From an optimization exercise on the open Yosys and OpenROAD flow, aimed at small area and few clock cycles; shortcuts taken in it are not production practice.
Function was checked by simulation only, so behaviour that the tests miss may differ from the original.
Some runs may be left out. An edit can pass the tests and still lose a function that they never use.
Power and IR drop assume default switching activity.

--- config.mk ---
export PLATFORM = sky130hd
export DESIGN_NAME = RV32_CPU_top
export DESIGN_NICKNAME = RV32_CPU_top
export VERILOG_FILES = /design/flow/design.v
export SDC_FILE = /design/flow/constraint.sdc
export NUM_CORES = 4
export LEC_CHECK = 0
export CAP_MARGIN = 20
export CORE_MARGIN = 2
export CORE_UTILIZATION = 40
export SLEW_MARGIN = 20
--- constraint.sdc ---
create_clock -name core_clock -period 16.0 [get_ports {CLK100}]
set_input_delay 3.2000 -clock core_clock [delete_from_list [all_inputs] [get_ports {CLK100}]]
set_output_delay 3.2000 -clock core_clock [all_outputs]
set_load 0.01 [all_outputs]
--- design.v ---
`timescale 1ns / 1ps
module RV32_CPU_top(
    input CLK100,
    input rst,
    output [9:0] LED,
    input [3:0] PB,
    output [15:2] imem_addr,
    input [31:0] imem_rdata,
    output [15:2] dmem_addr,
    input [31:0] dmem_rdata,
    output dmem_we,
    output [3:0] dmem_be,
    output [31:0] dmem_wdata
);
    wire clk = CLK100;
    reg reset, reset_sync_ff1;
    always_ff @(posedge clk) begin
        reset_sync_ff1 <= rst;
        reset <= reset_sync_ff1;
    end
    wire [31:2] memif_addr;
    wire [31:0] pc_if_out, iw_if_out;
    wire halt_pipeline;
    wire [31:0] i_rdata, d_rdata, d_wdata;
    wire d_we;
    wire [3:0] d_be;
    wire [31:2] d_addr;
    wire [31:2] io_addr;
    wire [31:0] io_rdata, io_wdata;
    wire [3:0] io_be;
    wire io_we;
    wire [31:0] rs1_data_reg_out, rs2_data_reg_out;
    wire [4:0] reg_rs1_id_out, reg_rs2_id_out;
    wire jump_enable;
    wire [31:0] jump_addr;
    wire [31:0] pc_id_out, iw_id_out;
    wire [31:0] rs1_data_id_out, rs2_data_id_out;
    wire [4:0] wb_reg_id_out;
    wire wb_enable_id_out;
    wire [1:0] wb_src_id_out;
    wire we_id_out;
    wire [31:0] pc_ex_out, iw_ex_out, alu_ex_out;
    wire [4:0] wb_reg_ex_out;
    wire wb_enable_ex_out, we_ex_out;
    wire [31:0] rs2_data_ex_out;
    wire [1:0] wb_src_ex_out;
    wire [31:0] pc_mem_out, iw_mem_out, alu_mem_out;
    wire [4:0] wb_reg_mem_out;
    wire wb_enable_mem_out;
    wire [1:0] wb_src_mem_out;
    wire [31:0] mem_rdata_mem_out, io_rdata_mem_out;
    wire [31:0] wb_reg_data_out;
    wire [4:0] wb_reg_wb_out;
    wire wb_enable_wb_out;
    wire df_ex_enable;
    wire [4:0] df_ex_reg;
    wire [31:0] df_ex_data;
    wire df_mem_enable;
    wire [4:0] df_mem_reg;
    wire [31:0] df_mem_data;
    wire df_wb_enable;
    wire [4:0] df_wb_reg;
    wire [31:0] df_wb_data;
    wire wb_from_mem_id_out;
    wire wb_from_mem_ex_out;
    wire wb_from_mem_mem_out;
    wire wb_from_mem_wb_out;
    wire we_mem_out;
    wire rs1_load_fwd_id_out, rs2_load_fwd_id_out;
    RV32_IF_top if_ (
        .clk(clk),
        .reset(reset),
        .jump_enable_in(jump_enable),
        .jump_addr_in(jump_addr),
        .halt_pipeline(halt_pipeline),
        .memif_addr(memif_addr),
        .memif_data(i_rdata),
        .pc_out(pc_if_out),
        .iw_out(iw_if_out)
    );
    assign imem_addr = memif_addr[15:2];
    assign i_rdata = imem_rdata;
    assign dmem_addr = d_addr[15:2];
    assign d_rdata = dmem_rdata;
    assign dmem_we = d_we;
    assign dmem_be = d_be;
    assign dmem_wdata = d_wdata;
    RV32_IO io (
        .clk(clk),
        .reset(reset),
        .io_addr(io_addr),
        .io_wdata(io_wdata),
        .io_we(io_we),
        .io_be(io_be),
        .io_rdata(io_rdata),
        .pushbuttons(PB),
        .leds(LED)
    );
    regs regs (
        .clk(clk),
        .reset(reset),
        .rs1_reg(reg_rs1_id_out),
        .rs2_reg(reg_rs2_id_out),
        .rs1_data(rs1_data_reg_out),
        .rs2_data(rs2_data_reg_out),
        .wb_enable(wb_enable_wb_out),
        .wb_reg(wb_reg_wb_out),
        .wb_data(wb_reg_data_out)
    );
    RV32_ID_top id (
        .clk(clk),
        .reset(reset),
        .pc_in(pc_if_out),
        .iw_in(iw_if_out),
        .regif_rs1_data(rs1_data_reg_out),
        .regif_rs2_data(rs2_data_reg_out),
        .regif_rs1_reg(reg_rs1_id_out),
        .regif_rs2_reg(reg_rs2_id_out),
        .reg_rs1_data_out(rs1_data_id_out),
        .reg_rs2_data_out(rs2_data_id_out),
        .pc_out(pc_id_out),
        .iw_out(iw_id_out),
        .wb_reg_out(wb_reg_id_out),
        .wb_enable_out(wb_enable_id_out),
        .wb_src_out(wb_src_id_out),
        .we_out(we_id_out),
        .halt_pipeline(halt_pipeline),
        .jump_enable_out(jump_enable),
        .jump_addr_out(jump_addr),
        .df_ex_enable(df_ex_enable),
        .df_ex_reg(df_ex_reg),
        .df_ex_data(df_ex_data),
        .df_mem_enable(df_mem_enable),
        .df_mem_reg(df_mem_reg),
        .df_mem_data(df_mem_data),
        .df_wb_enable(df_wb_enable),
        .df_wb_reg(df_wb_reg),
        .df_wb_data(df_wb_data),
        .df_wb_from_mem_ex(wb_from_mem_ex_out),
        .df_wb_from_mem_mem(wb_from_mem_mem_out),
        .wb_from_mem_out(wb_from_mem_id_out),
        .rs1_load_fwd_out(rs1_load_fwd_id_out),
        .rs2_load_fwd_out(rs2_load_fwd_id_out)
    );
    RV32_EX_top ex (
        .clk(clk),
        .reset(reset),
        .pc_in(pc_id_out),
        .iw_in(iw_id_out),
        .rs1_data_in(rs1_data_id_out),
        .rs2_data_in(rs2_data_id_out),
        .wb_reg_in(wb_reg_id_out),
        .wb_enable_in(wb_enable_id_out),
        .we_in(we_id_out),
        .wb_src_in(wb_src_id_out),
        .wb_src_out(wb_src_ex_out),
        .we_out(we_ex_out),
        .pc_out(pc_ex_out),
        .iw_out(iw_ex_out),
        .alu_out(alu_ex_out),
        .rs2_data_out(rs2_data_ex_out),
        .wb_reg_out(wb_reg_ex_out),
        .wb_enable_out(wb_enable_ex_out),
        .df_ex_enable(df_ex_enable),
        .wb_from_mem_out(wb_from_mem_ex_out),
        .df_ex_reg(df_ex_reg),
        .df_ex_data(df_ex_data),
        .df_wb_from_mem_wb(wb_from_mem_wb_out),
        .rs1_load_fwd_in(rs1_load_fwd_id_out),
        .rs2_load_fwd_in(rs2_load_fwd_id_out),
        .df_wb_reg(df_wb_reg),
        .df_wb_data(df_wb_data)
    );
    RV32_MEM_top mem (
        .clk(clk),
        .reset(reset),
        .pc_in(pc_ex_out),
        .iw_in(iw_ex_out),
        .alu_in(alu_ex_out),
        .rs2_data_in(rs2_data_ex_out),
        .wb_reg_in(wb_reg_ex_out),
        .wb_enable_in(wb_enable_ex_out),
        .we_in(we_ex_out),
        .pc_out(pc_mem_out),
        .iw_out(iw_mem_out),
        .alu_out(alu_mem_out),
        .wb_reg_out(wb_reg_mem_out),
        .wb_enable_out(wb_enable_mem_out),
        .wb_src_in(wb_src_ex_out),
        .wb_src_out(wb_src_mem_out),
        .we_out(we_mem_out),
        .memif_addr(d_addr),
        .memif_rdata(d_rdata),
        .memif_we(d_we),
        .memif_be(d_be),
        .memif_wdata(d_wdata),
        .io_addr(io_addr),
        .io_rdata(io_rdata),
        .io_we(io_we),
        .io_be(io_be),
        .io_wdata(io_wdata),
        .mem_rdata_out(mem_rdata_mem_out),
        .io_rdata_out(io_rdata_mem_out),
        .df_mem_enable(df_mem_enable),
        .df_mem_reg(df_mem_reg),
        .df_mem_data(df_mem_data),
        .wb_from_mem_out(wb_from_mem_mem_out)
    );
    RV32_WB_top wb (
        .clk(clk),
        .reset(reset),
        .pc_in(pc_mem_out),
        .iw_in(iw_mem_out),
        .alu_in(alu_mem_out),
        .mem_rdata_in(mem_rdata_mem_out),
        .io_rdata_in(io_rdata_mem_out),
        .wb_reg_in(wb_reg_mem_out),
        .wb_enable_in(wb_enable_mem_out),
        .wb_src_in(wb_src_mem_out),
        .regif_wb_enable(wb_enable_wb_out),
        .regif_wb_reg(wb_reg_wb_out),
        .regif_wb_data(wb_reg_data_out),
        .df_wb_enable(df_wb_enable),
        .df_wb_reg(df_wb_reg),
        .df_wb_data(df_wb_data),
        .wb_from_mem_out(wb_from_mem_wb_out)
    );
endmodule
`timescale 1ns / 1ps
module RV32_IF_top(
    input clk,
    input reset,
    input halt_pipeline,
    input jump_enable_in,
    input [31:0] jump_addr_in,
    output [31:2] memif_addr,
    input [31:0] memif_data,
    output reg [31:0] pc_out,
    output [31:0] iw_out
);
    reg [31:0] pc;
    parameter PC_RESET = 32'h00000000;
    always_ff @(posedge clk) begin
        if (reset) begin
            pc     <= PC_RESET;
            pc_out <= PC_RESET;
        end
        else if (!halt_pipeline) begin
            pc_out <= pc;
            if (jump_enable_in) begin
                pc <= jump_addr_in;   
            end
            else begin
                pc <= pc + 4;         
            end
        end
    end
    assign memif_addr = pc[31:2];
    assign iw_out = memif_data;
endmodule
`timescale 1ns / 1ps
module RV32_ID_top(
    input clk,
    input reset,
    input [31:0] pc_in,
    input [31:0] iw_in,
    output [4:0] regif_rs1_reg,
    output [4:0] regif_rs2_reg,
    input [31:0] regif_rs1_data,
    input [31:0] regif_rs2_data,
    input        df_ex_enable,
    input [4:0]  df_ex_reg,
    input [31:0] df_ex_data,
    input        df_mem_enable,
    input [4:0]  df_mem_reg,
    input [31:0] df_mem_data,
    input        df_wb_enable,
    input [4:0]  df_wb_reg,
    input [31:0] df_wb_data,
    input        df_wb_from_mem_ex,
    input        df_wb_from_mem_mem,
    output logic jump_enable_out,
    output logic [31:0] jump_addr_out,
    output reg [31:0] pc_out,
    output reg [31:0] iw_out,
    output reg [31:0] reg_rs1_data_out,
    output reg [31:0] reg_rs2_data_out,
    output reg [4:0] wb_reg_out,
    output reg [1:0] wb_src_out,
    output reg we_out,
    output reg wb_enable_out,
    output reg halt_pipeline,
    output logic wb_from_mem_out,
    output reg rs1_load_fwd_out,
    output reg rs2_load_fwd_out
);
    logic save_valid;
    logic [31:0] saved_pc, saved_iw;
    assign regif_rs1_reg = (save_valid) ? saved_iw[19:15] : iw_in[19:15];
    assign regif_rs2_reg = (save_valid) ? saved_iw[24:20] : iw_in[24:20];
    wire [6:0] opcode = (save_valid) ? saved_iw[6:0] : iw_in[6:0];
    wire [2:0] funct3 = (save_valid) ? saved_iw[14:12] : iw_in[14:12];
    wire [31:0] imm_jal = (save_valid) ? {{12{saved_iw[31]}}, saved_iw[19:12], saved_iw[20], saved_iw[30:21], 1'b0}
                                        :{{12{iw_in[31]}}, iw_in[19:12], iw_in[20], iw_in[30:21], 1'b0};
    wire [31:0] imm_branch = (save_valid) ? {{20{saved_iw[31]}}, saved_iw[7], saved_iw[30:25], saved_iw[11:8], 1'b0}
                                           : {{20{iw_in[31]}}, iw_in[7], iw_in[30:25], iw_in[11:8], 1'b0};
    wire [31:0] imm_jalr = (save_valid) ? {{20{saved_iw[31]}}, saved_iw[31:20]}
                                         : {{20{iw_in[31]}}, iw_in[31:20]};
    logic flush_next;
    logic [31:0] rs1_val, rs2_val;
    logic [1:0] wb_src_next;
    logic rs1_mem_load, rs2_mem_load;
    assign wb_from_mem_out = (opcode == 7'b0000011);  
    wire stall_ex = !flush_next && df_wb_from_mem_ex &&
        ((df_ex_reg == regif_rs1_reg && regif_rs1_reg != 0) ||
         (df_ex_reg == regif_rs2_reg && regif_rs2_reg != 0));
    wire stall_mem = !flush_next && df_wb_from_mem_mem &&
        (((opcode == 7'b1100011) &&
          ((df_mem_reg == regif_rs1_reg && regif_rs1_reg != 0) ||
           (df_mem_reg == regif_rs2_reg && regif_rs2_reg != 0))) ||
         ((opcode == 7'b1100111) &&
          (df_mem_reg == regif_rs1_reg && regif_rs1_reg != 0)));
    assign halt_pipeline = stall_ex || stall_mem;
    always_ff @(posedge clk) begin
        if (reset)
            flush_next <= 1;
        else
            flush_next <= jump_enable_out;
    end
    always_ff @(posedge clk) begin
        if (reset) begin
            save_valid <= 0;
            saved_pc <= 0;
            saved_iw <= 0;
        end else if ((stall_ex || stall_mem) && !save_valid) begin
            saved_pc <= pc_in;
            saved_iw <= iw_in;
            save_valid <= 1;
        end else if (!stall_ex && !stall_mem && save_valid) begin
            save_valid <= 0;
        end
    end
    always_comb begin
        if (regif_rs1_reg != 0) begin
            if (df_ex_enable && df_ex_reg == regif_rs1_reg)
                rs1_val = df_ex_data;
            else if (df_mem_enable && df_mem_reg == regif_rs1_reg &&
                     !(df_ex_enable && df_ex_reg == regif_rs1_reg))
                rs1_val = df_mem_data;
            else if (df_wb_enable && df_wb_reg == regif_rs1_reg &&
                     !(df_ex_enable && df_ex_reg == regif_rs1_reg) &&
                     !(df_mem_enable && df_mem_reg == regif_rs1_reg))
                rs1_val = df_wb_data;
            else
                rs1_val = regif_rs1_data;
        end else rs1_val = 0;
        if (regif_rs2_reg != 0) begin
            if (df_ex_enable && df_ex_reg == regif_rs2_reg)
                rs2_val = df_ex_data;
            else if (df_mem_enable && df_mem_reg == regif_rs2_reg &&
                     !(df_ex_enable && df_ex_reg == regif_rs2_reg))
                rs2_val = df_mem_data;
            else if (df_wb_enable && df_wb_reg == regif_rs2_reg &&
                     !(df_ex_enable && df_ex_reg == regif_rs2_reg) &&
                     !(df_mem_enable && df_mem_reg == regif_rs2_reg))
                rs2_val = df_wb_data;
            else
                rs2_val = regif_rs2_data;
        end else rs2_val = 0;
        rs1_mem_load = (regif_rs1_reg != 0) && df_wb_from_mem_mem &&
                       df_mem_enable && df_mem_reg == regif_rs1_reg &&
                       !(df_ex_enable && df_ex_reg == regif_rs1_reg);
        rs2_mem_load = (regif_rs2_reg != 0) && df_wb_from_mem_mem &&
                       df_mem_enable && df_mem_reg == regif_rs2_reg &&
                       !(df_ex_enable && df_ex_reg == regif_rs2_reg);
        jump_enable_out = 0;
        jump_addr_out = 0;
        if (!flush_next && !halt_pipeline) begin
            case (opcode)
                7'b1101111: begin
                    jump_enable_out = 1;
                    jump_addr_out = pc_in + imm_jal;
                end
                7'b1100111: begin
                    jump_enable_out = 1;
                    jump_addr_out = (rs1_val + imm_jalr) & ~32'b1;
                end
                7'b1100011: begin
                    case (funct3)
                        3'b000: if (rs1_val == rs2_val) jump_enable_out = 1;
                        3'b001: if (rs1_val != rs2_val) jump_enable_out = 1;
                        3'b100: if ($signed(rs1_val) < $signed(rs2_val)) jump_enable_out = 1;
                        3'b101: if ($signed(rs1_val) >= $signed(rs2_val)) jump_enable_out = 1;
                        3'b110: if (rs1_val < rs2_val) jump_enable_out = 1;
                        3'b111: if (rs1_val >= rs2_val) jump_enable_out = 1;
                    endcase
                    if (jump_enable_out)
                        jump_addr_out = pc_in + imm_branch;
                end
            endcase
        end
        wb_src_next = 2'b00;
        if (opcode == 7'b0000011)
            wb_src_next = 2'b01;
    end
    always_ff @(posedge clk) begin
        if (reset) begin
            pc_out <= 0;
            iw_out <= 0;
            reg_rs1_data_out <= 0;
            reg_rs2_data_out <= 0;
            wb_reg_out <= 0;
            we_out <= 0;
            wb_src_out <= 0;
            wb_enable_out <= 0;
            rs1_load_fwd_out <= 0;
            rs2_load_fwd_out <= 0;
        end else if (stall_ex || stall_mem) begin
            iw_out <= 32'h00000013;
            pc_out <= 0;
            reg_rs1_data_out <= 0;
            reg_rs2_data_out <= 0;
            wb_reg_out <= 0;
            we_out <= 0;
            wb_enable_out <= 0;
            wb_src_out <= 2'b00;
            rs1_load_fwd_out <= 0;
            rs2_load_fwd_out <= 0;
        end else if (save_valid && !stall_ex && !stall_mem) begin
            iw_out <= saved_iw;
            pc_out <= saved_pc;
            reg_rs1_data_out <= rs1_val;
            reg_rs2_data_out <= rs2_val;
            wb_reg_out <= saved_iw[11:7];
            we_out <= (saved_iw[6:0] == 7'b0100011);
            wb_src_out <= wb_src_next;
            rs1_load_fwd_out <= rs1_mem_load;
            rs2_load_fwd_out <= rs2_mem_load;
            wb_enable_out <= (saved_iw[6:0] == 7'b0000011 ||
                              saved_iw[6:0] == 7'b0010011 ||
                              saved_iw[6:0] == 7'b0010111 ||
                              saved_iw[6:0] == 7'b0110011 ||
                              saved_iw[6:0] == 7'b0110111 ||
                              saved_iw[6:0] == 7'b1100111 ||
                              saved_iw[6:0] == 7'b1101111);
        end else if (flush_next) begin
            iw_out <= 32'h00000013;
            reg_rs1_data_out <= 0;
            reg_rs2_data_out <= 0;
            wb_reg_out <= 0;
            wb_enable_out <= 0;
            wb_src_out <= 2'b00;
            we_out <= 0;
            rs1_load_fwd_out <= 0;
            rs2_load_fwd_out <= 0;
        end else begin
            iw_out <= iw_in;
            pc_out <= pc_in;
            reg_rs1_data_out <= rs1_val;
            reg_rs2_data_out <= rs2_val;
            wb_reg_out <= iw_in[11:7];
            we_out <= (opcode == 7'b0100011);
            wb_src_out <= wb_src_next;
            rs1_load_fwd_out <= rs1_mem_load;
            rs2_load_fwd_out <= rs2_mem_load;
            wb_enable_out <= (opcode == 7'b0000011 ||
                              opcode == 7'b0010011 ||
                              opcode == 7'b0010111 ||
                              opcode == 7'b0110011 ||
                              opcode == 7'b0110111 ||
                              opcode == 7'b1100111 ||
                              opcode == 7'b1101111);
        end
    end
endmodule
`timescale 1ns / 1ps
module RV32_EX_top(
    input logic clk,
    input logic reset,
    input logic [31:0] pc_in,
    input logic [31:0] iw_in,
    input logic [31:0] rs1_data_in,
    input logic [31:0] rs2_data_in,
    input logic [4:0] wb_reg_in,
    input logic wb_enable_in,
    input logic we_in,
    input [1:0] wb_src_in,
    input logic df_wb_from_mem_wb,
    input logic [4:0] df_wb_reg,
    input logic [31:0] df_wb_data,
    input logic rs1_load_fwd_in,
    input logic rs2_load_fwd_in,
    output reg [31:0] pc_out,
    output reg [31:0] iw_out,
    output reg [31:0] alu_out,
    output reg [4:0] wb_reg_out,
    output reg wb_enable_out,
    output reg we_out,
    output reg [1:0] wb_src_out,
    output logic [31:0] rs2_data_out,
    output logic wb_from_mem_out,
    output logic df_ex_enable,
    output logic [4:0] df_ex_reg,
    output logic [31:0] df_ex_data
);
    logic [31:0] rs1_val, rs2_val;
    always_comb begin
        rs1_val = rs1_data_in;
        rs2_val = rs2_data_in;
        if (df_wb_from_mem_wb && df_wb_reg != 0) begin
            if (rs1_load_fwd_in && df_wb_reg == iw_in[19:15])   
                rs1_val = df_wb_data;
            if (rs2_load_fwd_in && df_wb_reg == iw_in[24:20])   
                rs2_val = df_wb_data;
        end
    end
    logic[31:0] alu_result;
    ALU alu(
        .iw_in(iw_in),
        .pc_in(pc_in),
        .rs1_data_in(rs1_val),
        .rs2_data_in(rs2_val),
        .alu_out(alu_result)
    );
    always_ff @(posedge clk) begin
        if (reset) begin
            pc_out <= 32'b0;
            iw_out <= 32'b0;
            alu_out <= 32'b0;
            we_out <= 1'b0;
            rs2_data_out <= 32'b0;
            wb_reg_out <= 5'b0;
            wb_enable_out <= 1'b0;
            wb_src_out <= 2'b00;
        end else begin  
            pc_out <= pc_in;
            iw_out <= iw_in;
            we_out <= we_in;
            alu_out <= alu_result;
            rs2_data_out <= rs2_val;
            wb_reg_out <= wb_reg_in;
            wb_enable_out <= wb_enable_in;
            wb_src_out <= wb_src_in;
        end
    end
    assign df_ex_enable = wb_enable_in;
    assign df_ex_reg = wb_reg_in;
    assign df_ex_data = alu_result;
    assign wb_from_mem_out = (wb_src_in == 2'b01 || wb_src_in == 2'b10);
endmodule
`timescale 1ns / 1ps
module ALU(
    input logic [31:0] iw_in,         
    input logic [31:0] pc_in,         
    input logic [31:0] rs1_data_in,   
    input logic [31:0] rs2_data_in,   
    output logic [31:0] alu_out       
);
    logic [6:0] opcode;      
    logic [2:0] funct3;      
    logic [6:0] funct7;      
    logic [31:0] imm;        
    logic [4:0] shamt;       
    logic [31:0] imm_s;      
    logic [31:0] imm_j;      
    always_comb begin
        opcode = iw_in[6:0];
        funct3 = iw_in[14:12];
        funct7 = iw_in[31:25];
        imm = iw_in[31:20];   
        shamt = iw_in[24:20];   
        imm = {{20{iw_in[31]}}, iw_in[31:20]};
        imm_j = {{11{iw_in[31]}}, iw_in[19:12], iw_in[20], iw_in[30:21]};
        imm_s = {{20{iw_in[31]}}, iw_in[31:25], iw_in[11:7]};
    end
    always_comb begin
        alu_out = 32'b0;
        case (opcode)
            7'b0110011: begin   
                case (funct3)
                    3'b000: begin
                        if (funct7 == 7'b0000000) begin   
                            alu_out = rs1_data_in + rs2_data_in;
                        end else if (funct7 == 7'b0100000) begin   
                            alu_out = rs1_data_in - rs2_data_in;
                        end
                    end
                    3'b001: begin   
                        alu_out = rs1_data_in << rs2_data_in[4:0];
                    end
                    3'b010: begin   
                        alu_out = $signed(rs1_data_in) < $signed(rs2_data_in) ? 1 : 0;
                    end
                    3'b011: begin   
                        alu_out = $unsigned(rs1_data_in) < $unsigned(rs2_data_in) ? 1 : 0;
                    end
                    3'b100: begin   
                        alu_out = rs1_data_in ^ rs2_data_in;
                    end
                    3'b101: begin
                        if (funct7 == 7'b0000000) begin   
                            alu_out = rs1_data_in >> rs2_data_in[4:0];
                        end else if (funct7 == 7'b0100000) begin   
                            alu_out = $signed(rs1_data_in) >>> rs2_data_in[4:0];
                        end
                    end
                    3'b110: begin   
                        alu_out = rs1_data_in | rs2_data_in;
                    end
                    3'b111: begin   
                        alu_out = rs1_data_in & rs2_data_in;
                    end
                endcase
            end
            7'b0010011: begin   
                case (funct3)
                    3'b000: begin   
                        alu_out = rs1_data_in + $signed(imm);
                    end
                    3'b001: begin   
                        alu_out = rs1_data_in << shamt;
                    end
                    3'b010: begin   
                        alu_out = $signed(rs1_data_in) < $signed(imm) ? 1 : 0;
                    end
                    3'b011: begin   
                        alu_out = $unsigned(rs1_data_in) < $unsigned(imm) ? 1 : 0;
                    end
                    3'b100: begin   
                        alu_out = rs1_data_in ^ $signed(imm);
                    end
                    3'b110: begin   
                        alu_out = rs1_data_in | $signed(imm);
                    end
                    3'b111: begin   
                        alu_out = rs1_data_in & $signed(imm);
                    end
                    3'b101: begin
                        if (funct7 == 7'b0100000) begin   
                            alu_out = $signed(rs1_data_in) >>> shamt;
                        end else begin   
                            alu_out = rs1_data_in >> shamt;
                        end
                    end
                endcase
            end
            7'b0000011: begin   
                case (funct3)
                    3'b000: begin   
                        alu_out = $signed(rs1_data_in + $signed(imm));   
                    end
                    3'b001: begin   
                        alu_out = $signed(rs1_data_in + $signed(imm));   
                    end
                    3'b010: begin   
                        alu_out = rs1_data_in + $signed(imm);   
                    end
                    3'b100: begin   
                        alu_out = {24'b0, rs1_data_in + $unsigned(imm)};   
                    end
                    3'b101: begin   
                        alu_out = {16'b0, rs1_data_in + $unsigned(imm)};   
                    end
                endcase
            end
            7'b0100011: begin   
                case (funct3)
                    3'b000: begin   
                        alu_out = rs1_data_in + $signed(imm_s);   
                    end
                    3'b001: begin   
                        alu_out = rs1_data_in + $signed(imm_s);   
                    end
                    3'b010: begin   
                        alu_out = rs1_data_in + $signed(imm_s);   
                    end
                endcase
            end
            7'b1101111: begin   
                alu_out = pc_in + 4;
            end
            7'b1100111: begin   
                alu_out = pc_in + 4;
            end
            7'b0110111: begin   
                alu_out = {iw_in[31:12], 12'b0};   
            end
            7'b0010111: begin   
                alu_out = pc_in + {iw_in[31:12], 12'b0};   
            end
            default: begin
                alu_out = 32'b0;   
            end
        endcase
    end    
endmodule
`timescale 1ns / 1ps
module RV32_MEM_top(
    input clk,
    input reset,
    input [31:0] pc_in,
    input logic [31:0] iw_in,
    input [31:0] alu_in,
    input [4:0] wb_reg_in,
    input  we_in,
    input wb_enable_in,
    input [31:0] rs2_data_in,
    output logic [31:2] memif_addr,
    input [31:0] memif_rdata,
    output logic memif_we,
    input  [1:0] wb_src_in,
    output reg [1:0] wb_src_out,
    output reg we_out,
    output logic [3:0] memif_be,
    output logic [31:0] memif_wdata,
    output logic [31:2] io_addr,
    input [31:0] io_rdata,
    output logic io_we,
    output logic [3:0] io_be,
    output logic [31:0] io_wdata,
    output reg [31:0] pc_out,
    output reg [31:0] iw_out,
    output reg [31:0] alu_out,
    output reg [4:0] wb_reg_out,
    output reg wb_enable_out,
    output logic [31:0] mem_rdata_out,
    output logic [31:0] io_rdata_out,
    output logic df_mem_enable,
    output logic [4:0] df_mem_reg,
    output logic [31:0] df_mem_data,
    output logic wb_from_mem_out
);
    always_ff @(posedge clk) begin
        if (reset) begin
            pc_out <= 0;
            iw_out <= 0;
            alu_out <= 0;
            we_out <= 0;
            wb_reg_out <= 0;
            wb_enable_out <= 0;
            wb_src_out <= 0;
        end else begin
            pc_out <= pc_in;
            iw_out <= iw_in;
            alu_out <= alu_in;
            we_out <= we_in;
            wb_reg_out <= wb_reg_in;
            wb_enable_out <= wb_enable_in;
            if (wb_src_in == 2'b01) begin  
                if (alu_in[31] == 1'b1)
                    wb_src_out <= 2'b10;  
                else
                    wb_src_out <= 2'b01;  
            end else begin
                wb_src_out <= wb_src_in;
            end
        end
    end
    assign df_mem_enable = wb_enable_in;
    assign df_mem_reg = wb_reg_in;
    assign df_mem_data = alu_in;
    logic is_store;
    assign is_store = (iw_in[6:0] == 7'b0100011);   
    logic [3:0] store_be;
    always_comb begin
        case (iw_in[14:12])
            3'b000: store_be = 4'b0001 << alu_in[1:0];               
            3'b001: store_be = (alu_in[1]) ? 4'b1100 : 4'b0011;      
            3'b010: store_be = 4'b1111;                              
            default: store_be = 4'b0000;
        endcase
    end
    logic [31:0] shifted_wdata;
    always_comb begin
        case (iw_in[14:12])
            3'b000: shifted_wdata = rs2_data_in[7:0] << (8 * alu_in[1:0]);
            3'b001: shifted_wdata = rs2_data_in[15:0] << (8 * {alu_in[1], 1'b0});
            3'b010: shifted_wdata = rs2_data_in;
            default: shifted_wdata = 32'b0;
        endcase
    end
    always_comb begin
        memif_addr = alu_in[31:2];
        io_addr    = alu_in[31:2];
        memif_wdata = shifted_wdata;
        io_wdata    = shifted_wdata;
        memif_we = 0;
        io_we    = 0;
        memif_be = 4'b0000;
        io_be    = 4'b0000;
        if (is_store && we_in) begin
            if (alu_in[31] == 0) begin
                memif_we = 1;
                memif_be = store_be;
            end else begin
                io_we = 1;
                io_be = store_be;
            end
        end
    end
    assign mem_rdata_out = memif_rdata;
    assign io_rdata_out  = io_rdata;
    assign wb_from_mem_out = (wb_src_in == 2'b01 || wb_src_in == 2'b10);
endmodule
`timescale 1ns / 1ps
module RV32_WB_top(
    input clk,
    input reset,
    input [31:0] pc_in,
    input [31:0] iw_in,
    input [31:0] alu_in,
    input [31:0] mem_rdata_in,      
    input [31:0] io_rdata_in,       
    input [4:0] wb_reg_in,
    input wb_enable_in,
    input [1:0] wb_src_in,
    output logic [4:0] regif_wb_reg,
    output logic regif_wb_enable,
    output logic [31:0] regif_wb_data,
    output logic df_wb_enable,
    output logic [4:0] df_wb_reg,
    output logic [31:0] df_wb_data,
    output logic wb_from_mem_out
);
    logic [31:0] load_data;
    logic [31:0] rdata;
    always_comb begin
        case (wb_src_in)
            2'b01: rdata = mem_rdata_in;
            2'b10: rdata = io_rdata_in;
            default: rdata = alu_in;   
        endcase
        if (iw_in[6:0] == 7'b0000011) begin   
            case (iw_in[14:12])
                3'b000: begin   
                    case (alu_in[1:0])
                        2'b00: load_data = {{24{rdata[7]}},  rdata[7:0]};
                        2'b01: load_data = {{24{rdata[15]}}, rdata[15:8]};
                        2'b10: load_data = {{24{rdata[23]}}, rdata[23:16]};
                        2'b11: load_data = {{24{rdata[31]}}, rdata[31:24]};
                    endcase
                end
                3'b001: begin   
                    case (alu_in[1])
                        1'b0: load_data = {{16{rdata[15]}}, rdata[15:0]};
                        1'b1: load_data = {{16{rdata[31]}}, rdata[31:16]};
                    endcase
                end
                3'b010: load_data = rdata;  
                3'b100: begin   
                    case (alu_in[1:0])
                        2'b00: load_data = {24'b0, rdata[7:0]};
                        2'b01: load_data = {24'b0, rdata[15:8]};
                        2'b10: load_data = {24'b0, rdata[23:16]};
                        2'b11: load_data = {24'b0, rdata[31:24]};
                    endcase
                end
                3'b101: begin   
                    case (alu_in[1])
                        1'b0: load_data = {16'b0, rdata[15:0]};
                        1'b1: load_data = {16'b0, rdata[31:16]};
                    endcase
                end
                default: load_data = 32'b0;
            endcase
        end else begin
            load_data = rdata;   
        end
    end
    assign regif_wb_enable = wb_enable_in;
    assign regif_wb_reg    = wb_reg_in;
    assign regif_wb_data   = load_data;
    assign df_wb_enable = wb_enable_in;
    assign df_wb_reg    = wb_reg_in;
    assign df_wb_data   = load_data;
    assign wb_from_mem_out = (wb_src_in == 2'b01 || wb_src_in == 2'b10);
endmodule
`timescale 1ns / 1ps
module RV32_IO(
    input clk,
    input reset,
    input [31:2] io_addr,
    input [31:0] io_wdata,
    input io_we,
    input [3:0] io_be,
    output logic [31:0] io_rdata,
    input [3:0] pushbuttons,
    output reg [9:0] leds
);
    localparam ADDR_LED  = 2'b01;   
    localparam ADDR_PB   = 2'b00;   
    always_ff @(posedge clk) begin
        if (reset) begin
            leds <= 10'b0;
            io_rdata <= 32'b0;
        end else begin
            if (io_we) begin
                case (io_addr[3:2])
                    ADDR_LED: begin
                        if (io_be[0]) leds[7:0]   <= io_wdata[7:0];
                        if (io_be[1]) leds[9:8]   <= io_wdata[9:8];
                    end
                endcase
            end
            case (io_addr[3:2])
                ADDR_PB: io_rdata <= {28'b0, pushbuttons};
                default: io_rdata <= 32'b0;
            endcase
        end
    end
endmodule
`timescale 1ns / 1ps
module regs(
    input clk,              
    input reset,           
    input [4:0] rs1_reg,    
    input [4:0] rs2_reg,    
    input wb_enable,        
    input [4:0] wb_reg,     
    input [31:0] wb_data,   
    output [31:0] rs1_data, 
    output [31:0] rs2_data  
);
    logic [31:0] registers [31:0];
    always_ff @(posedge clk) begin
        if (reset) begin
            for (int i = 0; i < 32; i = i + 1) begin
                registers[i] <= 32'b0;
            end
        end
        else if (wb_enable && wb_reg != 5'b00000) begin
            registers[wb_reg] <= wb_data;   
        end
    end
    assign rs1_data = (rs1_reg == 5'b00000) ? 32'b0 : registers[rs1_reg];
    assign rs2_data = (rs2_reg == 5'b00000) ? 32'b0 : registers[rs2_reg];
endmodule
--- run.sh ---
#!/bin/bash
# synth_recipe.tcl (not shown) runs the flow's synth.tcl, then flattens the netlist and writes it again
# the make line also repeats each setting of config.mk as NAME=value (left out here)
make -C /OpenROAD-flow-scripts/flow DESIGN_CONFIG=/design/flow/config.mk WORK_HOME=/design/flow/orfs CLKGATE_MAP_FILE= SYNTH_SCRIPT=/design/flow/synth_recipe.tcl finish
==> impl_results.md, run 1 <==
* Run status: finished clean
* Avg Cell Area, Syn at 7.91 um2
* H-tree level count at 4
* Count of buffers not belonging to the clock network in the layout at 487
* Placed Cells incl. Taps at 14,954
* Remaining antenna violation count at 0
* Maximum capacitance violations at 0
* Insertion delay to the later sink of the worst-skew pair at 0.88 ns
* Setup skew after layout at between 0.06 and 0.07 ns
* Post-route worst setup slack at 2.08 ns
* Kind of launch point of the worst setup path: input pin
* Detailed-placement wirelength estimate at 346,000 um
* Final TNS setup at 0 ns
* Number of sequential storage elements at 1,435
* Static power due to leakage at 39.9 nW
* Arrival time of the worst setup path at 14.72 ns
* Antenna cell count at 32
* Core outline area at 243,000 um2
* Finished Core Util at 44.5%
* Biggest area consumer among synthesized cells: sky130_fd_sc_hd__edfxtp_1
* Tap cell count at 3,202
* CP Class: input pin to flip-flop
* Post-CTS Hold Fix Bufs at 0
* Final Wtd Congestion at between 1 and 1.5
* Top library cells by usage in the layout, fill and taps aside: sky130_fd_sc_hd__nand2_1 (2,617), sky130_fd_sc_hd__nor2_1 (1,672), sky130_fd_sc_hd__nand3_1 (1,105), sky130_fd_sc_hd__edfxtp_1 (1,024), sky130_fd_sc_hd__a21oi_1 (645)
* Number of pins exceeding their max-slew limit in the final report at 0
* Kind of capture point of the worst setup path: flip-flop
* Cell types with the largest area share after synthesis: sky130_fd_sc_hd__edfxtp_1 (32%), sky130_fd_sc_hd__nand2_1 (10%), sky130_fd_sc_hd__dfxtp_1 (8.4%), sky130_fd_sc_hd__nor2_1 (6.5%), sky130_fd_sc_hd__nand3_1 (5.7%)
* Die width at 498 um
* Most numerous cell in the Yosys netlist: sky130_fd_sc_hd__nand2_1
* Simple-Gate Fraction of Synth Area at 27.2%
* Pre-CTS setup slack at 1.62 ns
* Vias per inst at 6.61
* Peak-usage layer in the global routing report: met2
* Tightest Pin Transition at between 1 and 1.5 ns
* Period minus WS final at 13.92 ns
* Cell repeated most along the worst path: sky130_fd_sc_hd__a21oi_1
Testbench counts for the RTL of run 1, summed over its fixed seeds: cycles 194,437.
==> run 1: registers in the layout (all words and copies together), names as in the netlist, 10 cells and up <==
signal and count:
ex.alu_out 32, id.iw_out 28, if_.pc 32, mem.alu_out 32, id.reg_rs1_data_out 32, if_.pc_out 32
io.leds 10, regs.registers 1024, mem.iw_out 11, id.pc_out 32, id.saved_pc 32, ex.iw_out 11
id.saved_iw 32, id.reg_rs2_data_out 32, ex.rs2_data_out 32
==> run 1: where the power goes <==
part / internal (mW) / switching, mW / total (mW)
clock: 2.22 / 1.72 / 3.94
sequential: 4.09 / 0.0979 / 4.19
combinational: 0.531 / 1.40 / 1.93
==> run 1: path summary, 6_finish.rpt <==
path	startpoint	endpoint	slack, ns	depth (start not counted)
worst max-delay path	dmem_rdata[0]	if_.pc[31]$_SDFFE_PP0N_	2.08	39
worst min-delay path	reset_sync_ff1$_DFF_P_	reset$_DFF_P_	0.33	0
worst max register to register	mem.wb_reg_out[2]$_SDFF_PP0_	if_.pc[31]$_SDFFE_PP0N_	2.70	36
worst min register to register	reset_sync_ff1$_DFF_P_	reset$_DFF_P_	0.33	0
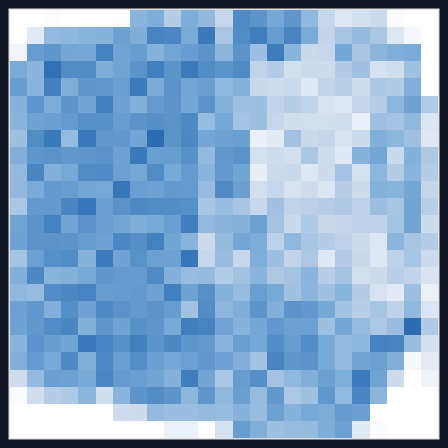
Fig. 1. Cell density map (run 1).
25 x 25 tiles, from white (low) to dark blue (high), 0 to 100% covered.
fullest tile: 76%
nearly empty tiles: 6.7%
densest ninth of the die: middle left
emptiest ninth of the die: upper right
tiles over 75% full: 0.30%

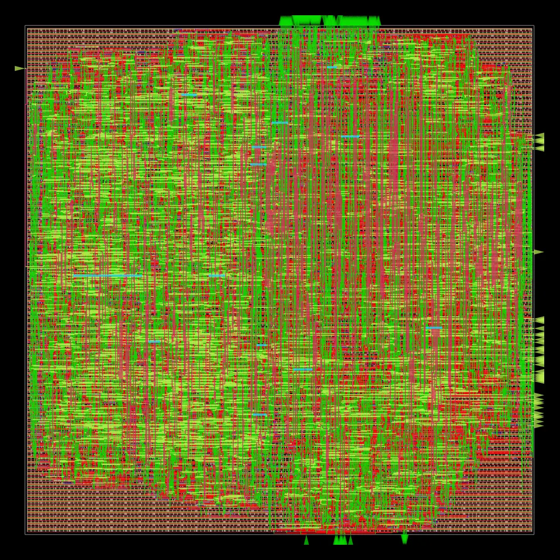
Fig. 2. Routing view (run 1).
DRT Wirelength: 516,000 um
detailed route wirelength on metal2: 227,000 um
count of vias placed by the detailed router: 101,125
Avg WL per Cell: 33.8 um
GRT Total Usage: 40.0%

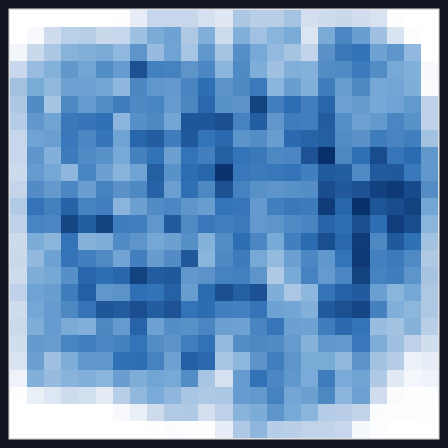
Fig. 3. Signal metal coverage by tile (run 1).
25 x 25 tiles, from white (low) to dark blue (high), scaled to the fullest tile. Values are wire area over tile area, all layers added.
fullest tile: 0.71
nearly empty tiles: 6.9%
densest ninth of the die: middle right
mean over tiles: 0.37

Fig. 4: run 1, flops by top-level scope
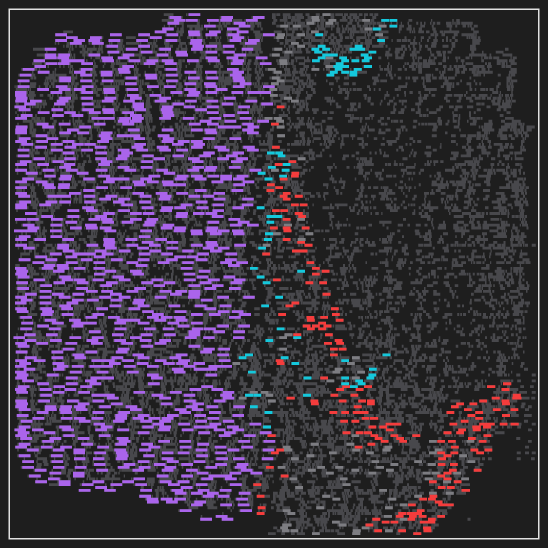

--- run 2 (changed files replaced; the others as in run 1) ---
removed: run.sh
==> design.v <==
`timescale 1ns / 1ps
module RV32_CPU_top(
    input CLK100,
    input rst,
    output [9:0] LED,
    input [3:0] PB,
    output [15:2] imem_addr,
    input [31:0] imem_rdata,
    output [15:2] dmem_addr,
    input [31:0] dmem_rdata,
    output dmem_we,
    output [3:0] dmem_be,
    output [31:0] dmem_wdata
);
    wire clk = CLK100;
    reg        e_valid;      
    reg [31:0] e_pc;
    reg [31:0] w_data;       
    reg [4:0]  w_rd;         
    reg        w_load;
    reg [2:0]  w_f3;
    wire [31:0] iw = imem_rdata;
    wire [4:0]  op = iw[6:2];
    wire [2:0]  f3 = iw[14:12];
    wire [4:0]  rd = iw[11:7];
    wire [4:0]  rs1 = iw[19:15];
    wire [4:0]  rs2 = iw[24:20];
    wire is_ctl    = op[4:3] == 2'b11;                  
    wire is_branch = is_ctl & ~op[0];
    wire is_jal    = is_ctl & op[0] & op[1];
    wire is_jalr   = is_ctl & op[0] & ~op[1];
    wire is_mem    = ~op[4] & ~op[2];                   
    wire is_load   = is_mem & ~op[3];
    wire is_store  = is_mem & op[3];
    wire is_opr    = op == 5'b01100;                    
    wire is_opi    = op == 5'b00100;                    
    wire is_lui    = op == 5'b01101;
    wire is_auipc  = op == 5'b00101;
    wire [31:0] io_word = (w_data[3:2] == 2'b00) ? {28'b0, PB} : 32'b0;
    wire [31:0] ld_word = w_data[31] ? io_word : dmem_rdata;
    wire [15:0] ld_half = w_data[1] ? ld_word[31:16] : ld_word[15:0];
    wire [7:0]  ld_byte = w_data[0] ? ld_half[15:8] : ld_half[7:0];
    reg  [31:0] ld_val;
    always_comb begin
        case (w_f3[1:0])
            2'b00:   ld_val = {{24{~w_f3[2] & ld_byte[7]}}, ld_byte};
            2'b01:   ld_val = {{16{~w_f3[2] & ld_half[15]}}, ld_half};
            default: ld_val = ld_word;
        endcase
    end
    wire [31:0] w_val = w_load ? ld_val : w_data;
    wire        w_we = |w_rd;
    wire [31:0] rf1, rf2;
    regs regs (
        .clk(clk),
        .reset(rst),
        .rs1_reg(rs1),
        .rs2_reg(rs2),
        .rs1_data(rf1),
        .rs2_data(rf2),
        .wb_reg(w_rd),
        .wb_data(w_val)
    );
    wire fwd1 = w_we && w_rd == rs1;
    wire fwd2 = w_we && w_rd == rs2;
    wire [31:0] a = fwd1 ? w_val : rf1;
    wire [31:0] b = fwd2 ? w_val : rf2;
    wire [31:0] imm_i = {{20{iw[31]}}, iw[31:20]};
    wire [31:0] imm_s = {{20{iw[31]}}, iw[31:25], iw[11:7]};
    wire [31:0] imm_b = {{20{iw[31]}}, iw[7], iw[30:25], iw[11:8], 1'b0};
    wire [31:0] imm_j = {{12{iw[31]}}, iw[19:12], iw[20], iw[30:21], 1'b0};
    wire [31:0] imm_u = {iw[31:12], 12'b0};
    wire [31:0] alu_b = (is_opr | is_branch) ? b : (is_store ? imm_s : imm_i);
    wire sub = is_branch | ((is_opr | is_opi) & f3[2:1] == 2'b01) |
               (is_opr & f3 == 3'b000 & iw[30]);
    wire [2:0] f3_alu = (is_opr | is_opi) ? f3 : 3'b000;
    wire [31:0] alu_res, sum;
    wire lt_s, lt_u, eq;
    ALU alu (
        .a(a),
        .b(alu_b),
        .sub(sub),
        .f3(f3_alu),
        .arith(iw[30]),
        .sum(sum),
        .lt_s(lt_s),
        .lt_u(lt_u),
        .eq(eq),
        .res(alu_res)
    );
    wire [31:0] pc_imm = is_branch ? imm_b : (is_jal ? imm_j : imm_u);
    logic [31:0] pc_add, pc_4;
    logic ca, ci;
    always_comb begin
        ca = 1'b0;
        for (int i = 0; i < 32; i++) begin
            pc_add[i] = e_pc[i] ^ pc_imm[i] ^ ca;
            ca = (e_pc[i] & pc_imm[i]) | (ca & (e_pc[i] ^ pc_imm[i]));
        end
        ci = 1'b1;
        pc_4[1:0] = e_pc[1:0];
        for (int i = 2; i < 32; i++) begin
            pc_4[i] = e_pc[i] ^ ci;
            ci = ci & e_pc[i];
        end
    end
    wire cond = (f3[2] ? (f3[1] ? lt_u : lt_s) : eq) ^ f3[0];
    wire take = e_valid & (is_jal | is_jalr | (is_branch & cond));
    wire [31:0] next_pc = take ? (is_jalr ? {sum[31:1], 1'b0} : pc_add) : pc_4;
    assign imem_addr = next_pc[15:2];
    reg [31:0] result;
    always_comb begin
        if (is_ctl)
            result = pc_4;
        else if (is_lui)
            result = imm_u;
        else if (is_auipc)
            result = pc_add;
        else
            result = alu_res;    
    end
    wire writes = e_valid & ~is_branch & ~is_store;
    assign dmem_addr = sum[15:2];
    assign dmem_we = e_valid & is_store & ~sum[31];
    assign dmem_be = f3[1] ? 4'b1111 :
                     f3[0] ? (sum[1] ? 4'b1100 : 4'b0011) :
                             (4'b0001 << sum[1:0]);
    assign dmem_wdata = f3[1] ? b : (f3[0] ? {2{b[15:0]}} : {4{b[7:0]}});
    wire io_we = e_valid & is_store & sum[31] & sum[3:2] == 2'b01;
    RV32_IO io (
        .clk(clk),
        .reset(rst),
        .io_we(io_we),
        .io_be(dmem_be[1:0]),
        .io_wdata(dmem_wdata[9:0]),
        .leds(LED)
    );
    always_ff @(posedge clk) begin
        if (rst) begin
            e_valid <= 1'b0;
            e_pc <= 32'hFFFFFFFC;    
            w_rd <= 5'd0;
            w_load <= 1'b0;
        end else begin
            e_valid <= 1'b1;
            e_pc <= next_pc;
            w_rd <= writes ? rd : 5'd0;
            w_load <= e_valid & is_load;
        end
    end
    always_ff @(posedge clk) begin
        w_data <= result;
        w_f3 <= f3;
    end
endmodule
`timescale 1ns / 1ps
module ALU(
    input [31:0] a,
    input [31:0] b,
    input sub,
    input [2:0] f3,
    input arith,
    output [31:0] sum,
    output lt_s,
    output lt_u,
    output eq,
    output logic [31:0] res
);
    wire [31:0] bx = b ^ {32{sub}};
    wire [31:0] p = a ^ bx;
    logic [31:0] G, P;
    logic [32:0] c;
    always_comb begin
        G = a & bx;
        P = p;
        G[0] = G[0] | (P[0] & sub);
        for (int l = 0; l < 5; l++)
            for (int i = 0; i < 32; i++)
                if ((i + 1) % (2 << l) == 0) begin
                    G[i] = G[i] | (P[i] & G[i - (1 << l)]);
                    P[i] = P[i] & P[i - (1 << l)];
                end
        for (int l = 3; l >= 0; l--)
            for (int i = 0; i < 32; i++)
                if ((i + 1) % (2 << l) == (1 << l) && i >= (2 << l)) begin
                    G[i] = G[i] | (P[i] & G[i - (1 << l)]);
                    P[i] = P[i] & P[i - (1 << l)];
                end
        c[0] = sub;
        for (int i = 0; i < 32; i++) c[i + 1] = G[i];
    end
    assign sum = p ^ c[31:0];
    assign lt_u = ~c[32];
    assign lt_s = (a[31] ^ b[31]) ? a[31] : sum[31];
    assign eq = P[31];       
    wire left = ~f3[2];
    logic [31:0] a_rev;
    always_comb for (int i = 0; i < 32; i++) a_rev[i] = a[31 - i];
    wire [31:0] sh_in = left ? a_rev : a;
    wire fill = arith & a[31] & ~left;
    wire [31:0] sh_out = 32'($signed({fill, sh_in}) >>> b[4:0]);
    logic [31:0] sh_rev;
    always_comb for (int i = 0; i < 32; i++) sh_rev[i] = sh_out[31 - i];
    always_comb begin
        case (f3)
            3'b000: res = sum;
            3'b001: res = sh_rev;
            3'b010: res = {31'b0, lt_s};
            3'b011: res = {31'b0, lt_u};
            3'b100: res = a ^ b;
            3'b101: res = sh_out;
            3'b110: res = a | b;
            default: res = a & b;
        endcase
    end
endmodule
`timescale 1ns / 1ps
module RV32_IO(
    input clk,
    input reset,
    input io_we,
    input [1:0] io_be,
    input [9:0] io_wdata,
    output reg [9:0] leds
);
    always_ff @(posedge clk) begin
        if (reset)
            leds <= 10'b0;
        else if (io_we) begin
            if (io_be[0]) leds[7:0] <= io_wdata[7:0];
            if (io_be[1]) leds[9:8] <= io_wdata[9:8];
        end
    end
endmodule
`timescale 1ns / 1ps
module regs(
    input clk,
    input reset,
    input [4:0] rs1_reg,
    input [4:0] rs2_reg,
    input [4:0] wb_reg,          
    input [31:0] wb_data,
    output [31:0] rs1_data,
    output [31:0] rs2_data
);
    logic [31:0] registers [1:31];
    always_ff @(posedge clk) begin
        for (int i = 1; i < 32; i++)
            if (reset)
                registers[i] <= 32'b0;
            else if (wb_reg == i)
                registers[i] <= wb_data;
    end
    logic [31:0] r1, r2;
    always_comb begin
        r1 = '0;
        r2 = '0;
        for (int i = 1; i < 32; i++) begin
            r1 = r1 | ({32{rs1_reg == i}} & registers[i]);
            r2 = r2 | ({32{rs2_reg == i}} & registers[i]);
        end
    end
    assign rs1_data = r1;
    assign rs2_data = r2;
endmodule
==> flow/run.sh <==
#!/bin/bash
# Layout flow: the standard synthesis, then the combinational logic is
# re-mapped with an area-oriented ABC script (flip-flops untouched), then
# the standard layout steps on the re-mapped netlist.
# Each tool's output goes to a log file of its own in this folder.
set -euo pipefail
W=$(pwd)
R=$W/orfs/results/$FLOW_PLATFORM/RV32_CPU_top/base
LIB=$FLOW_HOME/platforms/$FLOW_PLATFORM/lib/sky130_fd_sc_hd__tt_025C_1v80.lib
DU=$(sed -n '/^export DONT_USE_CELLS/,/^#/p' $FLOW_HOME/platforms/$FLOW_PLATFORM/config.mk | grep -o 'sky130_fd_sc_hd__[a-z0-9_]*' | tr '\n' ' ')
# the re-mapping also leaves out the weakest (_0) cells: their small
# max-capacitance limits are easily exceeded once the layout is routed
DU="$DU $(grep -o 'cell *("sky130_fd_sc_hd__[a-z0-9]*_0")' $LIB | grep -o 'sky130_fd_sc_hd__[a-z0-9]*_0' | tr '\n' ' ')"
EXTRA=()
if [[ -f $W/flow/extra_make_args ]]; then
    mapfile -t EXTRA < <(grep -v '^#' $W/flow/extra_make_args | grep -v '^$')
fi

# 1. standard synthesis
bash standard.sh synth > $W/log_1_synth.log 2>&1
cp $R/1_2_yosys.v $W/netlist_standard.v

# 2. re-map the combinational logic with each ABC script in flow/abc/ and
#    keep the smallest result whose flip-flops are the standard synthesis's
flops() { grep -E '^\s*sky130_fd_sc_hd__\S*df\S* ' "$1" | awk '{print $1, $2}' | sort; }
std_flops=$(flops $W/netlist_standard.v)
best=""
best_area=""
for sc in $W/flow/abc/*.abc; do
    n=$(basename $sc .abc)
    if REMAP_IN=$W/netlist_standard.v REMAP_OUT=$W/netlist_remap_$n.v REMAP_LIB=$LIB \
       REMAP_DONT_USE="$DU" REMAP_SCRIPT=$sc \
           yosys -c $W/flow/remap.tcl > $W/log_2_remap_$n.log 2>&1; then
        a=$(grep -m1 "Chip area for module" $W/netlist_remap_$n.v.after.stat | awk '{print $NF}')
        if [[ "$std_flops" == "$(flops $W/netlist_remap_$n.v)" ]] && \
           ! grep -oE '\\\S+' $W/netlist_remap_$n.v | grep -qE '[:/]'; then
            echo "$n: area $a, accepted" >> $W/log_2_remap_check.log
            if [[ -z "$best" ]] || awk -v x="$a" -v y="$best_area" 'BEGIN{exit !(x < y)}'; then
                best=$n; best_area=$a
            fi
        else
            echo "$n: area $a, refused (flip-flops or names differ)" >> $W/log_2_remap_check.log
        fi
    else
        echo "$n: yosys failed" >> $W/log_2_remap_check.log
    fi
done
if [[ -n "$best" ]]; then
    echo "using $best" >> $W/log_2_remap_check.log
    cp $W/netlist_remap_$best.v $R/1_2_yosys.v
    touch $R/1_2_yosys.v
    rm -f $R/1_synth.odb
else
    echo "no re-mapped netlist accepted; keeping the standard netlist" >> $W/log_2_remap_check.log
fi

# 3. the standard layout steps
bash standard.sh "${EXTRA[@]}" finish > $W/log_3_layout.log 2>&1
==> flow/abc/s1.abc <==
strash
dc2
&get -n
&dch -f
&nf
&put
==> flow/abc/s2.abc <==
strash
dc2
&get -n
&dch -f
&nf
&put
strash
dc2
&get -n
&dch -f
&nf
&put
==> flow/abc/s3.abc <==
strash
dc2
&get -n
&dch -f
&nf -R 100 -C 32 -F 8 -p
&put
==> flow/abc/s4.abc <==
strash
dc2
&get -n
&dch -f
&nf -R 10 -C 32 -F 8 -p
&put
==> flow/abc/s5.abc <==
strash
&get -n
&dch -f
&nf -R 100 -C 32 -F 8 -p
&put
==> flow/abc/s6.abc <==
strash
dc2
&get -n
&dch -f
&nf -R 1000 -a
&put
==> flow/extra_make_args <==
# extra ORFS make variables for the layout steps, one per line
CTS_ARGS=-sink_clustering_enable -repair_clock_nets -sink_clustering_size 25 -sink_clustering_max_diameter 100 -dont_use_dummy_load
BUFFER_PORTS_ARGS=-buffer_cell sky130_fd_sc_hd__buf_2
==> flow/remap.tcl <==
# Re-map the combinational logic of the standard synthesis netlist with an
# area-oriented ABC script. Flip-flops (and their instance names) are kept
# exactly as the standard synthesis made them.
# env: REMAP_IN, REMAP_OUT, REMAP_LIB, REMAP_DONT_USE, REMAP_SCRIPT
yosys -import
set lib $::env(REMAP_LIB)
read_liberty -ignore_miss_func $lib
setattr -mod -set keep_hierarchy 1 sky130_fd_sc_hd__*df* sky130_fd_sc_hd__conb_1
read_verilog -noautowire $::env(REMAP_IN)
hierarchy -top $::env(FLOW_TOP)
tee -o $::env(REMAP_OUT).before.stat stat -liberty $lib
flatten
opt_clean -purge
# constant drivers back to plain constants, so abc can absorb them
foreach c [tee -q -s result.string select -list t:sky130_fd_sc_hd__conb_1] { }
set du {}
foreach c $::env(REMAP_DONT_USE) { lappend du -dont_use $c }
abc -liberty $lib {*}$du -script $::env(REMAP_SCRIPT)
opt_clean -purge
setundef -zero
hilomap -singleton -hicell sky130_fd_sc_hd__conb_1 HI -locell sky130_fd_sc_hd__conb_1 LO
insbuf -buf sky130_fd_sc_hd__buf_4 A X
splitnets
opt_clean -purge
tee -o $::env(REMAP_OUT).after.stat stat -liberty $lib
select $::env(FLOW_TOP)
write_verilog -noattr -nohex -nodec -selected $::env(REMAP_OUT)
==> standard.sh <==
#!/bin/bash
# synth_recipe.tcl (not shown) runs the flow's synth.tcl, then flattens the netlist and writes it again
# the make line also repeats each setting of config.mk as NAME=value (left out here)
make -C /OpenROAD-flow-scripts/flow DESIGN_CONFIG=/design/flow/config.mk WORK_HOME=/design/flow/orfs CLKGATE_MAP_FILE= SYNTH_SCRIPT=/design/flow/synth_recipe.tcl "${@:-finish}"
==> config.mk <==
export PLATFORM = sky130hd
export DESIGN_NAME = RV32_CPU_top
export DESIGN_NICKNAME = RV32_CPU_top
export VERILOG_FILES = /design/flow/design.v
export SDC_FILE = /design/flow/constraint.sdc
export NUM_CORES = 4
export LEC_CHECK = 0
export ABC_AREA = 1
export CAP_MARGIN = 15
export CORE_MARGIN = 2
export CORE_UTILIZATION = 40
export PLACE_DENSITY = 0.5
export SLEW_MARGIN = 15
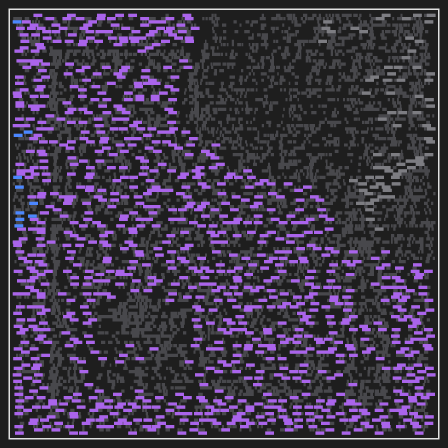
Fig. 5. Flops by top-level scope (run 2).
legend:
  io:
    color: blue
    sequential_cells: 10
    where: middle left
  regs:
    color: purple
    sequential_cells: 992
    where: all over the die
number of non-filler instances in the completed layout: 8,157
Finished Core Util: 46.5%
die area: 129,000 um2

==> impl_results.md, run 2 <==
* Max reg flops at 992 (was 1,024)
* Insertion delay to the later sink of the worst-skew pair at 0.75 ns (was 0.88 ns)
* Final Wtd Congestion at 1.06 (was 1.07)
* Avg Cell Area, Syn at 8.47 um2 (was 7.91 um2)
* Die width at 360 um (was 498 um)
* Period minus WS final at 15.68 ns (was 13.92 ns)
* Count of buffers not belonging to the clock network in the layout at 475 (was 487)
* R2R depth at 55 (was 36)
* Static power due to leakage at 20.5 nW (was 39.9 nW)
* Top flop regs: regs.registers (992), e_pc (32), w_data (32)
* Final TNS setup at 0 ns (unchanged)
* Largest register by flop count: regs.registers (unchanged)
* Top library cells by usage in the layout, fill and taps aside: sky130_fd_sc_hd__a21oi_1 (1,258), sky130_fd_sc_hd__o21ai_1 (1,238), sky130_fd_sc_hd__dfxtp_1 (1,076), sky130_fd_sc_hd__a222oi_1 (418), sky130_fd_sc_hd__nand2_1 (344) (was sky130_fd_sc_hd__nand2_1 (2,617), sky130_fd_sc_hd__nor2_1 (1,672), sky130_fd_sc_hd__nand3_1 (1,105), sky130_fd_sc_hd__edfxtp_1 (1,024), sky130_fd_sc_hd__a21oi_1 (645))
* DRT Wirelength at 334,000 um (was 516,000 um)
* H-tree level count at 2 (was 4)
* Kind of launch point of the worst setup path: input pin (unchanged)
* Tightest Pin Transition at 1.38 ns (was 1.26 ns)
* Remaining antenna violation count at 0 (unchanged)
* Arrival time of the worst setup path at 12.48 ns (was 14.72 ns)
* Maximum capacitance violations at 0 (unchanged)
* Core outline area at 126,000 um2 (was 243,000 um2)
* CP Class: input pin to primary output (was input pin to flip-flop)
* Number of sequential storage elements at 1,076 (was 1,435)
* Run status: finished clean (unchanged)
* GRT Total Usage at 49.1% (was 40.0%)
* Post-route worst setup slack at 0.321 ns (was 2.08 ns)
* Post-CTS Hold Fix Bufs at 0 (unchanged)
* Count of vias placed by the detailed router at 62,233 (was 101,125)
* Avg WL per Cell at 40.9 um (was 33.8 um)
* Number of cells on the critical path at 41 (was 39)
Testbench counts for the RTL of run 2, summed over its fixed seeds: cycles 159,730.
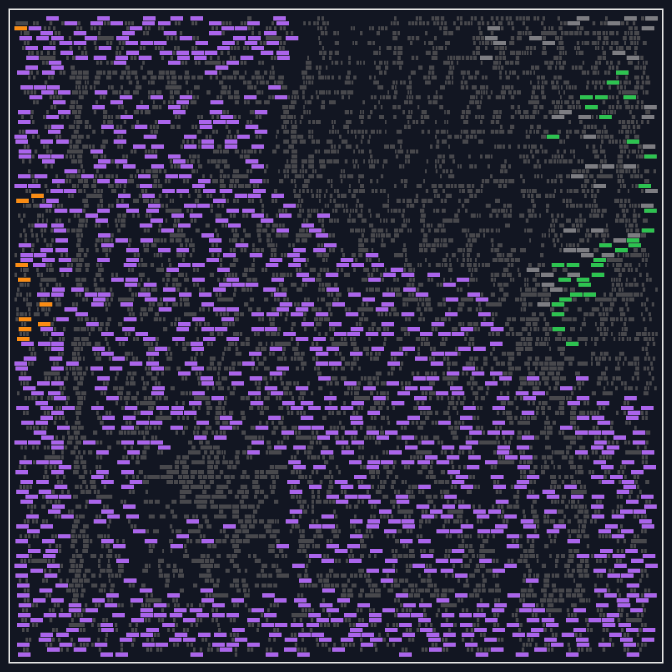
Fig. 6. Sequential cells colored by netlist name (run 2).
legend:
  io.leds:
    color: orange
    sequential_cells: 10
    where: middle left
  w_data:
    color: green
    sequential_cells: 32
  regs.registers:
    color: purple
    sequential_cells: 992
    where: all over the die
not colored: 42
sequential share of cell area: 36.9%
Seq power: 2.81 mW

==> run 2: what timing repair did <==
action                                  4_1_cts  5_1_grt
setup buffers                                 0        3
gates resized for setup                       0        5
endpoints found under the setup margin        0       14
==> run 2: routing by layer <==
metal	part of all wire, %	vias to the layer above	routed length, um	global-route usage [%]
met2	38	5557	128000	66.6
met4	8.4	42	28000	32.2
met1	37	29562	125000	63.3
met3	16	1665	52200	19.8
met5	0.17	-	555	1.37
li1	-	25407	-	-
==> run 2: final timing paths <==
check | to | slack, ns | start
worst max-delay path | imem_addr[14] | 0.32 | imem_rdata[20]
worst min-delay path | io.leds[4]$_SDFFE_PP0P_ | 0.50 | io.leds[4]$_SDFFE_PP0P_
worst max register to register | w_data[31]$_DFF_P_ | 5.84 | e_pc[1]$_SDFFE_PP0P_
worst min register to register | io.leds[4]$_SDFFE_PP0P_ | 0.50 | io.leds[4]$_SDFFE_PP0P_
==> run 2: report_power, final <==
part	switching, mW	internal [mW]	leakage [nW]	total [mW]
sequential	0.0727	2.74	8.70	2.81
combinational	0.919	0.318	11.2	1.24
clock	0.946	0.580	0.641	1.53
total	1.94	3.64	20.5	5.58
Fig. 7: run 2, signal metal coverage by tile
36 x 36 tiles, from white (low) to dark blue (high), scaled to the fullest tile. Values are wire area over tile area, all layers added.
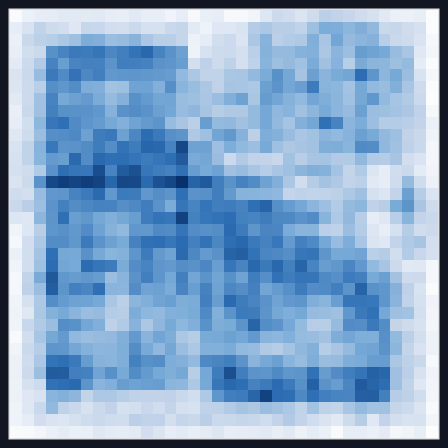

==> inputs of run 3 (changes only) <==
--- a/flow/run.sh
+++ b/flow/run.sh
@@ -1,5 +1,6 @@
 #!/bin/bash
 # Layout flow: the standard synthesis, then the combinational logic is
-# re-mapped with an area-oriented ABC script (flip-flops untouched), then
+# re-mapped with area-oriented ABC scripts (with ABC's own buffering and
+# gate sizing; flip-flops untouched), the smallest result kept, then
 # the standard layout steps on the re-mapped netlist.
 # Each tool's output goes to a log file of its own in this folder.
==> flow/abc/s1.abc (replaced) <==
strash
dc2
&get -n
&dch -f
&nf
&put
topo
stime -c
buffer -c
upsize -c
dnsize -c
==> flow/abc/s2.abc (replaced) <==
strash
dc2
&get -n
&dch -f
&nf
&put
strash
dc2
&get -n
&dch -f
&nf
&put
topo
stime -c
buffer -c
upsize -c
dnsize -c
==> flow/abc/s3.abc (replaced) <==
strash
dc2
&get -n
&dch -f
&nf -R 100 -C 32 -F 8 -p
&put
topo
stime -c
buffer -c
upsize -c
dnsize -c
==> flow/abc/s4.abc (replaced) <==
strash
dc2
&get -n
&dch -f
&nf -R 10 -C 32 -F 8 -p
&put
topo
stime -c
buffer -c
upsize -c
dnsize -c
==> flow/abc/s5.abc (replaced) <==
strash
&get -n
&dch -f
&nf -R 100 -C 32 -F 8 -p
&put
topo
stime -c
buffer -c
upsize -c
dnsize -c
==> flow/abc/s6.abc (replaced) <==
strash
dc2
&get -n
&dch -f
&nf -R 1000 -a
&put
topo
stime -c
buffer -c
upsize -c
dnsize -c
--- a/config.mk
+++ b/config.mk
@@ -10,4 +10,4 @@
 export CORE_MARGIN = 2
 export CORE_UTILIZATION = 40
-export PLACE_DENSITY = 0.5
+export PLACE_DENSITY = 0.44
 export SLEW_MARGIN = 15
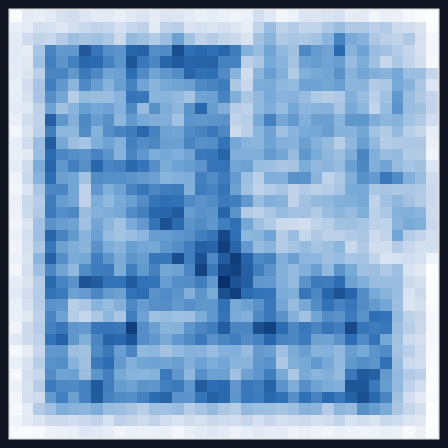
Fig. 8. Signal metal coverage by tile (run 3).
37 x 37 tiles, from white (low) to dark blue (high), scaled to the fullest tile. Values are wire area over tile area, all layers added.
mean over tiles: 0.44
nearly empty tiles: 0.60%
densest ninth of the die: center
count of vias placed by the detailed router: 61,205
DRT Wirelength: 331,000 um
Avg WL per Cell: 40.2 um
GRT Total Usage: 46.3%

==> impl_results.md, run 3 <==
* M3 GR Usage at 16.3% (was 19.8%)
* Number of non-filler instances in the completed layout at 8,225 (was 8,157)
* Avg Cell Area, Syn at 8.00 um2 (was 8.47 um2)
* Remaining antenna violation count at 0 (unchanged)
* Top flop regs: regs.registers (992), e_pc (32), w_data (32) (unchanged)
* Kind of launch point of the worst setup path: input pin (unchanged)
* Post-CTS Setup Bufs at 0 (unchanged)
* Static power due to leakage at 20.4 nW (was 20.5 nW)
* GR Layer Usage met1 at 60.8% (was 63.3%)
* Die area at 137,000 um2 (was 129,000 um2)
* Met2 GRT Util at 64.4% (was 66.6%)
* Post-CTS sizing at 0 (unchanged)
* Share of layout cells above drive strength 1 at 10.5% (was 10.4%)
* Insertion delay to the later sink of the worst-skew pair at 0.76 ns (was 0.75 ns)
* Final TNS setup at 0 ns (unchanged)
* Kind of capture point of the worst setup path: primary output (unchanged)
* Destination of the worst hold path: io.leds[9]$_SDFFE_PP0P_ (was io.leds[4]$_SDFFE_PP0P_)
* Worst setup path endpoint: imem_addr[15] (was imem_addr[14])
* Finished Core Util at 43.6% (was 46.5%)
* Max reg flops at 992 (unchanged)
* Arrival time of the worst setup path at 12.14 ns (was 12.48 ns)
* Largest register by flop count: regs.registers (unchanged)
* Run status: finished clean (unchanged)
* Core outline area at 133,000 um2 (was 126,000 um2)
* Cell repeated most along the worst path: sky130_fd_sc_hd__a21oi_1 (unchanged)
* Tightest Pin Transition at 1.35 ns (was 1.38 ns)
* Vias per inst at 7.44 (was 7.63)
* Placed Cells incl. Taps at 8,152 (was 8,080)
* Pre-CTS setup slack at 0.956 ns (was 0.389 ns)
* Detailed-placement wirelength estimate at 196,000 um (was 211,000 um)
* End of the worst register-to-register path: w_data[31]$_DFF_P_ (unchanged)
* H-tree level count at 2 (unchanged)
* Top library cells by usage in the layout, fill and taps aside: sky130_fd_sc_hd__a21oi_1 (1,259), sky130_fd_sc_hd__o21ai_1 (1,236), sky130_fd_sc_hd__dfxtp_1 (1,076), sky130_fd_sc_hd__a222oi_1 (418), sky130_fd_sc_hd__nand2_1 (343) (was sky130_fd_sc_hd__a21oi_1 (1,258), sky130_fd_sc_hd__o21ai_1 (1,238), sky130_fd_sc_hd__dfxtp_1 (1,076), sky130_fd_sc_hd__a222oi_1 (418), sky130_fd_sc_hd__nand2_1 (344))
* Register-to-Register Setup Slack at 6.41 ns (was 5.84 ns)
* Number of pins exceeding their max-slew limit in the final report at 0 (unchanged)
* R2R depth at 57 (was 55)
* Critical Path Start: imem_rdata[20] (unchanged)
* Top-Level Pins at 145 (unchanged)
* Final Wtd Congestion at 0.979 (was 1.06)
* Die width at 370 um (was 360 um)
* CP Class: input pin to primary output (unchanged)
* Origin of the critical flop-to-flop path: e_pc[1]$_SDFFE_PP0P_ (unchanged)
* Launch point of the worst hold path: io.leds[9]$_SDFFE_PP0P_ (was io.leds[4]$_SDFFE_PP0P_)
* Maximum capacitance violations at 0 (unchanged)
* Post-route worst setup slack at 0.660 ns (was 0.321 ns)
* Post-CTS Hold Fix Bufs at 0 (unchanged)
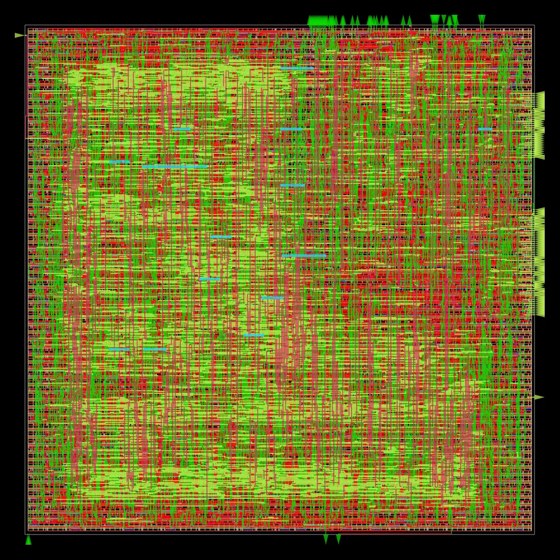
Fig. 9. Routing view (run 3).
detailed route wirelength on metal2: 130,000 um
M1 WL: 127,000 um
highest metal layer with signal wires: met5
Routed met3 length: 47,200 um

[run 3: changes by cell type in the layout (fill, tap and decap cells not counted), moves of 5 or more]
cell,before,now
sky130_fd_sc_hd__buf_4,310,277
sky130_fd_sc_hd__clkinv_1,28,2
sky130_fd_sc_hd__inv_1,0,24
sky130_fd_sc_hd__buf_12,22,6
sky130_fd_sc_hd__nor3_2,22,36
sky130_fd_sc_hd__nor3_1,68,55
sky130_fd_sc_hd__or2_1,19,6
sky130_fd_sc_hd__or2_2,0,13
sky130_fd_sc_hd__mux2_1,5,0
sky130_fd_sc_hd__mux2_2,0,5
sky130_fd_sc_hd__nor2b_1,45,40
[run 3: cell type report]
type	count	share of cell area [%]
antenna	19	0.0820
tap	1768	3.81
inverter	30	0.207
multi-input combinational	4854	51.4
sequential	1076	37.1
timing repair buffer	425	5.02
clock buffer	53	2.29
[run 3: worst max-delay path, delay by kind of cell]
family,cells,cell delay [ns]
AO/OA/AOI/OAI,20,4.94
XOR/XNOR,3,0.54
adder cells (fa/ha/maj),2,0.63
buffers and inverters,6,1.13
AND/OR/NAND/NOR,8,1.62
[run 3: power by group]
group          switching, mW  internal (mW)
logic                  0.876          0.313
clock network          0.969          0.590
registers             0.0669           2.74

-- static timing again, ports no longer ideal --
Ports are ideal in the flow. The routed layouts listed here were re-timed in OpenROAD. Step 1: set_driving_cell puts a clkbuf_16 on CLK100 and a buf_2 on each other input, an assumption about the parent block. Step 2 times the ports against the registers' clock, not the clock port: input delays grow and output delays shrink by t, the midpoint of the rising clock arrivals with the driver on. Slacks: ideal ports / drivers / drivers and shift; pairs: ideal ports / drivers.
| run | t (ns) | setup WS [ns] | hold slack, ns |
|---|---|---|---|
| run 1 | 0.947 | 2.083 / 2.151 / 1.204 | 0.326 / 0.326 / 0.326 |
| run 2 | 0.781 | 0.321 / 0.297 / 0.297 | 0.499 / 0.499 / 0.499 |
| run 3 | 0.775 | 0.660 / 0.637 / 0.637 | 0.495 / 0.495 / 0.495 |
After both steps setup and hold are still met in every run listed. The setup slack of run 1, which loses most, moves by +0.068 ns with the drivers and by -0.879 ns with both steps.
